What follows belongs to an exercise in optimizing a design on an open flow for small area, a short achievable clock period and few clock cycles; a production flow would make more cautious choices. RTL that was checked went through simulation tests only; none was proved equivalent to the original. Not every run is shown, and edits may drop behaviour that the tests do not exercise. For runs 2 to 7, only the layout was checked, not whether the RTL still works.

`flow/config.mk`:
```
export PLATFORM = sky130hd
export DESIGN_NAME = top
export DESIGN_NICKNAME = top
export VERILOG_FILES = /design/flow/design.v
export SDC_FILE = /design/flow/constraint.sdc
export NUM_CORES = 4
export LEC_CHECK = 0
export CAP_MARGIN = 20
export CORE_MARGIN = 2
export CORE_UTILIZATION = 40
export PLACE_DENSITY = 0.45
export SLEW_MARGIN = 20
```
`flow/constraint.sdc`:
```
create_clock -name core_clock -period 10.0 [get_ports {clk}]
set_input_delay 2.0000 -clock core_clock [delete_from_list [all_inputs] [get_ports {clk}]]
set_output_delay 2.0000 -clock core_clock [all_outputs]
set_load 0.01 [all_outputs]
```
`flow/run.sh`:
```
#!/bin/bash
# synth_recipe.tcl (not shown) runs the flow's synth.tcl, then flattens the netlist and writes it again
# the make line also repeats each setting of config.mk as NAME=value (left out here)
make -C /OpenROAD-flow-scripts/flow DESIGN_CONFIG=/design/flow/config.mk WORK_HOME=/design/flow/orfs CLKGATE_MAP_FILE= SYNTH_SCRIPT=/design/flow/synth_recipe.tcl finish
```
`flow/design.v`:
```
`timescale 1ns / 1ps
module data_memory(
    input clk,
    input signed [1:0] wrdata,
    input [8:0] wraddr,
	input [8:0] rdaddr,
    input we,
    input rd,
    output signed [1:0] rddata
    );
    reg signed [1:0] mem [0:255];
    always @(posedge clk)
    begin
        if (we)
           mem[wraddr] <= wrdata;
    end
    assign rddata = (rd)?mem[rdaddr]:2'b00;
endmodule
`timescale 1ns / 1ps
module b12_memory(
    input clk,
    input signed [15:0] b12_wrdata,
    input [4:0] wr_b12addr,
	input [4:0] rd_b12addr,
    input we,
    input rd,
    output signed [15:0] b12_rddata 
    );
    reg signed [15:0] mem [0:19];
    always @(posedge clk)
    begin
        if (we)
           mem[wr_b12addr] <= b12_wrdata;
    end
    assign b12_rddata = (rd)?mem[rd_b12addr]:16'h0000;
endmodule
`timescale 1ns / 1ps
module b23_memory(
    input clk,
    input signed [15:0] b23_wrdata,
    input [3:0] wr_b23addr,
	input [3:0] rd_b23addr,
    input we,
    input rd,
    output signed [15:0] b23_rddata
    );
    reg signed [15:0] mem [0:9];
    always @(posedge clk)
    begin
        if (we)
           mem[wr_b23addr] <= b23_wrdata;
    end
    assign b23_rddata = (rd)?mem[rd_b23addr]:16'h0000;
endmodule
`timescale 1ns / 1ps
module adder(
    input signed[15:0] a,
    input signed[15:0] b,
    output signed[15:0] out
    );
    assign out = a+b;
endmodule
`timescale 1ns / 1ps
module adder32bit(
    input signed [31:0] a,
    input signed [15:0] b,
    output signed [31:0] out
    );
    wire signed [25:0] z;
    wire signed [31:0] k;
    assign z = {b,10'b0};
    assign k = {{6{z[25]}},z};
    assign out = a+k;
endmodule
`timescale 1ns / 1ps
module leakyrelu(
    input signed [15:0] a,
    output reg signed [15:0] out
    );
    always @(a)
    begin
        if(a[15])
           out = a>>>3;
        else
           out = a;
    end
endmodule
`timescale 1ns / 1ps
module leakyrelu32bit(
    input signed [31:0] a,
    output reg signed [31:0] out
    );
    always @(a)
    begin
        if(a[31])
           out = a>>>3;
        else
           out = a;
    end
endmodule
`timescale 1ns / 1ps
module stage1(
input clk,  
input reset,
input start,
input signed [15:0] w12_rddata,  
output [12:0] w12_rdaddr,  
input [4:0] wr_b12addr,  
input [8:0] wraddr,  
input signed [15:0] b12_wrdata,  
input signed [1:0] wrdata,  
input we_data,  
input we_b12,  
output [319:0] stage2_in_bus,  
output reg stage1_done  
);
reg signed [15:0] stage2_in [0:19];
reg signed [15:0] z2 [0:19];  
reg signed [15:0] hidlayer_out;  
reg signed [1:0]  data;  
reg signed [15:0] w12 [0:19];  
reg signed [15:0] b12;
wire signed [15:0] stage1_out;  
parameter RESET = 1'b0;
parameter MULT  = 1'b1;
parameter ADD_RESET = 1'b0;
parameter ADD = 1'b1;
reg state;  
reg add_state;
reg stage1_mac_done;  
reg stage1_mac_delay;  
wire signed [15:0] w12wire;
wire signed [15:0] b12wire;
wire signed [1:0] data_i;
reg [8:0] i; 
reg [4:0] k; 
reg [4:0] l; 
wire [12:0] b12_addr;
integer j;
always @(posedge clk)
begin
    if (reset)
    begin
        i <= 9'b0;   
        k <= 5'b0;   
		for (j = 0; j < 20; j = j + 1) begin
               z2[j] <= 16'b0;   
        end
        state <= RESET;
        stage1_mac_done <= 1'b0;
    end
    else begin
    case(state)       
        RESET:begin
           if(start)
            begin
				i <= 9'b0;   
				k <= 5'b0;   
				for (j = 0; j < 20; j = j + 1) begin
					z2[j] <= 16'b0;   
				end
                state <= MULT;
				stage1_mac_done<=1'b0;
            end 
        end
        MULT:begin
            if(i[8]==1'b1)   
            begin
                stage1_mac_done <= 1'b1;
                state <= RESET;
            end
            else if(k==5'b10100)  
            begin
                z2[0] <= data*w12[0]+z2[0];   
                z2[1] <= data*w12[1]+z2[1];
                z2[2] <= data*w12[2]+z2[2];
                z2[3] <= data*w12[3]+z2[3];
                z2[4] <= data*w12[4]+z2[4];
                z2[5] <= data*w12[5]+z2[5];
                z2[6] <= data*w12[6]+z2[6];
                z2[7] <= data*w12[7]+z2[7];
                z2[8] <= data*w12[8]+z2[8];
                z2[9] <= data*w12[9]+z2[9];
                z2[10] <= data*w12[10]+z2[10];
                z2[11] <= data*w12[11]+z2[11];
                z2[12] <= data*w12[12]+z2[12];
                z2[13] <= data*w12[13]+z2[13];
                z2[14] <= data*w12[14]+z2[14];
                z2[15] <= data*w12[15]+z2[15];
                z2[16] <= data*w12[16]+z2[16];
                z2[17] <= data*w12[17]+z2[17];
                z2[18] <= data*w12[18]+z2[18];
                z2[19] <= data*w12[19]+z2[19];
                i <= i+1'b1;
                k <= 5'b0;
            end
            else
            begin
                w12[k] <= w12wire;  
                data <= data_i;  
                k <= k+1'b1;  
            end
        end
    endcase
  end
 end
assign b12_addr = 13'b0000100000000*k+i;  
assign w12_rdaddr = b12_addr;  
assign w12wire = w12_rddata;
data_memory a2 (clk,wrdata,wraddr, i,we_data,1'b1,data_i);  
  always @(posedge clk)
  begin
     if (reset)
        stage1_mac_delay <= 1'b0;
    else
        stage1_mac_delay <= stage1_mac_done;
 end
b12_memory a3 (clk,b12_wrdata,wr_b12addr,l,we_b12,1'b1,b12wire);  
always @(posedge clk)   
begin
    if (reset)
    begin
        l <= 5'b0;
        add_state <= ADD_RESET;
        stage1_done <= 1'b0;
    end
    else begin
    case (add_state)
    ADD_RESET: begin
        if(!stage1_mac_delay && stage1_mac_done)
        begin
			l <= 5'b0;
            stage1_done <= 1'b0;
            add_state <= ADD;
        end
    end
    ADD: begin
        if (l==5'b10100)
            begin
                stage1_done <= 1'b1;
                add_state <= ADD_RESET;
            end
        else
            begin
                l <= l+1'b1;
            end
    end
    endcase
    end
end
 adder u1 (z2[l], b12wire, stage1_out);  
leakyrelu u2 (stage1_out, hidlayer_out);  
always @(posedge clk)
 begin
    if (reset)
    begin
        for (j = 0; j < 20; j = j + 1) begin
             stage2_in[j] <= 16'b0;
        end
    end
    else
      stage2_in[l] <= hidlayer_out;   
 end
genvar g;
generate
  for (g = 0; g < 20; g = g + 1) begin : g_out
    assign stage2_in_bus[16*g+15:16*g] = stage2_in[g];
  end
endgenerate
endmodule
`timescale 1ns / 1ps
module inhiddenout(
input clk,  
input reset,
input [319:0] stage2_in_bus,  
input stage1_done,  
input [3:0] wr_b23addr,  
input signed [15:0] b23_wrdata,  
input b23_we,  
output [7:0] w23_rdaddr,  
input signed [15:0] w23_rddata,  
output [319:0] finalout_bus,  
output reg stage2_done  
);
wire signed [15:0] stage2_in [0:19];
reg signed [31:0] finalout [0:9];
reg signed [31:0] z3 [0:9];  
reg signed [15:0] w23 [0:9];  
reg signed [15:0] hid;  
parameter S2_RESET = 2'b00;
parameter S2_MULT = 2'b01;
parameter S2_ADD = 2'b10;
reg [1:0] state;
reg stage1_done_delay;
reg [4:0] j;  
reg [3:0] k;  
reg [3:0] n;  
wire signed [15:0] b23wire;
wire signed [31:0] sum_out;
wire signed [31:0] relu_out;
integer m;
genvar g;
generate
  for (g = 0; g < 20; g = g + 1) begin : g_in
    assign stage2_in[g] = stage2_in_bus[16*g+15:16*g];
  end
  for (g = 0; g < 10; g = g + 1) begin : g_out
    assign finalout_bus[32*g+31:32*g] = finalout[g];
  end
endgenerate
assign w23_rdaddr = 8'd20*k+j;  
always @(posedge clk)
begin
    if (reset)
        stage1_done_delay <= 1'b0;
    else
        stage1_done_delay <= stage1_done;
end
b23_memory a4 (clk,b23_wrdata,wr_b23addr,n,b23_we,1'b1,b23wire);  
adder32bit u3 (z3[n], b23wire, sum_out);  
leakyrelu32bit u4 (sum_out, relu_out);  
always @(posedge clk)
begin
    if (reset)
    begin
        j <= 5'b0;
        k <= 4'b0;
        n <= 4'b0;
        state <= S2_RESET;
        stage2_done <= 1'b0;
        for (m = 0; m < 10; m = m + 1) begin
            z3[m] <= 32'b0;
            finalout[m] <= 32'b0;
        end
    end
    else begin
    case (state)
    S2_RESET: begin
        if (!stage1_done_delay && stage1_done)
        begin
            j <= 5'b0;
            k <= 4'b0;
            n <= 4'b0;
            for (m = 0; m < 10; m = m + 1) begin
                z3[m] <= 32'b0;
            end
            stage2_done <= 1'b0;
            state <= S2_MULT;
        end
    end
    S2_MULT: begin
        if (j == 5'b10100)  
        begin
            n <= 4'b0;
            state <= S2_ADD;
        end
        else if (k == 4'b1010)  
        begin
            for (m = 0; m < 10; m = m + 1) begin
                z3[m] <= hid*w23[m] + z3[m];
            end
            j <= j + 1'b1;
            k <= 4'b0;
        end
        else
        begin
            w23[k] <= w23_rddata;
            hid <= stage2_in[j];
            k <= k + 1'b1;
        end
    end
    S2_ADD: begin
        if (n == 4'b1010)
        begin
            stage2_done <= 1'b1;
            state <= S2_RESET;
        end
        else
        begin
            finalout[n] <= relu_out;
            n <= n + 1'b1;
        end
    end
    default: state <= S2_RESET;
    endcase
    end
end
endmodule
`timescale 1ns / 1ps
module finalstage(
input clk,  
input reset,
input start,  
input [319:0] stage3_in_bus,  
input stage2_done,  
output reg done,  
output reg [9:0] onehot_enc  
);
reg signed [31:0] final_out; 
wire signed [31:0] stage3_in [0:9];
genvar g;
generate
  for (g = 0; g < 10; g = g + 1) begin : g_in
    assign stage3_in[g] = stage3_in_bus[32*g+31:32*g];
  end
endgenerate
reg stage3_maxval_state;
reg stage2_done_delay;
parameter STAGE3_RESET = 1'b0;
parameter STAGE3_MAXVAL = 1'b1;
reg [3:0] z;
reg [3:0] max_out;
 always @(posedge clk)
 begin
    if (reset)
        stage2_done_delay <= 1'b0;
    else
        stage2_done_delay <= stage2_done;
 end
 always @(posedge clk) 
 begin
    if(reset)
    begin
        stage3_maxval_state <= STAGE3_RESET;
		z<=4'b0;		
        max_out <= 4'b0;
        onehot_enc <= 10'b0;
        done <= 1'b0;
    end
    else begin
    case (stage3_maxval_state)
    STAGE3_RESET:begin
        if(!stage2_done_delay && stage2_done)
        begin
			z<=4'b0;		
			max_out <= 4'b0;
            done <= 1'b0;
            stage3_maxval_state <= STAGE3_MAXVAL;
        end
        else if(start)
            done <= 1'b0;
    end
    STAGE3_MAXVAL:begin
       if(z==4'b1010)
        begin
            done <= 1'b1;
            onehot_enc <= 10'b0000000001<<max_out;
            stage3_maxval_state <= STAGE3_RESET;
        end
        else
        begin
		    if(stage3_in[z]>stage3_in[max_out])
		    begin
		      max_out <= z;
		    end
            z<= z+1'b1;
        end
    end
   endcase
   end
 end
endmodule
`timescale 1ns / 1ps
module top(
input clk,
input reset,
input start,
input signed [1:0] wrdata,
input signed [15:0] b12_wrdata,
input signed [15:0] b23_wrdata,
input [4:0] wr_b12addr,  
input [8:0] wraddr,  
input [3:0] wr_b23addr,  
input we_data,
input we_b12,
input b23_we,
output [12:0] w12_rdaddr,  
input signed [15:0] w12_rddata,  
output [7:0] w23_rdaddr,  
input signed [15:0] w23_rddata,  
output done,
output [9:0] onehot_enc 
);
wire [319:0] stage2_in;
wire [319:0] finalout;
wire stage1_done,stage2_done;
stage1 c1 (clk,reset,start,w12_rddata,w12_rdaddr,wr_b12addr,wraddr,b12_wrdata,wrdata,we_data,we_b12,stage2_in,stage1_done);
inhiddenout c2 (clk,reset,stage2_in,stage1_done,wr_b23addr,b23_wrdata,b23_we,w23_rdaddr,w23_rddata,finalout,stage2_done);
finalstage  c3 (clk,reset,start,finalout,stage2_done,done,onehot_enc);
endmodule
```
Figure 1. I/O nets highlighted (run 1).
Bar = 200 um.
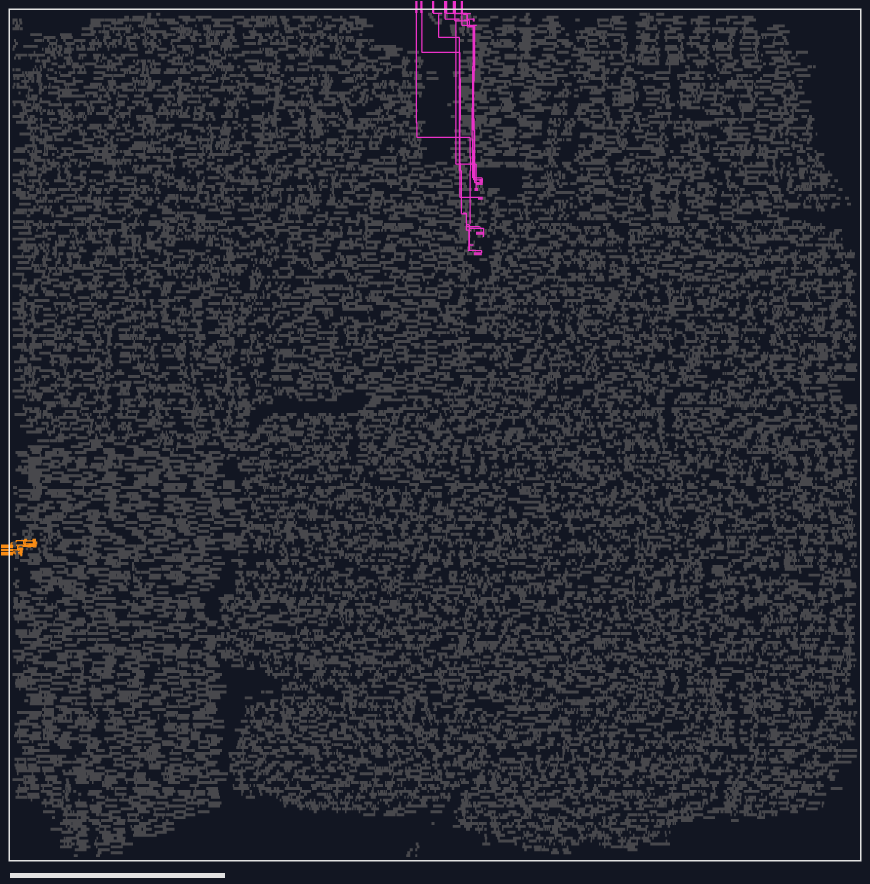
port	color	direction	end cells	buffers	wire
w23_rdaddr	magenta	output	8	8	1,620 um
wr_b12addr	orange	input	12	5	148 um

Figure 2. Where the registers sit (run 1).
Bar = 200 um.
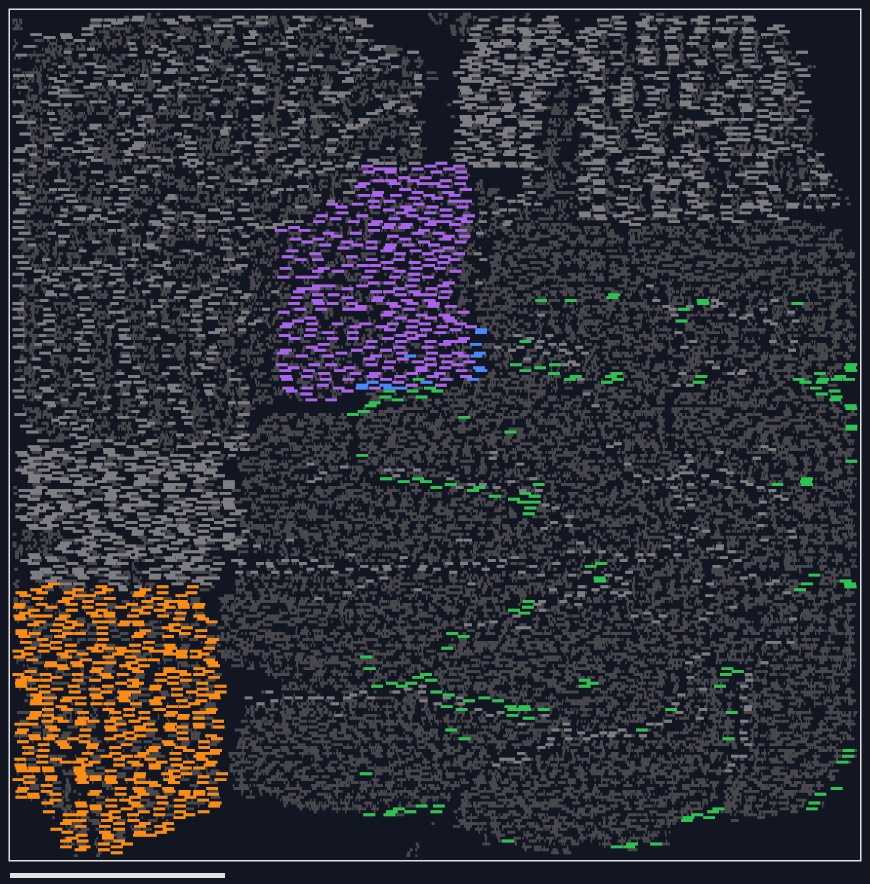
signal	color	sequential cells
c1.stage2_in	purple	320
c2.w23	green	160
c2.hid	blue	16
c1.a2.mem	orange	512
not colored	1,833

==> impl_results.md, run 1 <==
* Hold WS at 448 ps
* Setup Skew at 57.5 ps
* Largest Register: c1.a2.mem
* Syn Nets at around 28,000
* DRC viols at 0
* IO Port Bufs at 120
* CTS tree: done
* Vias in the first global route at 178,933
* Clock Latency Late Sink at between 1000 and 1500 ps
* EDFF count, synth at ~2,100
* Initial core utilization at between 40% and 50%
* Largest family of logic cells by synthesized area: adder cells
* HPWL Detailed at a little under 600,000 um
* Most frequent cell after synthesis: inv_1
* Core Util, Final at a little over two fifths
* Peak Freq at between 0.1 and 0.15 GHz
* Warnings from Yosys at 12
* Post-route cell area at 271,000 sq um
* Fill cells at 59,517
* GPL Wtd Cong at 0.878
* Most frequent cells in the layout: inv_1 (4,295), fa_1 (3,224), nand2_1 (2,318)
* Crit path max-delay family: compound AO/OA/AOI/OAI gates
* GRT Max-Usage Layer: met2
* Met1 usage at 37.1%
* Worst path required time at roughly 11,000 ps
* Non-clk invs at about 4,300
* Met2 usage at 43.5%
* Setup WS pre-CTS at 1970 ps
* Area share of the largest cell type after synthesis at 26.0%
* Die width at between 700 and 800 um
* Clock Sinks at approximately 2,800
* DIE HEIGHT at 791 um
* Dpl cell area at around 260,000 sq um
* Hold Fails Final Rpt at 0
* Post-synthesis register bit count at approximately 2,800
* Htree depth at 5
* TAP cells at roughly 8,100
* DR vias at 171,133
* Worst path buffer plus inverter count at 2
* Num CTS Buffers at around 360
* FF/Latch Area at 78,200 sq um
* Multiplexer area fraction after synthesis at 3.41%
* Hold Path End: c1.z2[0][15]
* Metal3 WL at 45,100 um
* Hold path startpoint: c1.z2[0][15]
* CTS max path bufs at 4
* Multi-input combinational gate total at roughly 15,000
* Final Cycle Share at between 80 and 90%
* Non-clock buffers at 526
* DRT met1 WL at ~360,000 um
* FF+latch count at approximately 2,800
* Sequential share of cell area at 28.9%
* Nets at 27,924
* CP max stage delay at 940 ps
* Multi-input gate share of total cell area at 55.4%
* Cells after synthesis at about 23,000
* Post-route ant nets at 0
* CLK BUF at around 470
* Critical-path top delay cell: a22oi_1
* Worst-Margin Slew at 1250 ps
* Reg2reg start: c2.n[1]
* Cell Rows at just under 300
* FF-to-FF path depth at 17
* Synth Area in XOR/XNOR at under 10%
* Top-level I/O count at between 100 and 150
* Top cell class by occupied area: multi-input combinational cells
* Avg Vias per Cell at between 5 and 6
* Layout cells sized above 1 at 6.74%
* DRT iter0 DRCs at about 13,000
* CP Launch Point: c2.n[1]
* Post-synthesis adder-cell area fraction at around a third
* Distinct cells, synth at 95
* Slew margin rel. at 16.4%
* Sequential cell area fraction in the yosys report at a little under a third
* Worst Hold Class: flip-flop to flip-flop
* Post-synthesis simple-gate area fraction at approximately an eighth
* Post-Syn Area at ~250,000 sq um
* Met3 global-route usage at just over 3%
* Crit path depth at 17
* Tmin final at 8300 ps
* Final clock-cell share at 4.29%
* Top post-synthesis cells by area: fa_1 (26%), edfxtp_1 (26%), ha_1 (7.2%)
* Worst Setup End Kind: flip-flop
* Die area at between 600,000 and 700,000 sq um
* Signal buf overhead at 1.70%
* Routed len/inst at 26.0 um
* Reg2reg end: c2.finalout[8][30]
* RSZ-0062 raised after global routing: no
* Setup Buffers After CTS at 0
* Fin cells at between 30,000 and 40,000
* Top post-synthesis cells by count: inv_1 (4,296), fa_1 (3,224), nand2_1 (2,325)
* Crit path arrival time at 9000 ps
* Syn-to-layout area delta at 9.16%
* Hold_buf cts at 0
* Syn_area_per_cell at between 10 and 15 sq um
* Kind of start point of the critical path: flip-flop
* Grt total ovfl at 0
* Worst-path clk slew at ~60 ps
* Placed cells at between 30,000 and 40,000
* Hold Path Depth at 1
* Ys flop type: edfxtp_1
* Area leader, netlist: fa_1
* Met2 Routed Length at approximately 390,000 um
* Antenna cells at 31
* Worst Slack Setup Final at roughly 1700 ps
* Commonest non-fill, non-tap cell in the layout: inv_1
* Max Cap Viol at 0
* Final WL at between 800,000 and 900,000 um
* First-pass GRT wire length at between 1,000,000 and 1,500,000 um
* Number of flip-flops in the largest register at 512
* Largest net degree at the start of global routing at 155
* PostCTS Resize Cnt at 0
* Complex-gate fraction of the synthesized area at about 9%
* Outcome: no timing/DRC/antenna violations
* CP Max Fanout at 28
* CP Cell Sequence: inv_1 > ha_1 > and2_2 > buf_4 > a22oi_1 > nand2_1 > a221oi_1 > nand3_1 > ha_1 > or2_2 > or4b_1 > and3_1 > o311ai_2 > a21oi_1 > o41ai_2 > xor2_2 > a21oi_1
* Async set-reset flop share out of synthesis at 0%
* Register-to-register setup slack at ~1700 ps
* CP endpoint: c2.finalout[8][30]
* Highest routed metal layer: met5
* Multi-input logic area at about 150,000 sq um
* Clock root cell: clkbuf_16
* Core area at 618,000 sq um
* WS Path Type: flip-flop to flip-flop
* Final setup fails at 0
* Max Transition Viols Final at 0
* Gr usage total at approximately a quarter
Testbench counts for the RTL of run 1, summed over its fixed seeds: cycles 283,248.
Figure 3. Sequential cells colored by instance or generate block (run 1).
Bar = 200 um.
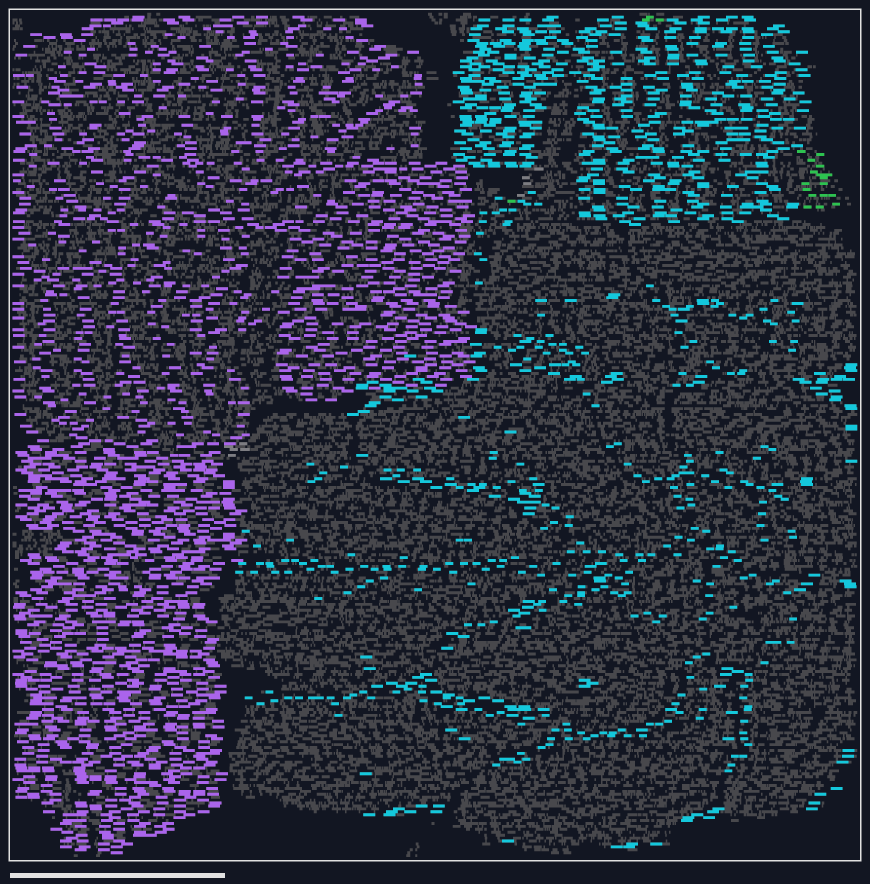
scope	color	sequential cells
c3	green	21
c1	purple	1,818
c2	cyan	993

Figure 4. Signal wires on met2 (run 1).
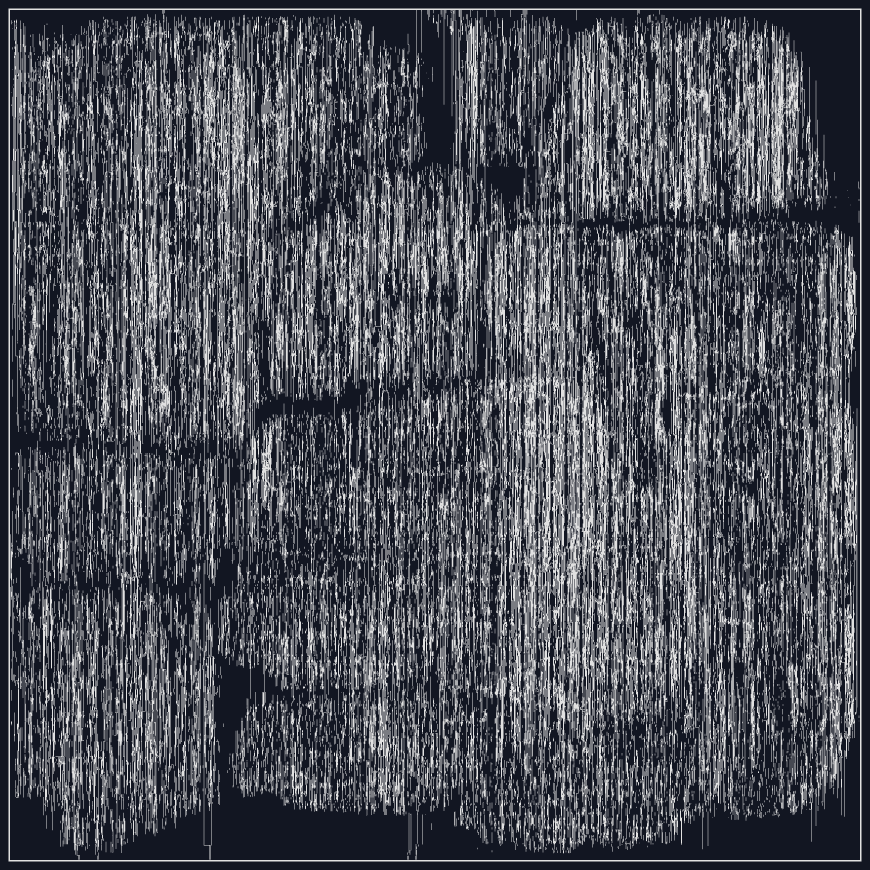
longest straight run	298 um
wire length on this layer	388 mm
main direction	vertical
nets with wire on the layer	23,375
share of all routed wire	47%

==> run 2: a larger rewrite; changed files in full <==
==> flow/design.v <==
`timescale 1ns / 1ps
module top(
input clk,
input reset,
input start,
input signed [1:0] wrdata,
input signed [15:0] b12_wrdata,
input signed [15:0] b23_wrdata,
input [4:0] wr_b12addr,
input [8:0] wraddr,
input [3:0] wr_b23addr,
input we_data,
input we_b12,
input b23_we,
output [12:0] w12_rdaddr,
input signed [15:0] w12_rddata,
output [7:0] w23_rdaddr,
input signed [15:0] w23_rddata,
output reg done,
output reg [9:0] onehot_enc
);
genvar gi;
integer j;
wire [511:0] imgv;
generate for (gi = 0; gi < 256; gi = gi + 1) begin : g_img
  reg [1:0] px;
  always @(posedge clk)
    if (we_data && wraddr[7:0] == gi) px <= wrdata;
  assign imgv[2*gi+1:2*gi] = px;
end endgenerate
wire [319:0] b12v;
generate for (gi = 0; gi < 20; gi = gi + 1) begin : g_b12
  reg [15:0] e;
  always @(posedge clk)
    if (we_b12 && wr_b12addr == gi) e <= b12_wrdata;
  assign b12v[16*gi+15:16*gi] = e;
end endgenerate
wire [159:0] b23v;
generate for (gi = 0; gi < 10; gi = gi + 1) begin : g_b23
  reg [15:0] e;
  always @(posedge clk)
    if (b23_we && wr_b23addr == gi) e <= b23_wrdata;
  assign b23v[16*gi+15:16*gi] = e;
end endgenerate
function [3:0] enc16(input [15:0] oh);
  integer q;
  begin
    enc16 = 4'd0;
    for (q = 0; q < 16; q = q + 1)
      if (oh[q]) enc16 = enc16 | q[3:0];
  end
endfunction
function [15:0] relu16(input [15:0] s);
  relu16 = s[15] ? {{3{1'b1}}, s[15:3]} : s;
endfunction
function [31:0] relu32(input [31:0] s);
  relu32 = s[31] ? {{3{1'b1}}, s[31:3]} : s;
endfunction
reg factive;       
reg [4:0] fh;      
reg ffirst;        
reg [3:0] grp;     
reg [31:0] rem;    
reg outstanding;   
wire [15:0] gnz;
generate for (gi = 0; gi < 16; gi = gi + 1) begin : g_gnz
  assign gnz[gi] = |imgv[32*gi+31:32*gi];
end endgenerate
wire [15:0] gfirst_oh = gnz & (~gnz + 16'd1);
wire [15:0] gm = gnz & (16'hFFFE << grp);
wire has_ng = |gm;
wire [15:0] gnext_oh = gm & (~gm + 16'd1);
wire [15:0] gsel_oh = (factive && has_ng) ? gnext_oh : gfirst_oh;
wire [3:0] gsel_idx = enc16(gsel_oh);
reg [31:0] gsel_data;
always @* begin
  gsel_data = 32'd0;
  for (j = 0; j < 16; j = j + 1)
    gsel_data = gsel_data | ({32{gsel_oh[j]}} & imgv[32*j +: 32]);
end
wire [15:0] nzr;
wire [15:0] low;
wire [31:0] low2;
generate for (gi = 0; gi < 16; gi = gi + 1) begin : g_nzr
  assign nzr[gi] = rem[2*gi] | rem[2*gi+1];
  assign low2[2*gi+1:2*gi] = {2{low[gi]}};
end endgenerate
assign low = nzr & (~nzr + 16'd1);
wire lig = ~|(nzr & ~low);              
wire [3:0] pidx = enc16(low);
reg [1:0] xv;
always @* begin
  xv = 2'b00;
  for (j = 0; j < 16; j = j + 1)
    xv = xv | ({2{low[j]}} & rem[2*j +: 2]);
end
wire tok_last = lig & ~has_ng;          
wire emit = factive & ~(tok_last & outstanding);
wire take;                              
always @(posedge clk) begin
  if (reset) begin
    factive <= 1'b0;
  end else if (start) begin
    factive <= 1'b1;
    fh <= 5'd0;
    ffirst <= 1'b1;
    grp <= gsel_idx;
    rem <= gsel_data;
  end else if (emit) begin
    if (lig) begin
      grp <= gsel_idx;
      rem <= gsel_data;
    end else
      rem <= rem & ~low2;
    ffirst <= tok_last;
    if (tok_last) begin
      fh <= fh + 5'd1;
      if (fh == 5'd19) factive <= 1'b0;
    end
  end
end
always @(posedge clk) begin
  if (reset || start) outstanding <= 1'b0;
  else if (emit && tok_last) outstanding <= 1'b1;
  else if (take) outstanding <= 1'b0;
end
reg [12:0] a12;
reg [1:0] x1, x2;
reg first1, last1, first2, last2, last3;
reg [4:0] h2;
reg [15:0] wq, acc, pending;
reg pend_v;
assign w12_rdaddr = a12;
always @(posedge clk) begin
  a12 <= {fh, grp, pidx};
  wq <= w12_rddata;
  h2 <= a12[12:8];
  x2 <= x1;
  if (reset) begin
    x1 <= 2'b00; first1 <= 1'b0; last1 <= 1'b0;
    first2 <= 1'b0; last2 <= 1'b0; last3 <= 1'b0;
  end else begin
    x1 <= emit ? xv : 2'b00;
    first1 <= emit & ffirst;
    last1 <= emit & tok_last;
    first2 <= first1;
    last2 <= last1;
    last3 <= last2;
  end
end
wire [15:0] b12sel = b12v[16*h2 +: 16];
wire [15:0] tsel = x2[0] ? wq : {wq[14:0], 1'b0};
wire [15:0] term = (x2 == 2'b00) ? 16'd0 : (x2[1] ? ~tsel : tsel);
always @(posedge clk)
  acc <= (first2 ? b12sel : acc) + term + {15'd0, x2[1]};
always @(posedge clk) begin
  if (last3) pending <= relu16(acc);
  if (reset || start) pend_v <= 1'b0;
  else if (last3) pend_v <= 1'b1;
  else if (take) pend_v <= 1'b0;
end
reg [3:0] na;         
reg busy;             
reg [1:0] kc;         
reg [4:0] fh2;        
reg [7:0] a23;
reg [15:0] cur;       
reg [4:0] chq;
reg vB, initB, finalB, initC, finalC, finalD;
reg [1:0] kB, kC;
reg [19:0] prodq;
reg [31:0] accr [0:9];
reg [31:0] best;
assign w23_rdaddr = a23;
wire wrap = (na == 4'd9);
wire [3:0] na_n = wrap ? 4'd0 : na + 4'd1;
wire cont = busy && (kc != 2'd3);
assign take = wrap && !cont && pend_v && !reset && !start;
wire [4:0] fh2_n = (reset || start) ? 5'd31 : (take ? fh2 + 5'd1 : fh2);
function [7:0] times20(input [3:0] n);
  times20 = {n, 4'b0} + {2'b0, n, 2'b0};
endfunction
always @(posedge clk) begin
  if (reset) na <= 4'd0;
  else na <= na_n;
  fh2 <= fh2_n;
  a23 <= times20(na_n) + {3'b0, fh2_n};
  if (reset || start) begin
    busy <= 1'b0;
  end else if (wrap) begin
    if (cont) kc <= kc + 2'd1;
    else if (pend_v) begin busy <= 1'b1; kc <= 2'd0; end
    else busy <= 1'b0;
  end
  if (busy && kc == 2'd0 && na == 4'd0) cur <= pending;
end
always @(posedge clk) begin
  case (kc)
    2'd0: chq <= {w23_rddata[3:0], 1'b0};
    2'd1: chq <= w23_rddata[7:3];
    2'd2: chq <= w23_rddata[11:7];
    default: chq <= w23_rddata[15:11];
  endcase
  kB <= kc;
  if (reset) begin
    vB <= 1'b0; initB <= 1'b0; finalB <= 1'b0;
  end else begin
    vB <= busy;
    initB <= busy && fh2 == 5'd0 && kc == 2'd0;
    finalB <= busy && fh2 == 5'd19 && kc == 2'd3;
  end
end
function [19:0] booth2(input [15:0] a, input [4:0] c);
  reg [17:0] ae, p0, p1;
  reg s10, s20, s11, s21;
  begin
    ae = {{2{a[15]}}, a};
    s10 = c[1] ^ c[0];
    s20 = (c[2] & ~c[1] & ~c[0]) | (~c[2] & c[1] & c[0]);
    s11 = c[3] ^ c[2];
    s21 = (c[4] & ~c[3] & ~c[2]) | (~c[4] & c[3] & c[2]);
    p0 = ({18{s10}} & ae) | ({18{s20}} & {ae[16:0], 1'b0});
    p1 = ({18{s11}} & ae) | ({18{s21}} & {ae[16:0], 1'b0});
    if (c[2]) p0 = ~p0;
    if (c[4]) p1 = ~p1;
    booth2 = {{2{p0[17]}}, p0} + {p1, 2'b00} + {19'd0, c[2]} + {17'd0, c[4], 2'b00};
  end
endfunction
always @(posedge clk) begin
  prodq <= vB ? booth2(cur, chq) : 20'd0;
  kC <= kB;
  if (reset) begin
    initC <= 1'b0; finalC <= 1'b0;
  end else begin
    initC <= initB;
    finalC <= finalB;
  end
end
wire [3:0] nC = (na >= 4'd2) ? na - 4'd2 : na + 4'd8;
wire [15:0] b23sel = b23v[16*nC +: 16];
wire [31:0] addA = initC ? {{6{b23sel[15]}}, b23sel, 10'd0} : accr[0];
wire [31:0] pext = {{12{prodq[19]}}, prodq};
wire [31:0] addB = pext << {kC, 2'b00};
always @(posedge clk) begin
  for (j = 0; j < 9; j = j + 1) accr[j] <= accr[j+1];
  accr[9] <= addA + addB;
end
wire [3:0] nD = (na >= 4'd3) ? na - 4'd3 : na + 4'd7;
wire [31:0] fo = relu32(accr[9]);
always @(posedge clk) begin
  if (reset) finalD <= 1'b0;
  else finalD <= finalC;
  if (reset || start) done <= 1'b0;
  else if (finalD) begin
    if (nD == 4'd0 || $signed(fo) > $signed(best)) begin
      best <= fo;
      onehot_enc <= 10'd1 << nD;
    end
    if (nD == 4'd9) done <= 1'b1;
  end
end
endmodule
Figure 5. I/O nets highlighted (run 2).
Bar = 100 um.
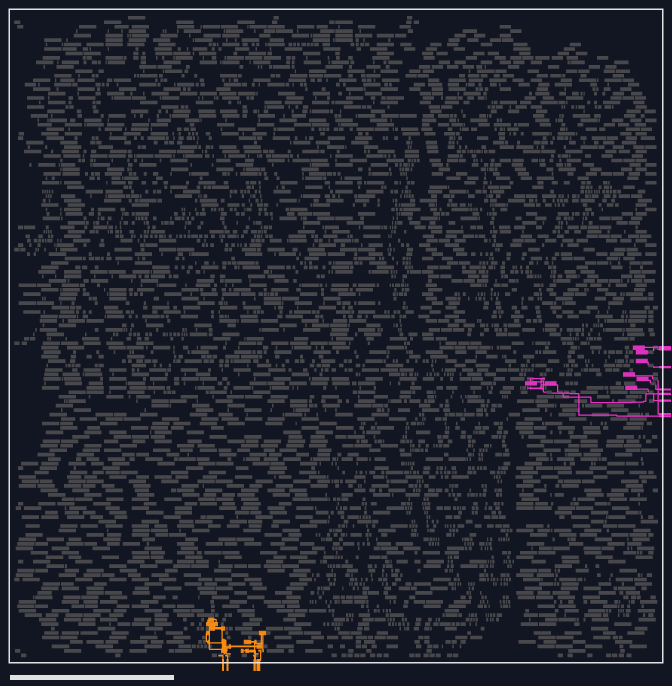
IO Port Bufs: 120
top-level I/O count: 122

Figure 6. Where the registers sit (run 2).
Bar = 100 um.
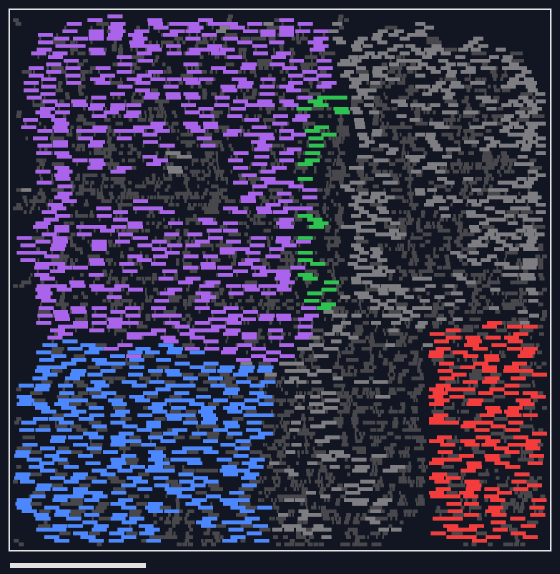
signal	color	sequential cells
rem	green	32
g_img.px	purple	512
g_b23.e	red	160
g_b12.e	blue	320
not colored	520

Figure 7. Signal wires on met2 (run 2).
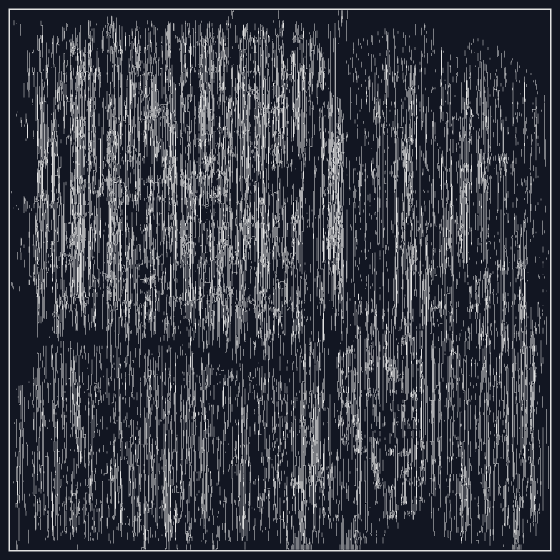
longest straight run	170 um
share of all routed wire	47%
wire length on this layer	82.7 mm
nets with wire on the layer	4,148

==> impl_results.md, run 2 <==
* PostCTS Resize Cnt at 0
* Clock Sinks at 1,544
* Peak Freq at 0.175 GHz
* Final Cycle Share at between 50% and 60%
* DRT met1 WL at 79,300 um
* Largest family of logic cells by synthesized area: simple AND/OR/NAND/NOR gates
* Routed len/inst at between 20 and 30 um
* DIE HEIGHT at slightly below 400 um
* CP Cell Sequence: nor4_1 > nand4_1 > or4_1 > nor4b_4 > and2_1 > nand3_2 > o32ai_2 > or2_1 > a222oi_1 > a31oi_1
* Post-synthesis adder-cell area fraction at approximately 3.4%
* FF+latch count at around 1,500
* Top cell class by occupied area: flip-flops and latches
* DRC viols at 0
* Syn Nets at 4,714
* Syn-to-layout area delta at 14.9%
* Die area at between 150,000 and 200,000 sq um
* Number of flip-flops in the largest register at between 500 and 600
* Worst Setup End Kind: flip-flop
* Layout cells sized above 1 at approximately an eighth
* CP Max Fanout at 17
* GRT Max-Usage Layer: met2
* Avg Vias per Cell at 5.67
* Top Registers: g_img.px (512), accr (320), g_b12.e (320)
* Multi-input logic area at roughly 19,000 sq um
* Final setup fails at 0
* GPL Wtd Cong at about 0.91
* CTS tree: done
* CP endpoint: rem[4]
* First-pass GRT wire length at ~260,000 um
* Max Cap Viol at 0
* Hold path startpoint: accr[5][21]
* TAP cells at slightly above 2,000
* WS Path Type: flip-flop to flip-flop
* Worst Hold Class: flip-flop to flip-flop
* Max Transition Viols Final at 0
* Sequential cell area fraction in the yosys report at between 60 and 70%
* Fin cells at just under 7,000
* CLK BUF at 213
* Post-route ant nets at 0
* Core area at between 150,000 and 200,000 sq um
* Placed cells at ~6,500
* Final WL at 177,000 um
* Crit path depth at 10
* Nets at 4,862
* DRT iter0 DRCs at 4,033
* Clock root cell: clkbuf_16
* Cell Rows at around 140
* Area share of the largest cell type after synthesis at between 50 and 60%
* Vias in the first global route at between 30,000 and 40,000
* Cells after synthesis at ~4,500
* RSZ-0062 raised after global routing: no
* CP Launch Point: g_img[64].px[0]
* Worst path buffer plus inverter count at 0
* Final clock-cell share at under 10%
* Die width at 398 um
* CP max stage delay at 820 ps
* Area leader, netlist: edfxtp_1
* Reg2reg start: g_img[64].px[0]
* Post-route cell area at a little over 70,000 sq um
* Distinct cells, synth at between 90 and 100
* Largest Register: g_img.px
* Multi-input gate share of total cell area at a little over a quarter
* Outcome: no timing/DRC/antenna violations
* Clock Latency Late Sink at ~800 ps
* Setup WS pre-CTS at 4080 ps
* Setup total negative slack at 0 ps
* Highest routed metal layer: met5
* Signal buf overhead at roughly 2.7%
* Synth Area in XOR/XNOR at 0.960%
* Gr usage total at 22.2%
* FF/Latch Area at ~42,000 sq um
* Critical-path top delay cell: or4_1
* Grt total ovfl at 0
* Fill cells at about 14,000
* CTS max path bufs at 3
* Largest net degree at the start of global routing at a little over 200
* Non-clk invs at 98
* Post-synthesis simple-gate area fraction at between 10% and 20%
* Hold Path Depth at 0
* Met2 Routed Length at approximately 83,000 um
* Num CTS Buffers at 168
* Crit path max-delay family: simple AND/OR/NAND/NOR gates
* Dpl cell area at around 66,000 sq um
* Htree depth at 4
* Syn_area_per_cell at 13.8 sq um
* EDFF count, synth at between 1,000 and 1,500
* Multi-input combinational gate total at ~2,600
* HPWL Detailed at around 120,000 um
* Warnings from Yosys at 2
* Worst-path clk slew at roughly 60 ps
* Core Util, Final at a little under half
* Hold_buf cts at 0
* Post-Syn Area at between 60,000 and 70,000 sq um
* Top post-synthesis cells by area: edfxtp_1 (54%), dfxtp_1 (14%), mux4_2 (4.8%)
* Hold Path End: accr[4][21]
* Pre-antenna DRT Iters at 8
* Setup Skew at between 20 and 30 ps
* Initial core utilization at 40.3%
* Non-clock buffers at between 200 and 250
* Register-to-register setup slack at 4290 ps
* Metal3 WL at ~11,000 um
* Hold Fails Final Rpt at 0
* Most frequent cell after synthesis: edfxtp_1
* Top post-synthesis cells by count: edfxtp_1 (1,110), nor2_1 (480), dfxtp_1 (434)
* Sequential share of cell area at around three fifths
* Met1 usage at a little under a third
* Antenna violations before repair at 6
* Most frequent cells in the layout: edfxtp_1 (1,110), nor2_1 (467), dfxtp_1 (425)
* Reg2reg end: rem[4]
* Crit path arrival time at 6280 ps
* Hold WS at approximately 320 ps
* Async set-reset flop share out of synthesis at 0%
* Worst path required time at about 11,000 ps
* Ys flop type: edfxtp_1
* Antenna cells at 1
* Complex-gate fraction of the synthesized area at 9.22%
* Kind of start point of the critical path: flip-flop
* Worst Slack Setup Final at ~4300 ps
* Met2 usage at 35.3%
* Tmin final at approximately 5700 ps
* Post-synthesis register bit count at 1,544
* FF-to-FF path depth at 10
* Slew margin rel. at 19.2%
* Multiplexer area fraction after synthesis at 6.15%
* Setup Buffers After CTS at 0
* Met3 global-route usage at 3.89%
* Commonest non-fill, non-tap cell in the layout: edfxtp_1
* DR vias at approximately 39,000
* Worst-Margin Slew at about 1200 ps
Figure 8. Layout detail (run 2).
Region (79, 278) to (119, 318) um. Cells in gray, sequential cells in the stronger gray; small squares are vias.
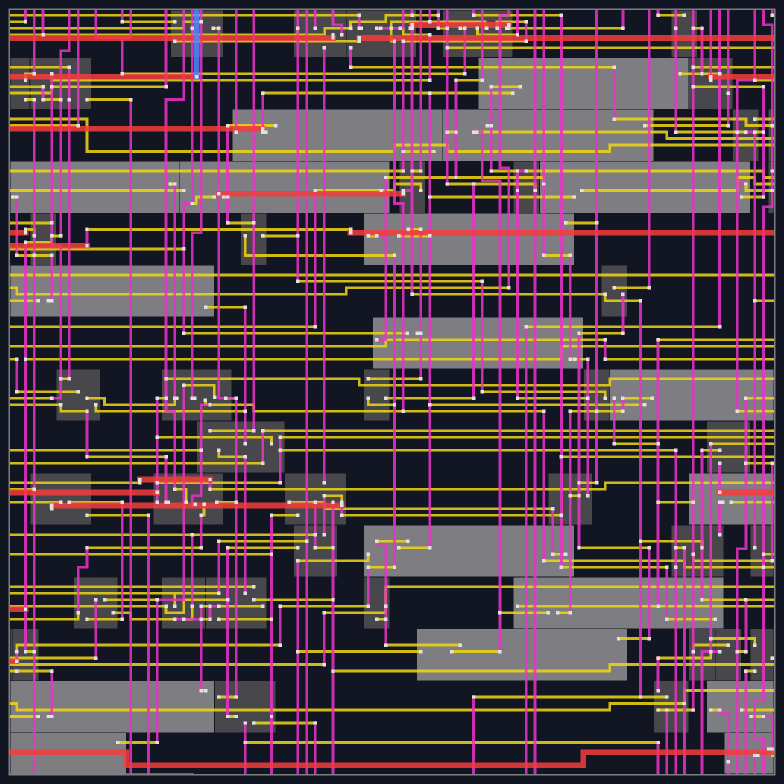

==> run 3: changes to the inputs <==
--- a/flow/design.v
+++ b/flow/design.v
@@ -62,6 +62,8 @@
 reg [3:0] grp;     
 reg [31:0] rem;    
 reg outstanding;   
+reg start_q;       
+always @(posedge clk) start_q <= start & ~reset;
 wire [15:0] gnz;
 generate for (gi = 0; gi < 16; gi = gi + 1) begin : g_gnz
   assign gnz[gi] = |imgv[32*gi+31:32*gi];
@@ -100,7 +102,7 @@
 always @(posedge clk) begin
   if (reset) begin
     factive <= 1'b0;
-  end else if (start) begin
+  end else if (start_q) begin
     factive <= 1'b1;
     fh <= 5'd0;
     ffirst <= 1'b1;
@@ -120,21 +122,21 @@
   end
 end
 always @(posedge clk) begin
-  if (reset || start) outstanding <= 1'b0;
+  if (reset || start_q) outstanding <= 1'b0;
   else if (emit && tok_last) outstanding <= 1'b1;
   else if (take) outstanding <= 1'b0;
 end
 reg [12:0] a12;
 reg [1:0] x1, x2;
 reg first1, last1, first2, last2, last3;
-reg [4:0] h2;
+reg [15:0] b12q;
 reg [15:0] wq, acc, pending;
 reg pend_v;
 assign w12_rdaddr = a12;
 always @(posedge clk) begin
   a12 <= {fh, grp, pidx};
   wq <= w12_rddata;
-  h2 <= a12[12:8];
+  b12q <= b12v[16*a12[12:8] +: 16];
   x2 <= x1;
   if (reset) begin
     x1 <= 2'b00; first1 <= 1'b0; last1 <= 1'b0;
@@ -148,14 +150,13 @@
     last3 <= last2;
   end
 end
-wire [15:0] b12sel = b12v[16*h2 +: 16];
 wire [15:0] tsel = x2[0] ? wq : {wq[14:0], 1'b0};
 wire [15:0] term = (x2 == 2'b00) ? 16'd0 : (x2[1] ? ~tsel : tsel);
 always @(posedge clk)
-  acc <= (first2 ? b12sel : acc) + term + {15'd0, x2[1]};
+  acc <= (first2 ? b12q : acc) + term + {15'd0, x2[1]};
 always @(posedge clk) begin
   if (last3) pending <= relu16(acc);
-  if (reset || start) pend_v <= 1'b0;
+  if (reset || start_q) pend_v <= 1'b0;
   else if (last3) pend_v <= 1'b1;
   else if (take) pend_v <= 1'b0;
 end
@@ -175,17 +176,17 @@
 wire wrap = (na == 4'd9);
 wire [3:0] na_n = wrap ? 4'd0 : na + 4'd1;
 wire cont = busy && (kc != 2'd3);
-assign take = wrap && !cont && pend_v && !reset && !start;
-wire [4:0] fh2_n = (reset || start) ? 5'd31 : (take ? fh2 + 5'd1 : fh2);
+assign take = wrap && !cont && pend_v;
+wire [4:0] fh2_t = take ? fh2 + 5'd1 : fh2;
 function [7:0] times20(input [3:0] n);
   times20 = {n, 4'b0} + {2'b0, n, 2'b0};
 endfunction
 always @(posedge clk) begin
   if (reset) na <= 4'd0;
   else na <= na_n;
-  fh2 <= fh2_n;
-  a23 <= times20(na_n) + {3'b0, fh2_n};
-  if (reset || start) begin
+  fh2 <= (reset || start_q) ? 5'd31 : fh2_t;
+  a23 <= times20(na_n) + {3'b0, fh2_t};
+  if (reset || start_q) begin
     busy <= 1'b0;
   end else if (wrap) begin
     if (cont) kc <= kc + 2'd1;
@@ -236,9 +237,10 @@
     finalC <= finalB;
   end
 end
-wire [3:0] nC = (na >= 4'd2) ? na - 4'd2 : na + 4'd8;
-wire [15:0] b23sel = b23v[16*nC +: 16];
-wire [31:0] addA = initC ? {{6{b23sel[15]}}, b23sel, 10'd0} : accr[0];
+reg [15:0] b23q;
+wire [3:0] nB = (na >= 4'd1) ? na - 4'd1 : 4'd9;
+always @(posedge clk) b23q <= b23v[16*nB +: 16];
+wire [31:0] addA = initC ? {{6{b23q[15]}}, b23q, 10'd0} : accr[0];
 wire [31:0] pext = {{12{prodq[19]}}, prodq};
 wire [31:0] addB = pext << {kC, 2'b00};
 always @(posedge clk) begin
Figure 9. Layout detail (run 3).
Region (80, 281) to (120, 321) um. Cells in gray, sequential cells in the stronger gray; small squares are vias.
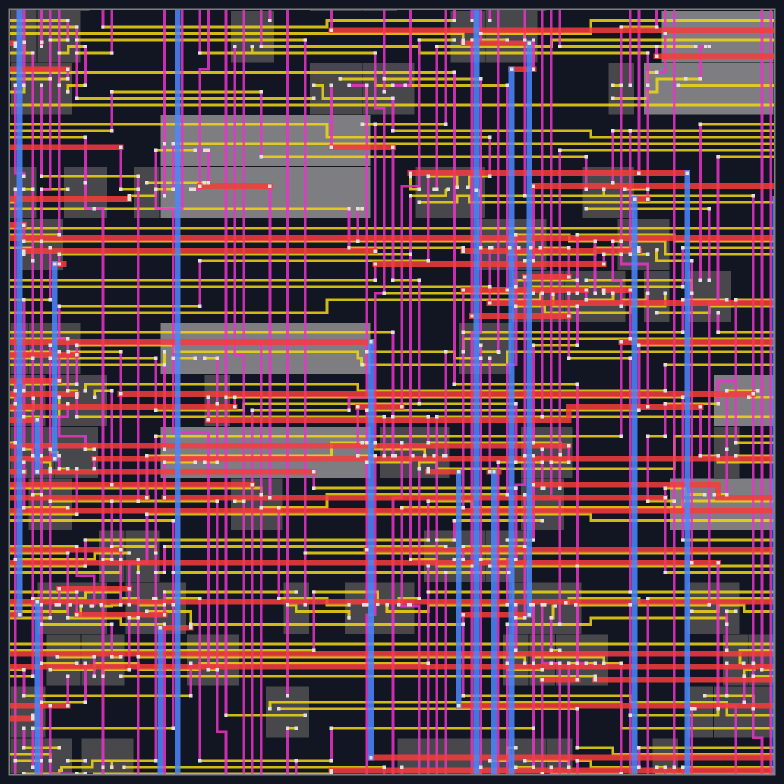
layer	color
met2	magenta
met1	yellow
met4	blue
met3	red
cells with their middle in the window	68
netlist names of flops here include	g_img.px (6)
most frequent	a22oi_1 (12), nor2_1 (8)
sequential cells in the window	6

Figure 10. Where the registers sit (run 3).
Bar = 100 um.
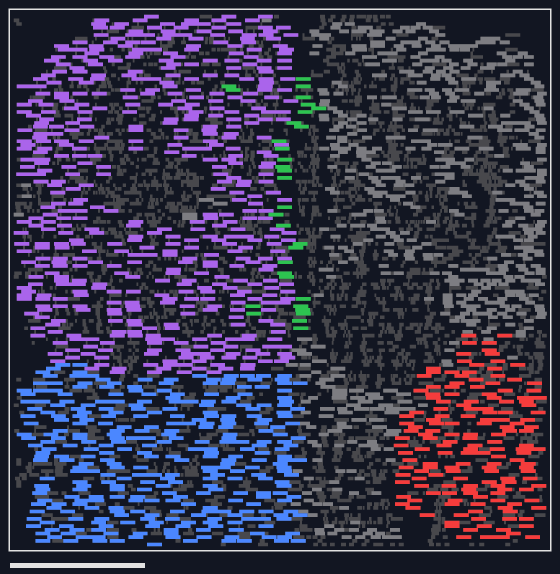
signal	color	sequential cells
rem	green	32
g_img.px	purple	512
g_b12.e	blue	320
g_b23.e	red	160
Core Util, Final: 46.1%
sequential share of cell area: 59.2%
FF/Latch Area: 42,600 sq um

Figure 11. I/O nets highlighted (run 3).
Bar = 100 um.
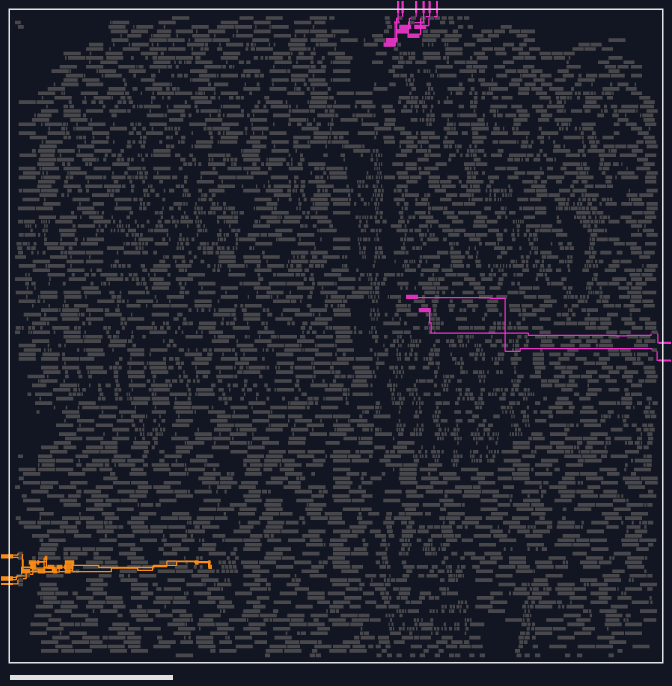
port	color	direction	end cells	buffers	wire
w23_rdaddr	magenta	output	8	8	447 um
wr_b12addr	orange	input	18	5	412 um

==> impl_results.md, run 3 <==
* Multiplexer area fraction after synthesis at 6.65%
* Tmin final at 5910 ps
* Kind of start point of the critical path: flip-flop
* Fill cells at about 14,000
* GPL Wtd Cong at between 0.9 and 1
* RSZ-0062 raised after global routing: no
* Grt total ovfl at 0
* PostCTS Resize Cnt at 0
* Hold Path End: accr[7][16]
* CP endpoint: rem[14]
* CP Cell Sequence: nor4_1 > nand4_1 > o21ai_0 > o2111ai_1 > nor4_4 > and2_1 > nor3_1 > nor3_4 > buf_4 > a222oi_1 > and3_1 > a41oi_1
* Die width at around 400 um
* Routed len/inst at around 27 um
* Die area at 161,000 sq um
* Met2 Routed Length at between 80,000 and 90,000 um
* Htree depth at 4
* Warnings from Yosys at 2
* Number of flip-flops in the largest register at between 500 and 600
* Largest Register: g_img.px
* Setup Buffers After CTS at 0
* First-pass GRT wire length at about 270,000 um
* Crit path depth at 12
* Clock Latency Late Sink at 790 ps
* Max Transition Viols Final at 0
* Syn-to-layout area delta at 14.4%
* FF+latch count at between 1,500 and 2,000
* Register-to-register setup slack at 4090 ps
* Layout cells sized above 1 at between 10% and 20%
* CTS max path bufs at 3
* Hold Path Depth at 0
* Top-level I/O count at about 120
* CP Max Fanout at 18
* Worst Setup End Kind: flip-flop
* Hold_buf cts at 0
* Num CTS Buffers at 169
* Post-synthesis register bit count at around 1,600
* Dpl cell area at ~67,000 sq um
* Final clock-cell share at approximately 7.3%
* Non-clock buffers at 215
* Highest routed metal layer: met5
* Met1 usage at about a third
* Async set-reset flop share out of synthesis at 0%
* Multi-input gate share of total cell area at 26.7%
* IO Port Bufs at 120
* Final Cycle Share at 59.1%
* Antenna violations before repair at 9
* Worst Slack Setup Final at 4090 ps
* DRT met1 WL at between 80,000 and 90,000 um
* EDFF count, synth at approximately 1,100
* Placed cells at approximately 6,600
* TAP cells at between 2,000 and 2,500
* Outcome: no timing/DRC/antenna violations
* Largest family of logic cells by synthesized area: simple AND/OR/NAND/NOR gates
* Reg2reg start: g_img[80].px[1]
* DR vias at 39,794
* Distinct cells, synth at between 90 and 100
* CTS tree: done
* Post-route ant nets at 0
* Post-synthesis adder-cell area fraction at between 3 and 4%
* DRT iter0 DRCs at roughly 4,400
* Commonest non-fill, non-tap cell in the layout: edfxtp_1
* Multi-input logic area at ~19,000 sq um
* DIE HEIGHT at around 400 um
* Sequential cell area fraction in the yosys report at 67.7%
* Cell Rows at between 100 and 150
* Metal3 WL at 13,900 um
* Worst path required time at ~11,000 ps
* Most frequent cell after synthesis: edfxtp_1
* Reg2reg end: rem[14]
* Peak Freq at ~0.17 GHz
* Worst path buffer plus inverter count at 1
* Worst-path clk slew at ~60 ps
* GRT Max-Usage Layer: met2
* Pre-antenna DRT Iters at 8
* Worst-Margin Slew at 1180 ps
* Area share of the largest cell type after synthesis at a little over half
* FF-to-FF path depth at 12
* Crit path arrival time at 6520 ps
* Antenna cells at 4
* Largest net degree at the start of global routing at roughly 110
* Clock Sinks at approximately 1,600
* Non-clk invs at 96
* Worst Hold Class: flip-flop to flip-flop
* DRC viols at 0
* Synth Area in XOR/XNOR at between 1 and 1.5%
* Complex-gate fraction of the synthesized area at about 9%
* Setup WS pre-CTS at 4370 ps
* Top cell class by occupied area: flip-flops and latches
* Multi-input combinational gate total at about 2,700
* Cells after synthesis at about 4,600
* Core area at approximately 160,000 sq um
* Syn_area_per_cell at approximately 14 sq um
* Nets at roughly 4,900
* Setup total negative slack at 0 ps
* Crit path max-delay family: simple AND/OR/NAND/NOR gates
* Critical-path top delay cell: o21ai_0
* Post-Syn Area at roughly 63,000 sq um
* Slew margin rel. at a little over a fifth
* Met2 usage at between 30% and 40%
* Post-synthesis simple-gate area fraction at between 10% and 20%
* Clock root cell: clkbuf_16
* Top post-synthesis cells by area: edfxtp_1 (53%), dfxtp_1 (15%), mux4_2 (4.1%)
* Hold path startpoint: accr[8][16]
* Ys flop type: edfxtp_1
* CP max stage delay at around 960 ps
* CLK BUF at 225
* Avg Vias per Cell at 5.75
* Met3 global-route usage at between 4 and 5%
* Post-route cell area at approximately 70,000 sq um
* Hold WS at around 320 ps
* Top post-synthesis cells by count: edfxtp_1 (1,110), dfxtp_1 (464), nor2_1 (457)
* Final WL at about 190,000 um
* Gr usage total at between 20% and 30%
* Final setup fails at 0
* Initial core utilization at 40.3%
* CP Launch Point: g_img[80].px[1]
* Signal buf overhead at 2.67%
* Fin cells at between 6,000 and 7,000
* Max Cap Viol at 0
* Vias in the first global route at around 40,000
* Top Registers: g_img.px (512), accr (320), g_b12.e (320)
* Hold Fails Final Rpt at 0
* Syn Nets at 4,786
* Setup Skew at 51.5 ps
* Area leader, netlist: edfxtp_1
* Most frequent cells in the layout: edfxtp_1 (1,110), dfxtp_1 (456), nor2_1 (438)
* WS Path Type: flip-flop to flip-flop
* HPWL Detailed at about 130,000 um
Figure 12. Signal wires on met2 (run 3).
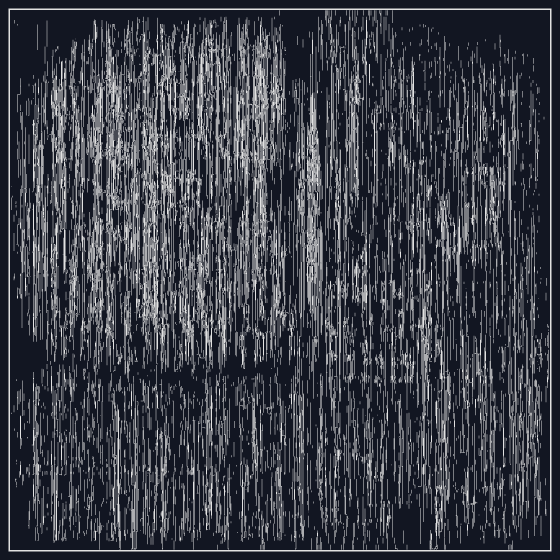

==> run 4: changes to the inputs <==
--- a/flow/config.mk
+++ b/flow/config.mk
@@ -5,8 +5,10 @@
 export SDC_FILE = /design/flow/constraint.sdc
 export NUM_CORES = 4
 export LEC_CHECK = 0
+export ABC_CLOCK_PERIOD_IN_PS = 3000
 export CAP_MARGIN = 20
 export CORE_MARGIN = 2
 export CORE_UTILIZATION = 40
 export PLACE_DENSITY = 0.45
+export SETUP_SLACK_MARGIN = 5
 export SLEW_MARGIN = 20
Figure 13. Signal wires on met2 (run 4).
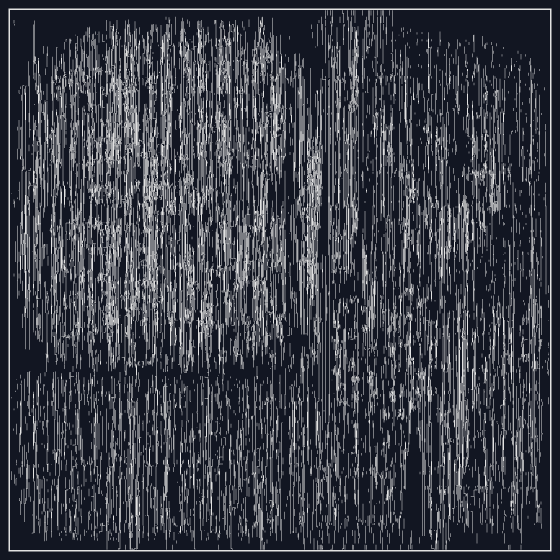
wire length on this layer	85.6 mm
longest straight run	145 um
main direction	vertical
share of all routed wire	46%

Figure 14. Layout detail (run 4).
Region (80, 281) to (120, 321) um. Cells in gray, sequential cells in the stronger gray; small squares are vias.
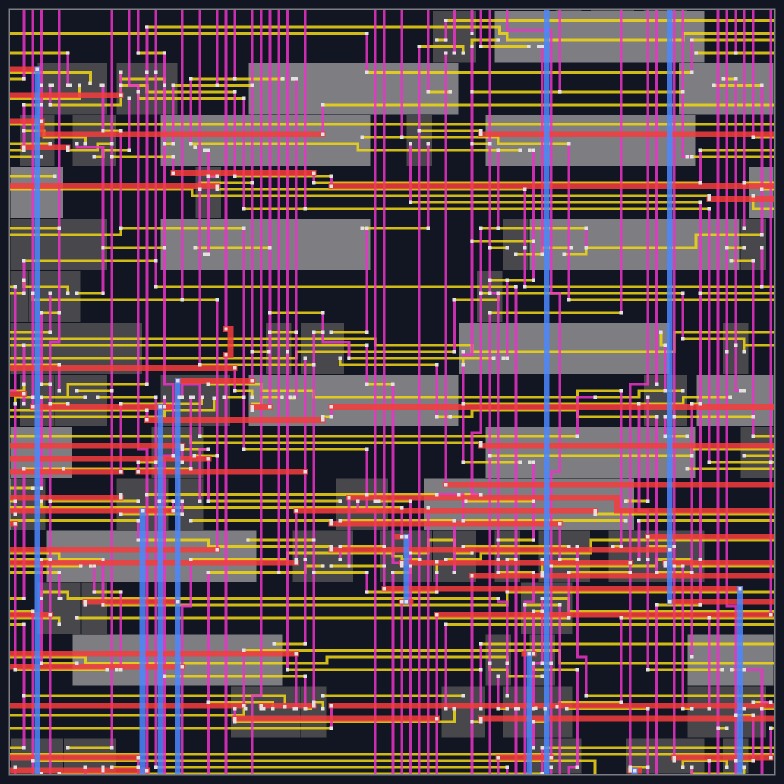
layer	color
met2	magenta
met1	yellow
met4	blue
met3	red
most frequent	edfxtp_1 (12), nor2_1 (10)
sequential cells in the window	12
cells with their middle in the window	61
netlist names of flops here include	g_img.px (12)

Figure 15. I/O nets highlighted (run 4).
Bar = 100 um.
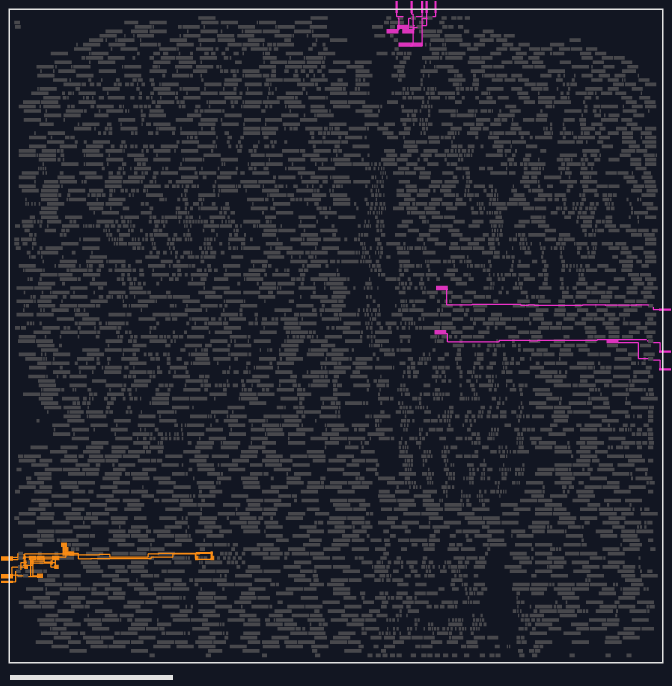

==> impl_results.md, run 4 <==
* Peak Freq at between 0.15 and 0.2 GHz
* FF+latch count at roughly 1,600
* Post-route cell area at around 73,000 sq um
* Placed cells at around 6,600
* Reg2reg start: g_img[3].px[0]
* GPL Wtd Cong at 0.890
* DRT iter0 DRCs at about 4,500
* Hold_buf cts at 0
* Worst path buffer plus inverter count at 1
* Post-synthesis adder-cell area fraction at 3.18%
* Largest family of logic cells by synthesized area: simple AND/OR/NAND/NOR gates
* Clock Latency Late Sink at between 700 and 800 ps
* Clock Sinks at 1,574
* Hold path startpoint: accr[7][4]
* Worst Setup End Kind: flip-flop
* Area leader, netlist: edfxtp_1
* Multiplexer area fraction after synthesis at between 6 and 7%
* Area share of the largest cell type after synthesis at between 50% and 60%
* DRT met1 WL at 81,900 um
* Top post-synthesis cells by count: edfxtp_1 (1,110), dfxtp_1 (464), nor2_1 (457)
* Sequential share of cell area at between 50% and 60%
* Hold Fails Final Rpt at 0
* Synth Area in XOR/XNOR at around 1.0%
* Worst-Margin Slew at 1080 ps
* Hold Path End: accr[6][4]
* Initial core utilization at between 40% and 50%
* Post-synthesis register bit count at between 1,500 and 2,000
* DR vias at between 30,000 and 40,000
* Die area at roughly 160,000 sq um
* Antenna violations before repair at 8
* CP max stage delay at 760 ps
* Hold Path Depth at 0
* Non-clock buffers at ~230
* Layout cells sized above 1 at approximately 13%
* Max Transition Viols Final at 0
* Post-Syn Area at about 63,000 sq um
* Post-route ant nets at 0
* FF-to-FF path depth at 11
* Crit path depth at 11
* Met2 usage at between 30% and 40%
* Max Cap Viol at 0
* CTS tree: done
* Ys flop type: edfxtp_1
* Core area at between 150,000 and 200,000 sq um
* Crit path arrival time at ~5600 ps
* Async set-reset flop share out of synthesis at 0%
* Cell Rows at approximately 150
* Largest net degree at the start of global routing at 128
* Final setup fails at 0
* Multi-input combinational gate total at around 2,700
* Warnings from Yosys at 2
* Antenna cells at 3
* PostCTS Resize Cnt at 19
* Setup total negative slack at 0 ps
* DRC viols at 0
* Post-synthesis simple-gate area fraction at just over 10%
* Fill cells at 13,966
* Setup Skew at 34.1 ps
* Core Util, Final at 46.4%
* Highest routed metal layer: met4
* Most frequent cells in the layout: edfxtp_1 (1,110), dfxtp_1 (456), nor2_1 (442)
* Outcome: no timing/DRC/antenna violations
* Final Cycle Share at between 50% and 60%
* Syn Nets at between 4,000 and 5,000
* Syn_area_per_cell at between 10 and 15 sq um
* Fin cells at 6,922
* Syn-to-layout area delta at 15.2%
* Top post-synthesis cells by area: edfxtp_1 (53%), dfxtp_1 (15%), mux4_2 (4.1%)
* Met1 usage at approximately a third
* Clock root cell: clkbuf_16
* Top Registers: g_img.px (512), accr (320), g_b12.e (320)
* Multi-input gate share of total cell area at 26.7%
* Top-level I/O count at 122
* Final clock-cell share at between 7 and 8%
* Top cell class by occupied area: flip-flops and latches
* Met3 global-route usage at under 10%
* Htree depth at 4
* Worst path required time at approximately 10,000 ps
* FF/Latch Area at 42,600 sq um
* CP endpoint: rem[0]
* IO Port Bufs at between 100 and 150
* TAP cells at 2,058
* Most frequent CP cell: nand4_1
* Register-to-register setup slack at 4930 ps
* Num CTS Buffers at approximately 170
* CLK BUF at between 200 and 250
* Worst Slack Setup Final at between 4000 and 5000 ps
* Dpl cell area at 66,700 sq um
* Reg2reg end: rem[0]
* Critical-path top delay cell: nor4_1
* CP Cell Sequence: nor4_1 > nand4_1 > nor2_1 > nand3_1 > nor3_1 > nand4_1 > a221oi_4 > buf_4 > a22oi_1 > and3_1 > a41oi_1
* CP Max Fanout at 34
* Setup Buffers After CTS at 5
* Vias in the first global route at 39,198
* Die width at roughly 400 um
* Grt total ovfl at 0
* GRT Max-Usage Layer: met2
* CTS max path bufs at 3
* Cells after synthesis at between 4,000 and 5,000
* Complex-gate fraction of the synthesized area at a little under a tenth
* First-pass GRT wire length at approximately 270,000 um
* Worst-path clk slew at ~60 ps
* Multi-input logic area at a little under 20,000 sq um
* Tmin final at 5070 ps
* Pre-antenna DRT Iters at 8
* Gr usage total at between 20 and 25%
* Most frequent cell after synthesis: edfxtp_1
* WS Path Type: flip-flop to flip-flop
* Nets at a little under 5,000
* HPWL Detailed at about 130,000 um
* Routed len/inst at between 20 and 30 um
* DIE HEIGHT at roughly 400 um
* Largest Register: g_img.px
* Avg Vias per Cell at roughly 5.7
* Number of flip-flops in the largest register at around 510
* Kind of start point of the critical path: flip-flop
* Hold WS at about 320 ps
* Non-clk invs at 96
* Sequential cell area fraction in the yosys report at between 60% and 70%
* RSZ-0062 raised after global routing: yes
* Worst Hold Class: flip-flop to flip-flop
* Final WL at roughly 190,000 um
* Setup WS pre-CTS at about 4200 ps
* Met2 Routed Length at 85,600 um
* EDFF count, synth at roughly 1,100
* CP Launch Point: g_img[3].px[0]
* Signal buf overhead at between 2 and 3%
* Metal3 WL at between 10,000 and 15,000 um
* Slew margin rel. at between 20 and 30%
* Distinct cells, synth at ~90
* Commonest non-fill, non-tap cell in the layout: edfxtp_1
* Crit path max-delay family: simple AND/OR/NAND/NOR gates
Figure 16. Where the registers sit (run 4).
Bar = 100 um.
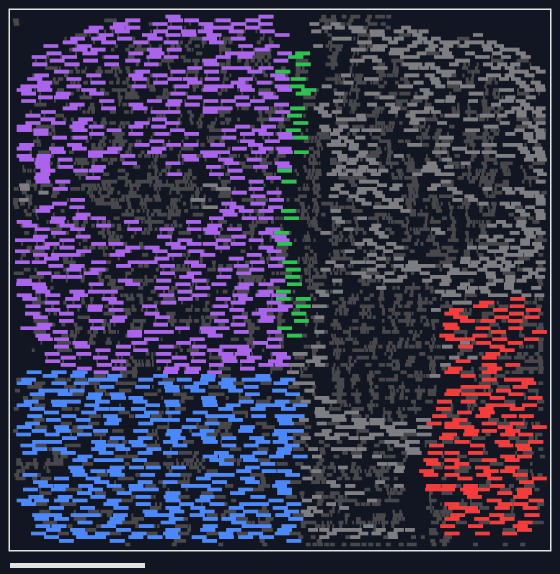

==> run 5: a larger rewrite; changed files in full <==
==> flow/design.v <==
`timescale 1ns / 1ps
module top(
input clk,
input reset,
input start,
input signed [1:0] wrdata,
input signed [15:0] b12_wrdata,
input signed [15:0] b23_wrdata,
input [4:0] wr_b12addr,
input [8:0] wraddr,
input [3:0] wr_b23addr,
input we_data,
input we_b12,
input b23_we,
output [12:0] w12_rdaddr,
input signed [15:0] w12_rddata,
output [7:0] w23_rdaddr,
input signed [15:0] w23_rddata,
output reg done,
output reg [9:0] onehot_enc
);
genvar gi;
integer j;
wire [511:0] imgv;
generate for (gi = 0; gi < 256; gi = gi + 1) begin : g_img
  reg [1:0] px;
  always @(posedge clk)
    if (we_data && wraddr[7:0] == gi) px <= wrdata;
  assign imgv[2*gi+1:2*gi] = px;
end endgenerate
wire [319:0] b12v;
generate for (gi = 0; gi < 20; gi = gi + 1) begin : g_b12
  reg [15:0] e;
  always @(posedge clk)
    if (we_b12 && wr_b12addr == gi) e <= b12_wrdata;
  assign b12v[16*gi+15:16*gi] = e;
end endgenerate
wire [159:0] b23v;
generate for (gi = 0; gi < 10; gi = gi + 1) begin : g_b23
  reg [15:0] e;
  always @(posedge clk)
    if (b23_we && wr_b23addr == gi) e <= b23_wrdata;
  assign b23v[16*gi+15:16*gi] = e;
end endgenerate
function [3:0] enc16(input [15:0] oh);
  integer q;
  begin
    enc16 = 4'd0;
    for (q = 0; q < 16; q = q + 1)
      if (oh[q]) enc16 = enc16 | q[3:0];
  end
endfunction
function [15:0] lowest16(input [15:0] v);
  reg [15:0] below;
  integer q, d;
  begin
    below = {v[14:0], 1'b0};
    for (d = 1; d < 16; d = d * 2)
      for (q = 15; q >= 0; q = q - 1)
        if (q >= d) below[q] = below[q] | below[q-d];
    lowest16 = v & ~below;
  end
endfunction
function [32:0] ksadd(input [31:0] a, input [31:0] b, input cin);
  reg [31:0] g, p, gg, pp, ng, np;
  integer q, d;
  begin
    p = a ^ b;
    g = a & b;
    g[0] = g[0] | (p[0] & cin);
    gg = g;
    pp = p;
    for (d = 1; d < 32; d = d * 2) begin
      ng = gg;
      np = pp;
      for (q = 0; q < 32; q = q + 1)
        if (q >= d) begin
          ng[q] = gg[q] | (pp[q] & gg[q-d]);
          np[q] = pp[q] & pp[q-d];
        end
      gg = ng;
      pp = np;
    end
    ksadd = {gg[31], p ^ {gg[30:0], cin}};
  end
endfunction
function [15:0] relu16(input [15:0] s);
  relu16 = s[15] ? {{3{1'b1}}, s[15:3]} : s;
endfunction
function [31:0] relu32(input [31:0] s);
  relu32 = s[31] ? {{3{1'b1}}, s[31:3]} : s;
endfunction
reg factive;       
reg [4:0] fh;      
reg ffirst;        
reg [3:0] grp;     
reg [31:0] rem;    
reg cur_last;      
reg [15:0] gnx;    
reg [15:0] gpend;  
reg [15:0] gnz_q;  
reg outstanding;   
reg start_q, start_qq;
always @(posedge clk) begin
  start_q <= start & ~reset;
  start_qq <= start_q & ~reset;
end
wire [15:0] gnz;
generate for (gi = 0; gi < 16; gi = gi + 1) begin : g_gnz
  assign gnz[gi] = |imgv[32*gi+31:32*gi];
end endgenerate
always @(posedge clk) gnz_q <= gnz;
wire [15:0] gfirst = lowest16(gnz_q);
wire [15:0] gplow = lowest16(gpend);
wire has_ng = |gpend;
reg [31:0] gnx_data;
always @* begin
  gnx_data = 32'd0;
  for (j = 0; j < 16; j = j + 1)
    gnx_data = gnx_data | ({32{gnx[j]}} & imgv[32*j +: 32]);
end
wire [15:0] nzr;
wire [15:0] low;
wire [31:0] low2;
generate for (gi = 0; gi < 16; gi = gi + 1) begin : g_nzr
  assign nzr[gi] = rem[2*gi] | rem[2*gi+1];
  assign low2[2*gi+1:2*gi] = {2{low[gi]}};
end endgenerate
assign low = lowest16(nzr);
wire lig = ~|(nzr & ~low);              
wire [3:0] pidx = enc16(low);
reg [1:0] xv;
always @* begin
  xv = 2'b00;
  for (j = 0; j < 16; j = j + 1)
    xv = xv | ({2{low[j]}} & rem[2*j +: 2]);
end
wire tok_last = lig & cur_last;         
wire emit = factive & ~(tok_last & outstanding);
wire load = start_qq | (emit & lig);    
wire take;                              
always @(posedge clk) begin
  if (load) begin
    grp <= enc16(gnx);
    rem <= gnx_data;
    cur_last <= ~has_ng;
  end else if (emit)
    rem <= rem & ~low2;
  if (load ? has_ng : factive) begin
    if (load) begin
      gnx <= gplow;
      gpend <= gpend & ~gplow;
    end
  end else begin
    gnx <= gfirst;
    gpend <= gnz_q & ~gfirst;
  end
end
always @(posedge clk) begin
  if (reset) begin
    factive <= 1'b0;
  end else if (start_qq) begin
    factive <= 1'b1;
    fh <= 5'd0;
    ffirst <= 1'b1;
  end else if (emit) begin
    ffirst <= tok_last;
    if (tok_last) begin
      fh <= fh + 5'd1;
      if (fh == 5'd19) factive <= 1'b0;
    end
  end
end
always @(posedge clk) begin
  if (reset || start_q) outstanding <= 1'b0;
  else if (emit && tok_last) outstanding <= 1'b1;
  else if (take) outstanding <= 1'b0;
end
reg [12:0] a12;
reg [1:0] x1, x2;
reg first1, last1, first2, last2, last3;
reg [15:0] b12q;
reg [15:0] wq, acc, pending;
reg pend_v;
assign w12_rdaddr = a12;
always @(posedge clk) begin
  a12 <= {fh, grp, pidx};
  wq <= w12_rddata;
  b12q <= b12v[16*a12[12:8] +: 16];
  x2 <= x1;
  if (reset) begin
    x1 <= 2'b00; first1 <= 1'b0; last1 <= 1'b0;
    first2 <= 1'b0; last2 <= 1'b0; last3 <= 1'b0;
  end else begin
    x1 <= emit ? xv : 2'b00;
    first1 <= emit & ffirst;
    last1 <= emit & tok_last;
    first2 <= first1;
    last2 <= last1;
    last3 <= last2;
  end
end
wire [15:0] tsel = x2[0] ? wq : {wq[14:0], 1'b0};
wire [15:0] term = (x2 == 2'b00) ? 16'd0 : (x2[1] ? ~tsel : tsel);
always @(posedge clk)
  acc <= ksadd({16'd0, first2 ? b12q : acc}, {16'd0, term}, x2[1]);
always @(posedge clk) begin
  if (last3) pending <= relu16(acc);
  if (reset || start_q) pend_v <= 1'b0;
  else if (last3) pend_v <= 1'b1;
  else if (take) pend_v <= 1'b0;
end
reg [3:0] na;         
reg busy;             
reg [1:0] kc;         
reg [4:0] fh2;        
reg [7:0] a23;
reg [15:0] cur;       
reg [4:0] chq;
reg vB, initB, finalB, initC, finalC, finalD;
reg [1:0] kB, kC;
reg [19:0] prodq;
reg [31:0] accr [0:9];
reg [31:0] best;
assign w23_rdaddr = a23;
wire wrap = (na == 4'd9);
wire [3:0] na_n = wrap ? 4'd0 : na + 4'd1;
wire cont = busy && (kc != 2'd3);
assign take = wrap && !cont && pend_v;
wire [4:0] fh2_t = take ? fh2 + 5'd1 : fh2;
function [7:0] times20(input [3:0] n);
  times20 = {n, 4'b0} + {2'b0, n, 2'b0};
endfunction
always @(posedge clk) begin
  if (reset) na <= 4'd0;
  else na <= na_n;
  fh2 <= (reset || start_q) ? 5'd31 : fh2_t;
  a23 <= times20(na_n) + {3'b0, fh2_t};
  if (reset || start_q) begin
    busy <= 1'b0;
  end else if (wrap) begin
    if (cont) kc <= kc + 2'd1;
    else if (pend_v) begin busy <= 1'b1; kc <= 2'd0; end
    else busy <= 1'b0;
  end
  if (busy && kc == 2'd0 && na == 4'd0) cur <= pending;
end
always @(posedge clk) begin
  case (kc)
    2'd0: chq <= {w23_rddata[3:0], 1'b0};
    2'd1: chq <= w23_rddata[7:3];
    2'd2: chq <= w23_rddata[11:7];
    default: chq <= w23_rddata[15:11];
  endcase
  kB <= kc;
  if (reset) begin
    vB <= 1'b0; initB <= 1'b0; finalB <= 1'b0;
  end else begin
    vB <= busy;
    initB <= busy && fh2 == 5'd0 && kc == 2'd0;
    finalB <= busy && fh2 == 5'd19 && kc == 2'd3;
  end
end
function [19:0] booth2(input [15:0] a, input [4:0] c);
  reg [17:0] ae, p0, p1;
  reg s10, s20, s11, s21;
  reg [19:0] o0, o1, o2, sv, cv;
  reg [32:0] sum;
  begin
    ae = {{2{a[15]}}, a};
    s10 = c[1] ^ c[0];
    s20 = (c[2] & ~c[1] & ~c[0]) | (~c[2] & c[1] & c[0]);
    s11 = c[3] ^ c[2];
    s21 = (c[4] & ~c[3] & ~c[2]) | (~c[4] & c[3] & c[2]);
    p0 = ({18{s10}} & ae) | ({18{s20}} & {ae[16:0], 1'b0});
    p1 = ({18{s11}} & ae) | ({18{s21}} & {ae[16:0], 1'b0});
    if (c[2]) p0 = ~p0;
    if (c[4]) p1 = ~p1;
    o0 = {{2{p0[17]}}, p0};
    o1 = {p1, 2'b00};
    o2 = {17'd0, c[4], 1'b0, c[2]};
    sv = o0 ^ o1 ^ o2;
    cv = (o0 & o1) | (o0 & o2) | (o1 & o2);
    sum = ksadd({12'd0, sv}, {12'd0, cv[18:0], 1'b0}, 1'b0);
    booth2 = sum[19:0];
  end
endfunction
always @(posedge clk) begin
  prodq <= vB ? booth2(cur, chq) : 20'd0;
  kC <= kB;
  if (reset) begin
    initC <= 1'b0; finalC <= 1'b0;
  end else begin
    initC <= initB;
    finalC <= finalB;
  end
end
reg [15:0] b23q;
wire [3:0] nB = (na >= 4'd1) ? na - 4'd1 : 4'd9;
always @(posedge clk) b23q <= b23v[16*nB +: 16];
wire [31:0] addA = initC ? {{6{b23q[15]}}, b23q, 10'd0} : accr[0];
wire [31:0] pext = {{12{prodq[19]}}, prodq};
wire [31:0] addB = pext << {kC, 2'b00};
wire [32:0] sum_c = ksadd(addA, addB, 1'b0);
always @(posedge clk) begin
  for (j = 0; j < 9; j = j + 1) accr[j] <= accr[j+1];
  accr[9] <= sum_c[31:0];
end
wire [3:0] nD = (na >= 4'd3) ? na - 4'd3 : na + 4'd7;
wire [31:0] fo = relu32(accr[9]);
wire [32:0] cmp = ksadd({~best[31], best[30:0]}, ~{~fo[31], fo[30:0]}, 1'b1);
wire gt = ~cmp[32];
always @(posedge clk) begin
  if (reset) finalD <= 1'b0;
  else finalD <= finalC;
  if (reset || start) done <= 1'b0;
  else if (finalD) begin
    if (nD == 4'd0 || gt) begin
      best <= fo;
      onehot_enc <= 10'd1 << nD;
    end
    if (nD == 4'd9) done <= 1'b1;
  end
end
endmodule
==> flow/config.mk <==
export PLATFORM = sky130hd
export DESIGN_NAME = top
export DESIGN_NICKNAME = top
export VERILOG_FILES = /design/flow/design.v
export SDC_FILE = /design/flow/constraint.sdc
export NUM_CORES = 4
export LEC_CHECK = 0
export CAP_MARGIN = 20
export CORE_MARGIN = 2
export CORE_UTILIZATION = 40
export PLACE_DENSITY = 0.45
export SETUP_SLACK_MARGIN = 5
export SLEW_MARGIN = 20
Figure 17. Where the registers sit (run 5).
Bar = 100 um.
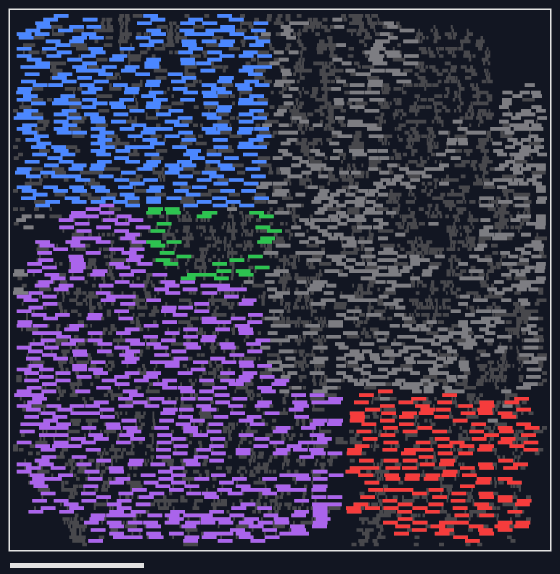
signal	color	sequential cells
g_b23.e	red	160
rem	green	32
g_b12.e	blue	320
g_img.px	purple	512
not colored	599

Figure 18. I/O nets highlighted (run 5).
Bar = 100 um.
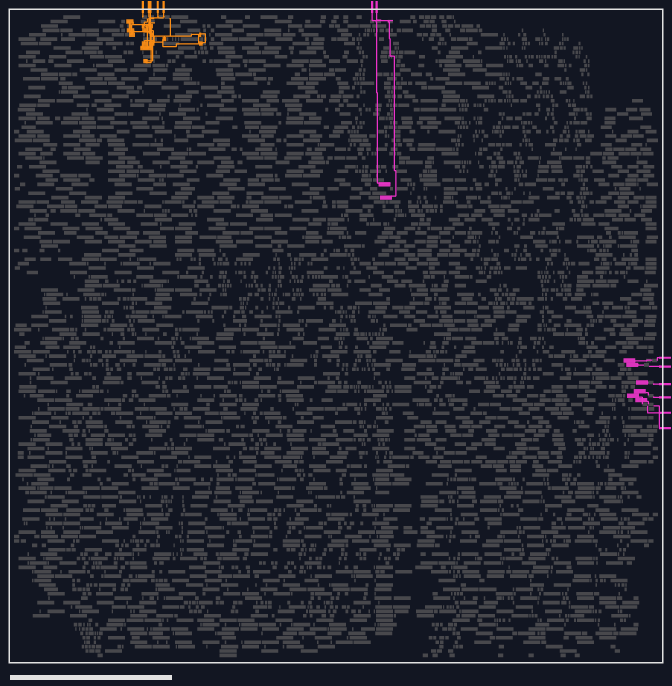
port	color	direction	end cells	buffers	wire
w23_rdaddr	magenta	output	8	8	335 um
wr_b12addr	orange	input	18	5	322 um

Figure 19. Signal wires on met2 (run 5).
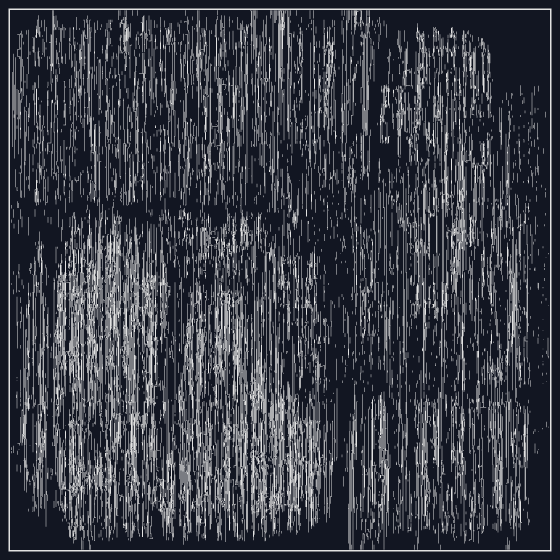
DR vias: 39,592
final WL: 184,000 um
met2 usage: 34.8%

==> impl_results.md, run 5 <==
* CP endpoint: gnx[2]
* Layout cells sized above 1 at about an eighth
* Dpl cell area at approximately 67,000 sq um
* GPL Wtd Cong at 0.891
* Post-route ant nets at 0
* Multi-input logic area at approximately 19,000 sq um
* Outcome: no timing/DRC/antenna violations
* Crit path max-delay family: simple AND/OR/NAND/NOR gates
* Clock Sinks at between 1,500 and 2,000
* Syn Nets at about 4,900
* Num CTS Buffers at 173
* Worst path buffer plus inverter count at 3
* Post-Syn Area at 63,600 sq um
* Async set-reset flop share out of synthesis at 0%
* Max Cap Viol at 0
* WS Path Type: flip-flop to flip-flop
* RSZ-0062 raised after global routing: yes
* CP max stage delay at roughly 660 ps
* Complex-gate fraction of the synthesized area at about 8.5%
* Setup Buffers After CTS at 0
* Hold path startpoint: accr[1][21]
* Number of flip-flops in the largest register at just over 500
* Sequential cell area fraction in the yosys report at between 60 and 70%
* Die width at 403 um
* EDFF count, synth at between 1,000 and 1,500
* Largest Register: g_img.px
* Metal3 WL at ~13,000 um
* CP Max Fanout at 34
* Non-clock buffers at 217
* Worst Slack Setup Final at ~5400 ps
* Area share of the largest cell type after synthesis at 53.9%
* Worst-path clk slew at ~60 ps
* DRT iter0 DRCs at about 3,700
* Largest net degree at the start of global routing at 136
* Final Cycle Share at a little under half
* Top-level I/O count at between 100 and 150
* Peak Freq at ~0.22 GHz
* Reg2reg start: rem[3]
* Worst path required time at 10,460 ps
* Cells after synthesis at ~4,700
* Signal buf overhead at between 2 and 3%
* DIE HEIGHT at slightly above 400 um
* Warnings from Yosys at 2
* Most frequent cell after synthesis: edfxtp_1
* Syn_area_per_cell at 13.6 sq um
* Highest routed metal layer: met5
* Met3 global-route usage at roughly 4.3%
* Sequential share of cell area at 60.2%
* Vias in the first global route at between 30,000 and 40,000
* Commonest non-fill, non-tap cell in the layout: edfxtp_1
* IO Port Bufs at 120
* Post-route cell area at ~73,000 sq um
* TAP cells at 2,072
* FF-to-FF path depth at 11
* HPWL Detailed at about 120,000 um
* Gr usage total at 22.3%
* Antenna cells at 2
* Grt total ovfl at 0
* Register-to-register setup slack at roughly 5400 ps
* FF/Latch Area at between 40,000 and 50,000 sq um
* Area leader, netlist: edfxtp_1
* DRC viols at 0
* Initial core utilization at a little over 40%
* Met2 Routed Length at ~84,000 um
* Antenna violations before repair at 5
* Crit path arrival time at between 5000 and 6000 ps
* DRT met1 WL at around 80,000 um
* CP Launch Point: rem[3]
* Hold Fails Final Rpt at 0
* Reg2reg end: gnx[2]
* Top post-synthesis cells by count: edfxtp_1 (1,142), nor2_1 (486), dfxtp_1 (481)
* Htree depth at 4
* Final setup fails at 0
* Most frequent cells in the layout: edfxtp_1 (1,142), dfxtp_1 (474), nor2_1 (468)
* Ys flop type: edfxtp_1
* Worst Setup End Kind: flip-flop
* GRT Max-Usage Layer: met2
* Hold_buf cts at 0
* Setup WS pre-CTS at approximately 4900 ps
* Die area at 162,000 sq um
* Avg Vias per Cell at around 5.6
* Synth Area in XOR/XNOR at less than 1%
* Distinct cells, synth at 81
* CLK BUF at about 230
* Fin cells at around 7,000
* Placed cells at around 6,700
* CP Cell Sequence: nor4_1 > nand3_1 > nor3_2 > a21oi_1 > nor4b_1 > a21boi_0 > buf_4 > a21oi_2 > buf_4 > nand2_1 > buf_4
* Multi-input gate share of total cell area at about a quarter
* Hold Path End: accr[0][21]
* Post-synthesis register bit count at approximately 1,600
* Clock Latency Late Sink at roughly 810 ps
* Routed len/inst at 26.2 um
* Setup Skew at approximately 30 ps
* FF+latch count at about 1,600
* Max Transition Viols Final at 0
* Slew margin rel. at approximately 29%
* Core Util, Final at roughly 46%
* Syn-to-layout area delta at 14.7%
* Multiplexer area fraction after synthesis at under 10%
* Post-synthesis adder-cell area fraction at under 10%
* Met1 usage at between 30% and 40%
* Crit path depth at 11
* Top Registers: g_img.px (512), accr (320), g_b12.e (320)
Figure 20. Layout detail (run 5).
Region (81, 282) to (121, 322) um. Cells in gray, sequential cells in the stronger gray; small squares are vias.
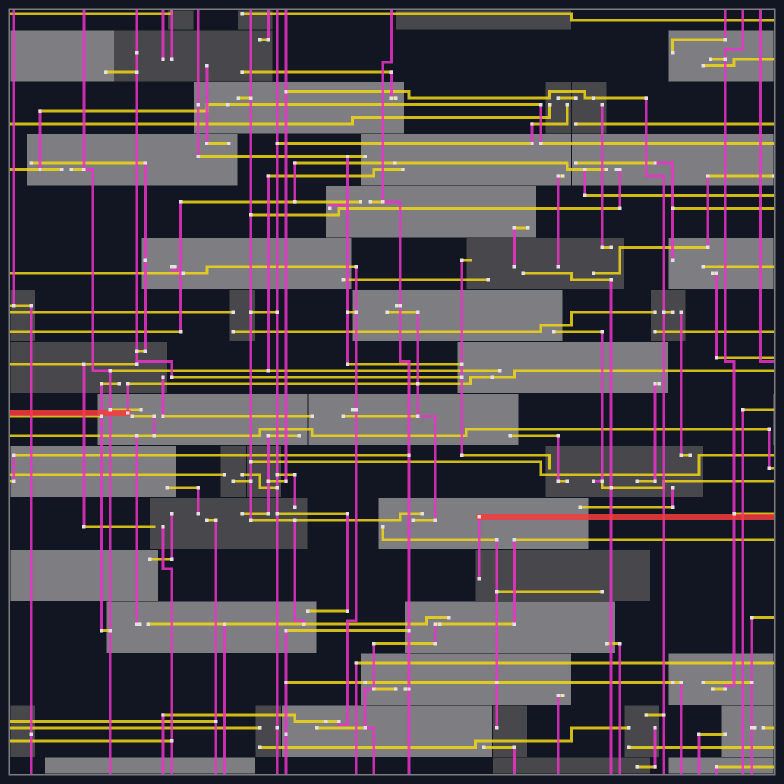

==> run 6: changes to the inputs <==
--- a/flow/design.v
+++ b/flow/design.v
@@ -35,13 +35,6 @@
     if (we_b12 && wr_b12addr == gi) e <= b12_wrdata;
   assign b12v[16*gi+15:16*gi] = e;
 end endgenerate
-wire [159:0] b23v;
-generate for (gi = 0; gi < 10; gi = gi + 1) begin : g_b23
-  reg [15:0] e;
-  always @(posedge clk)
-    if (b23_we && wr_b23addr == gi) e <= b23_wrdata;
-  assign b23v[16*gi+15:16*gi] = e;
-end endgenerate
 function [3:0] enc16(input [15:0] oh);
   integer q;
   begin
@@ -93,31 +86,17 @@
 reg factive;       
 reg [4:0] fh;      
 reg ffirst;        
-reg [3:0] grp;     
+reg [15:0] goh;    
 reg [31:0] rem;    
-reg cur_last;      
-reg [15:0] gnx;    
-reg [15:0] gpend;  
-reg [15:0] gnz_q;  
 reg outstanding;   
-reg start_q, start_qq;
-always @(posedge clk) begin
-  start_q <= start & ~reset;
-  start_qq <= start_q & ~reset;
-end
-wire [15:0] gnz;
-generate for (gi = 0; gi < 16; gi = gi + 1) begin : g_gnz
-  assign gnz[gi] = |imgv[32*gi+31:32*gi];
-end endgenerate
-always @(posedge clk) gnz_q <= gnz;
-wire [15:0] gfirst = lowest16(gnz_q);
-wire [15:0] gplow = lowest16(gpend);
-wire has_ng = |gpend;
+reg start_q;
+always @(posedge clk) start_q <= start & ~reset;
+wire [15:0] gnext = {goh[14:0], goh[15]};
 reg [31:0] gnx_data;
 always @* begin
   gnx_data = 32'd0;
   for (j = 0; j < 16; j = j + 1)
-    gnx_data = gnx_data | ({32{gnx[j]}} & imgv[32*j +: 32]);
+    gnx_data = gnx_data | ({32{gnext[j]}} & imgv[32*j +: 32]);
 end
 wire [15:0] nzr;
 wire [15:0] low;
@@ -129,37 +108,32 @@
 assign low = lowest16(nzr);
 wire lig = ~|(nzr & ~low);              
 wire [3:0] pidx = enc16(low);
+wire [3:0] grp = enc16(goh);
 reg [1:0] xv;
 always @* begin
   xv = 2'b00;
   for (j = 0; j < 16; j = j + 1)
     xv = xv | ({2{low[j]}} & rem[2*j +: 2]);
 end
-wire tok_last = lig & cur_last;         
+wire tok_last = lig & goh[15];          
 wire emit = factive & ~(tok_last & outstanding);
-wire load = start_qq | (emit & lig);    
 wire take;                              
 always @(posedge clk) begin
-  if (load) begin
-    grp <= enc16(gnx);
-    rem <= gnx_data;
-    cur_last <= ~has_ng;
-  end else if (emit)
-    rem <= rem & ~low2;
-  if (load ? has_ng : factive) begin
-    if (load) begin
-      gnx <= gplow;
-      gpend <= gpend & ~gplow;
-    end
-  end else begin
-    gnx <= gfirst;
-    gpend <= gnz_q & ~gfirst;
+  if (start) begin
+    goh <= 16'd1;
+    rem <= imgv[31:0];
+  end else if (emit) begin
+    if (lig) begin
+      goh <= gnext;
+      rem <= gnx_data;
+    end else
+      rem <= rem & ~low2;
   end
 end
 always @(posedge clk) begin
   if (reset) begin
     factive <= 1'b0;
-  end else if (start_qq) begin
+  end else if (start) begin
     factive <= 1'b1;
     fh <= 5'd0;
     ffirst <= 1'b1;
@@ -295,10 +269,17 @@
     finalC <= finalB;
   end
 end
-reg [15:0] b23q;
-wire [3:0] nB = (na >= 4'd1) ? na - 4'd1 : 4'd9;
-always @(posedge clk) b23q <= b23v[16*nB +: 16];
-wire [31:0] addA = initC ? {{6{b23q[15]}}, b23q, 10'd0} : accr[0];
+reg [15:0] b23r [0:9];
+reg [3:0] wofs;       
+always @(posedge clk)
+  if (reset) wofs <= 4'd1;
+  else wofs <= (wofs == 4'd0) ? 4'd9 : wofs - 4'd1;
+wire [4:0] wsum = {1'b0, wr_b23addr} + {1'b0, wofs};
+wire [3:0] wslot = (wsum >= 5'd10) ? wsum[3:0] - 4'd10 : wsum[3:0];
+always @(posedge clk)
+  for (j = 0; j < 10; j = j + 1)
+    b23r[j] <= (b23_we && wslot == j) ? b23_wrdata : b23r[(j + 1) % 10];
+wire [31:0] addA = initC ? {{6{b23r[0][15]}}, b23r[0], 10'd0} : accr[0];
 wire [31:0] pext = {{12{prodq[19]}}, prodq};
 wire [31:0] addB = pext << {kC, 2'b00};
 wire [32:0] sum_c = ksadd(addA, addB, 1'b0);
Figure 21. Layout detail (run 6).
Region (78, 273) to (118, 313) um. Cells in gray, sequential cells in the stronger gray; small squares are vias.
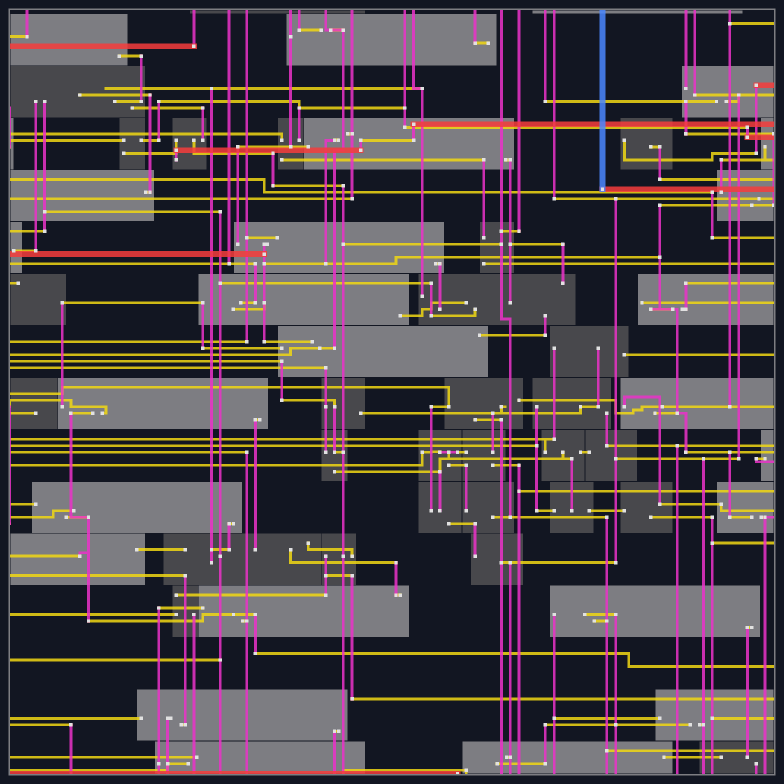
layer	color
met4	blue
met1	yellow
met3	red
met2	magenta
cells with their middle in the window	43
sequential cells in the window	18
most frequent	edfxtp_1 (18), buf_4 (6), nor2_2 (5)
netlist names of flops here include	g_b12.e (18)

Figure 22. Signal wires on met2 (run 6).
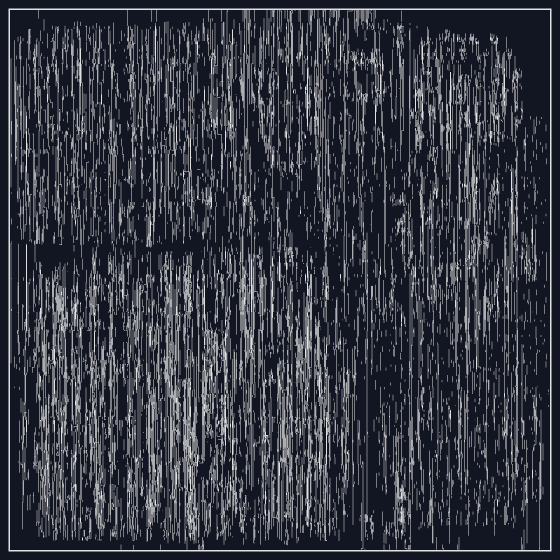
share of all routed wire	47%
wire length on this layer	71.9 mm
main direction	vertical
nets with wire on the layer	3,890
longest straight run	145 um

Figure 23. Where the registers sit (run 6).
Bar = 100 um.
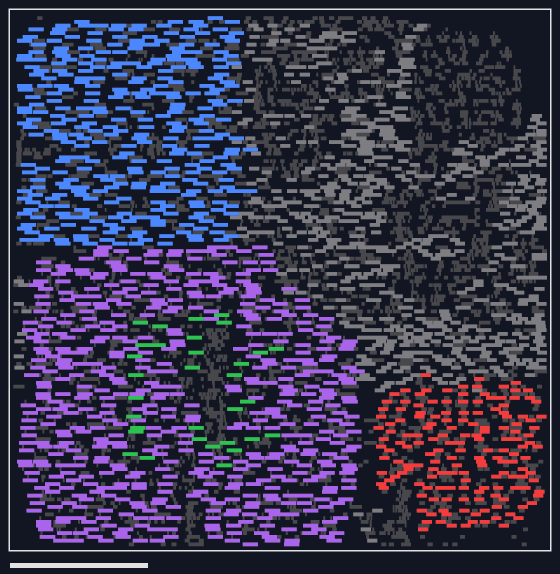
signal	color	sequential cells
g_img.px	purple	512
g_b12.e	blue	320
b23r	red	160
rem	green	32
not colored	550

==> impl_results.md, run 6 <==
* First-pass GRT wire length at 227,000 um
* Sequential cell area fraction in the yosys report at between 60% and 70%
* IO Port Bufs at between 100 and 150
* Signal buf overhead at under 10%
* Worst Setup End Kind: flip-flop
* Layout cells sized above 1 at between 10% and 20%
* Dpl cell area at ~63,000 sq um
* PostCTS Resize Cnt at 2
* Routed len/inst at 23.6 um
* Met2 usage at 32.1%
* Grt total ovfl at 0
* Worst Slack Setup Final at 5120 ps
* Post-synthesis adder-cell area fraction at between 3 and 4%
* Final clock-cell share at under 10%
* Clock Latency Late Sink at around 770 ps
* Top cell class by occupied area: flip-flops and latches
* Critical-path top delay cell: nand2_1
* Top-level I/O count at 122
* Area leader, netlist: edfxtp_1
* DRT iter0 DRCs at between 2,000 and 3,000
* CP Max Fanout at 16
* EDFF count, synth at around 950
* Distinct cells, synth at 78
* Htree depth at 4
* Reg2reg end: rem[25]
* Met2 Routed Length at 71,900 um
* Metal3 WL at a little under 7000 um
* Syn_area_per_cell at roughly 14 sq um
* Tmin final at roughly 4900 ps
* CP endpoint: b23r[5][7]
* Largest family of logic cells by synthesized area: compound AO/OA/AOI/OAI gates
* Met1 usage at between 20 and 30%
* Vias in the first global route at 34,851
* Highest routed metal layer: met5
* Clock Sinks at between 1,500 and 2,000
* RSZ-0062 raised after global routing: yes
* Multiplexer area fraction after synthesis at under 10%
* Most frequent cells in the layout: edfxtp_1 (946), dfxtp_1 (605), nor2_1 (445)
* Warnings from Yosys at 3
* CTS tree: done
* Hold_buf cts at 0
* Final Cycle Share at between 40% and 50%
* Core Util, Final at a little under half
* Post-synthesis register bit count at between 1,500 and 2,000
* Fill cells at 13,308
* Non-clock buffers at ~180
* Worst Hold Class: flip-flop to flip-flop
* Setup Skew at between 40 and 50 ps
* WS Path Type: primary input to flip-flop
* Cell Rows at around 140
* Top Registers: g_img.px (512), accr (320), g_b12.e (320)
* Hold Path End: accr[7][17]
* Syn-to-layout area delta at 14.9%
* Commonest non-fill, non-tap cell in the layout: edfxtp_1
* Multi-input combinational gate total at 2,318
* Worst-path clk slew at 60 ps
* DRC viols at 0
* GPL Wtd Cong at between 0.7 and 0.8
* Complex-gate fraction of the synthesized area at under 10%
* Number of flip-flops in the largest register at between 500 and 600
* FF/Latch Area at 41,000 sq um
* Ys flop type: edfxtp_1
* CLK BUF at 234
* DR vias at 34,875
* Nets at about 4,600
* Setup total negative slack at 0 ps
* Final setup fails at 0
* Crit path depth at 13
* Clock root cell: clkbuf_16
* Reg2reg start: rem[2]
* Crit path arrival time at 5530 ps
* Initial core utilization at just over 40%
* DIE HEIGHT at ~390 um
* Top post-synthesis cells by count: edfxtp_1 (946), dfxtp_1 (628), nor2_1 (453)
* CP Launch Point: wr_b23addr[0]
* Gr usage total at approximately a fifth
* Most frequent cell after synthesis: edfxtp_1
* GRT Max-Usage Layer: met2
* Crit path max-delay family: simple AND/OR/NAND/NOR gates
* Cells after synthesis at between 4,000 and 5,000
* Max Transition Viols Final at 0
* Hold Path Depth at 0
* Largest net degree at the start of global routing at between 100 and 150
* Placed cells at 6,124
* FF+latch count at between 1,500 and 2,000
* Post-route cell area at ~70,000 sq um
* Post-synthesis simple-gate area fraction at approximately 7.1%
* Register-to-register setup slack at 5300 ps
* CP Cell Sequence: clkdlybuf4s50_1 > ha_1 > inv_1 > fa_1 > xnor2_1 > inv_1 > ha_1 > o21ai_0 > a21oi_1 > o22ai_1 > and3_1 > nand2_1 > mux2_2
* Antenna violations before repair at 2
* Hold path startpoint: accr[8][17]
* Non-clk invs at 120
* Core area at between 100,000 and 150,000 sq um
* Synth Area in XOR/XNOR at 1.04%
* Post-Syn Area at 59,800 sq um
* Async set-reset flop share out of synthesis at 0%
* Post-route ant nets at 0
* Setup Buffers After CTS at 0
* Sequential share of cell area at between 50% and 60%
* Die area at around 150,000 sq um
* Largest Register: g_img.px
* Outcome: no timing/DRC/antenna violations
* DRT met1 WL at slightly below 70,000 um
* Met3 global-route usage at under 10%
* HPWL Detailed at slightly above 90,000 um
* TAP cells at around 1,900
* Multi-input logic area at between 15,000 and 20,000 sq um
* Num CTS Buffers at around 170
* Peak Freq at roughly 0.20 GHz
* Syn Nets at roughly 4,500
* Top post-synthesis cells by area: edfxtp_1 (47%), dfxtp_1 (21%), mux2_2 (3.8%)
* Avg Vias per Cell at ~5.4
* Die width at around 390 um
* Area share of the largest cell type after synthesis at between 40% and 50%
* Worst path required time at roughly 11,000 ps
* Setup WS pre-CTS at 4130 ps
* CTS max path bufs at 3
* Fin cells at ~6,400
* Hold Fails Final Rpt at 0
* Worst-Margin Slew at approximately 1100 ps
* Worst path buffer plus inverter count at 3
* Pre-antenna DRT Iters at 6
* Slew margin rel. at approximately 30%
* Final WL at around 150,000 um
* Hold WS at slightly below 300 ps
* Max Cap Viol at 0
* Antenna cells at 1
* FF-to-FF path depth at 10
* Kind of start point of the critical path: primary input
* Multi-input gate share of total cell area at 25.6%
* CP max stage delay at ~580 ps
Figure 24. I/O nets highlighted (run 6).
Bar = 100 um.
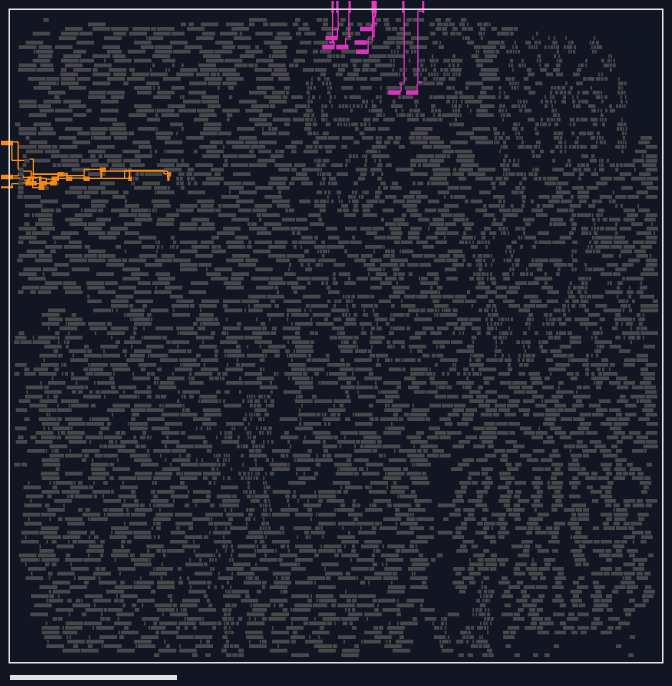

==> run 7: changes to the inputs <==
--- a/flow/design.v
+++ b/flow/design.v
@@ -150,7 +150,8 @@
   else if (emit && tok_last) outstanding <= 1'b1;
   else if (take) outstanding <= 1'b0;
 end
-reg [12:0] a12;
+reg [12:0] a12;      
+reg [4:0] hp;        
 reg [1:0] x1, x2;
 reg first1, last1, first2, last2, last3;
 reg [15:0] b12q;
@@ -160,7 +161,8 @@
 always @(posedge clk) begin
   a12 <= {fh, grp, pidx};
   wq <= w12_rddata;
-  b12q <= b12v[16*a12[12:8] +: 16];
+  if (emit) hp <= fh;
+  b12q <= b12v[16*hp +: 16];
   x2 <= x1;
   if (reset) begin
     x1 <= 2'b00; first1 <= 1'b0; last1 <= 1'b0;
@@ -190,7 +192,8 @@
 reg [4:0] fh2;        
 reg [7:0] a23;
 reg [15:0] cur;       
-reg [4:0] chq;
+reg [3:0] chq;
+reg [17:0] cur3;      
 reg vB, initB, finalB, initC, finalC, finalD;
 reg [1:0] kB, kC;
 reg [19:0] prodq;
@@ -209,7 +212,7 @@
   if (reset) na <= 4'd0;
   else na <= na_n;
   fh2 <= (reset || start_q) ? 5'd31 : fh2_t;
-  a23 <= times20(na_n) + {3'b0, fh2_t};
+  a23 <= wrap ? {3'b0, fh2_t} : a23 + 8'd20;
   if (reset || start_q) begin
     busy <= 1'b0;
   end else if (wrap) begin
@@ -217,14 +220,17 @@
     else if (pend_v) begin busy <= 1'b1; kc <= 2'd0; end
     else busy <= 1'b0;
   end
-  if (busy && kc == 2'd0 && na == 4'd0) cur <= pending;
+  if (busy && kc == 2'd0 && na == 4'd0) begin
+    cur <= pending;
+    cur3 <= ksadd({{16{pending[15]}}, pending}, {{15{pending[15]}}, pending, 1'b0}, 1'b0);
+  end
 end
 always @(posedge clk) begin
   case (kc)
-    2'd0: chq <= {w23_rddata[3:0], 1'b0};
-    2'd1: chq <= w23_rddata[7:3];
-    2'd2: chq <= w23_rddata[11:7];
-    default: chq <= w23_rddata[15:11];
+    2'd0: chq <= w23_rddata[3:0];
+    2'd1: chq <= w23_rddata[7:4];
+    2'd2: chq <= w23_rddata[11:8];
+    default: chq <= w23_rddata[15:12];
   endcase
   kB <= kc;
   if (reset) begin
@@ -235,32 +241,34 @@
     finalB <= busy && fh2 == 5'd19 && kc == 2'd3;
   end
 end
-function [19:0] booth2(input [15:0] a, input [4:0] c);
-  reg [17:0] ae, p0, p1;
-  reg s10, s20, s11, s21;
-  reg [19:0] o0, o1, o2, sv, cv;
+function [19:0] mul4(input [17:0] c1, input [17:0] c3, input [3:0] ch, input sgn);
+  reg [17:0] c2, m0, m1;
+  reg [19:0] o0, o1;
+  reg neg;
   reg [32:0] sum;
   begin
-    ae = {{2{a[15]}}, a};
-    s10 = c[1] ^ c[0];
-    s20 = (c[2] & ~c[1] & ~c[0]) | (~c[2] & c[1] & c[0]);
-    s11 = c[3] ^ c[2];
-    s21 = (c[4] & ~c[3] & ~c[2]) | (~c[4] & c[3] & c[2]);
-    p0 = ({18{s10}} & ae) | ({18{s20}} & {ae[16:0], 1'b0});
-    p1 = ({18{s11}} & ae) | ({18{s21}} & {ae[16:0], 1'b0});
-    if (c[2]) p0 = ~p0;
-    if (c[4]) p1 = ~p1;
-    o0 = {{2{p0[17]}}, p0};
-    o1 = {p1, 2'b00};
-    o2 = {17'd0, c[4], 1'b0, c[2]};
-    sv = o0 ^ o1 ^ o2;
-    cv = (o0 & o1) | (o0 & o2) | (o1 & o2);
-    sum = ksadd({12'd0, sv}, {12'd0, cv[18:0], 1'b0}, 1'b0);
-    booth2 = sum[19:0];
+    c2 = {c1[16:0], 1'b0};
+    case (ch[1:0])
+      2'd0: m0 = 18'd0;
+      2'd1: m0 = c1;
+      2'd2: m0 = c2;
+      default: m0 = c3;
+    endcase
+    neg = sgn & ch[3];
+    case (ch[3:2])
+      2'd0: m1 = 18'd0;
+      2'd1: m1 = c1;
+      2'd2: m1 = sgn ? ~c2 : c2;
+      default: m1 = sgn ? ~c1 : c3;
+    endcase
+    o0 = {{2{m0[17]}}, m0};
+    o1 = {m1, neg, neg};
+    sum = ksadd({12'd0, o0}, {12'd0, o1}, neg);
+    mul4 = sum[19:0];
   end
 endfunction
 always @(posedge clk) begin
-  prodq <= vB ? booth2(cur, chq) : 20'd0;
+  prodq <= vB ? mul4({{2{cur[15]}}, cur}, cur3, chq, kB == 2'd3) : 20'd0;
   kC <= kB;
   if (reset) begin
     initC <= 1'b0; finalC <= 1'b0;
@@ -288,7 +296,7 @@
   accr[9] <= sum_c[31:0];
 end
 wire [3:0] nD = (na >= 4'd3) ? na - 4'd3 : na + 4'd7;
-wire [31:0] fo = relu32(accr[9]);
+wire [31:0] fo = {accr[9][31:3], accr[9][2:0] & {3{~accr[9][31]}}};
 wire [32:0] cmp = ksadd({~best[31], best[30:0]}, ~{~fo[31], fo[30:0]}, 1'b1);
 wire gt = ~cmp[32];
 always @(posedge clk) begin
Figure 25. I/O nets highlighted (run 7).
Bar = 100 um.
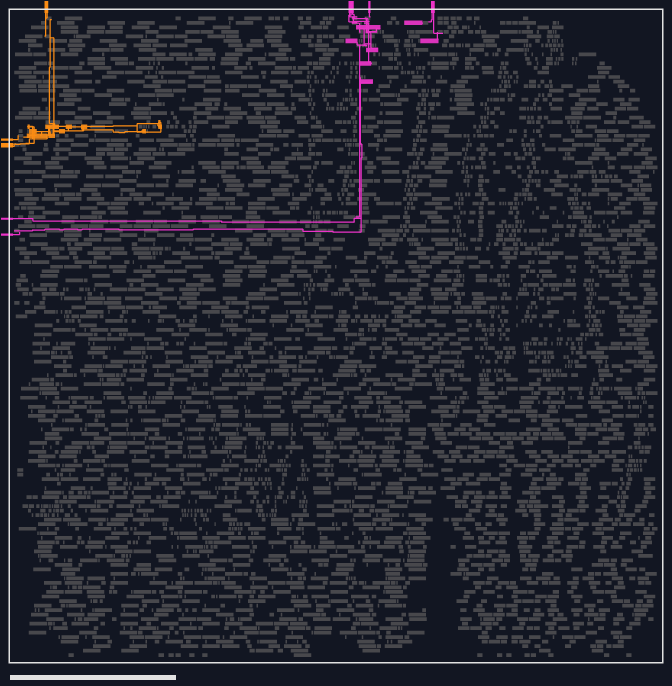
port	color	direction	end cells	buffers	wire
wr_b12addr	orange	input	18	5	427 um
w23_rdaddr	magenta	output	8	8	846 um

Figure 26. Layout detail (run 7).
Region (78, 274) to (118, 314) um. Cells in gray, sequential cells in the stronger gray; small squares are vias.
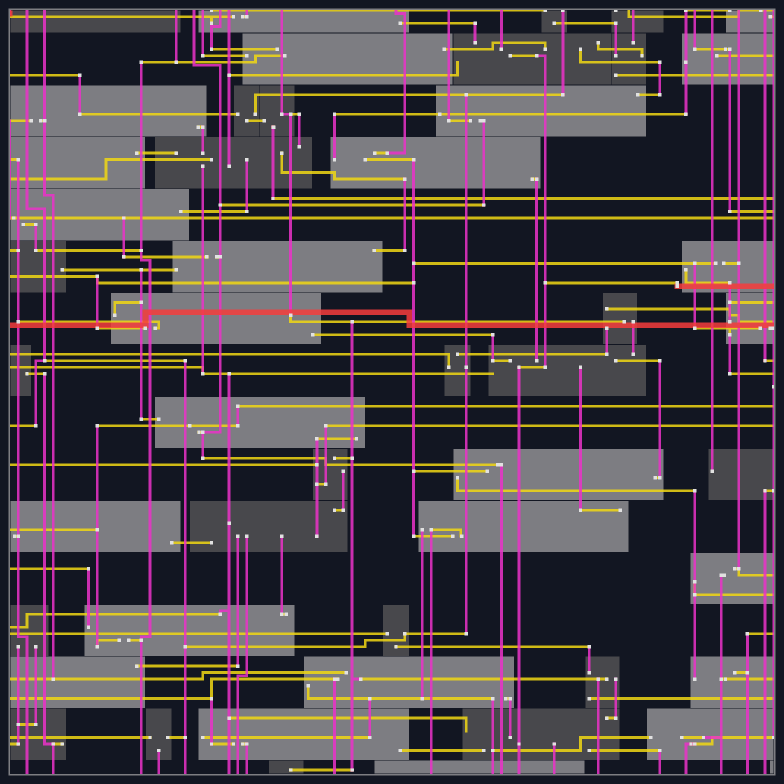
layer	color
met1	yellow
met3	red
met2	magenta
sequential cells in the window	17
most frequent	edfxtp_1 (17), mux4_2 (5), a21oi_1 (5)
netlist names of flops here include	g_b12.e (17)
cells with their middle in the window	33

Figure 27. Where the registers sit (run 7).
Bar = 100 um.
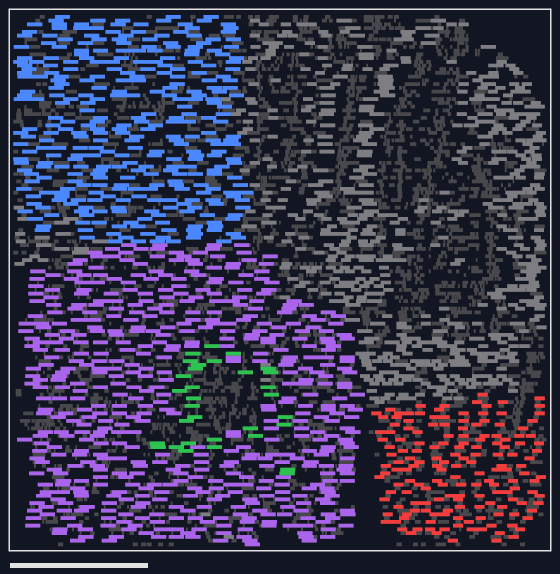
signal	color	sequential cells
g_b12.e	blue	320
rem	green	32
b23r	red	160
g_img.px	purple	512
Core Util, Final: 46.4%
sequential share of cell area: 59.8%
FF/Latch Area: 41,600 sq um

==> impl_results.md, run 7 <==
* CP endpoint: fh[0]
* Fin cells at between 6,000 and 7,000
* Nets at 4,621
* Final WL at around 150,000 um
* Reg2reg start: rem[6]
* WS Path Type: flip-flop to flip-flop
* Post-synthesis adder-cell area fraction at 2.83%
* Cell Rows at 142
* CP max stage delay at roughly 900 ps
* Final Cycle Share at a little under half
* Post-route ant nets at 0
* Kind of start point of the critical path: flip-flop
* Met3 global-route usage at approximately 3.3%
* Final setup fails at 0
* Worst-Margin Slew at 1050 ps
* Avg Vias per Cell at 5.29
* DRT iter0 DRCs at between 2,000 and 2,500
* CP Cell Sequence: or4_1 > nor4_4 > nand3_2 > maj3_2 > nor4_4 > buf_4 > nand4b_1 > a21oi_1
* Gr usage total at about a fifth
* Post-synthesis register bit count at ~1,600
* PostCTS Resize Cnt at 0
* Top post-synthesis cells by count: edfxtp_1 (969), dfxtp_1 (625), nor2_1 (424)
* Crit path max-delay family: simple AND/OR/NAND/NOR gates
* HPWL Detailed at around 94,000 um
* Fill cells at 13,416
* First-pass GRT wire length at approximately 230,000 um
* Area share of the largest cell type after synthesis at 48.2%
* CP Launch Point: rem[6]
* Clock Latency Late Sink at between 700 and 800 ps
* FF-to-FF path depth at 8
* Reg2reg end: fh[0]
* Multiplexer area fraction after synthesis at between 8 and 9%
* Layout cells sized above 1 at 15.5%
* Multi-input logic area at roughly 18,000 sq um
* DR vias at between 30,000 and 40,000
* Setup Buffers After CTS at 0
* Top cell class by occupied area: flip-flops and latches
* Most frequent CP cell: nor4_4
* Worst path buffer plus inverter count at 1
* Async set-reset flop share out of synthesis at 0%
* Multi-input combinational gate total at 2,315
* Cells after synthesis at roughly 4,300
* Top Registers: g_img.px (512), accr (320), g_b12.e (320)
* Worst Slack Setup Final at about 5300 ps
* Post-route cell area at roughly 70,000 sq um
* Warnings from Yosys at 3
* Post-Syn Area at between 60,000 and 70,000 sq um
* Hold path startpoint: accr[5][27]
* Most frequent cells in the layout: edfxtp_1 (969), dfxtp_1 (609), nor2_1 (416)
* Hold_buf cts at 0
* Syn_area_per_cell at around 14 sq um
* Htree depth at 4
* Top post-synthesis cells by area: edfxtp_1 (48%), dfxtp_1 (21%), mux2_2 (4.0%)
* FF+latch count at around 1,600
* Setup Skew at approximately 30 ps
* Hold Fails Final Rpt at 0
* Worst path required time at around 10,000 ps
* Hold WS at just over 300 ps
* IO Port Bufs at between 100 and 150
* Sequential cell area fraction in the yosys report at between 60% and 70%
* Hold Path End: accr[4][27]
* Peak Freq at between 0.2 and 0.25 GHz
* Die area at approximately 150,000 sq um
* CTS tree: done
* Synth Area in XOR/XNOR at 1.31%
* DRT met1 WL at around 70,000 um
* Met2 Routed Length at 72,000 um
* Ys flop type: edfxtp_1
* CTS max path bufs at 3
* Max Cap Viol at 0
* Distinct cells, synth at 71
* CLK BUF at around 260
* Met1 usage at 27.7%
* Routed len/inst at between 20 and 25 um
* Grt total ovfl at 0
* Die width at approximately 390 um
* Outcome: no timing/DRC/antenna violations
* DIE HEIGHT at about 390 um
* Antenna cells at 2
* Area leader, netlist: edfxtp_1
* DRC viols at 0
* Initial core utilization at 40.3%
* Clock Sinks at about 1,600
* Commonest non-fill, non-tap cell in the layout: edfxtp_1
* RSZ-0062 raised after global routing: no
* Setup total negative slack at 0 ps
* Dpl cell area at ~64,000 sq um
* Slew margin rel. at 30.0%
* Tmin final at 4740 ps
* Max Transition Viols Final at 0

afterwards: timing with drivers on the ports:
Ports are ideal in the flow. The routed layouts listed here were re-timed in OpenROAD. Step 1: set_driving_cell puts a clkbuf_16 on clk and a buf_2 on each other input, an assumption about the parent block. Step 2 also shifts input and output timing later by t, the mid clock arrival at the registers, as if the neighbouring blocks saw the same clock. Three values: ideal, step 1, step 2; two values: the first two.
| run | t, ns | setup WS [ns] | worst register clock-pin slew, ns |
|---|---|---|---|
| run 1 | 1.124 | 1.697 / 1.697 / 1.697 | 0.08 / 0.08 |
| run 2 | 0.875 | 4.292 / 4.292 / 4.084 | 0.07 / 0.07 |
| run 3 | 0.855 | 4.089 / 4.089 / 4.089 | 0.06 / 0.06 |
| run 4 | 0.845 | 4.931 / 4.931 / 4.931 | 0.07 / 0.07 |
| run 5 | 0.874 | 5.371 / 5.371 / 4.925 | 0.07 / 0.07 |
| run 6 | 0.842 | 5.122 / 5.179 / 4.337 | 0.06 / 0.06 |
| run 7 | 0.859 | 5.260 / 5.260 / 4.458 | 0.07 / 0.07 |
After both steps every run listed still meets setup and hold. For run 7, which loses most, drivers alone change the setup slack by 0.000 ns; drivers and shift together by -0.802 ns.
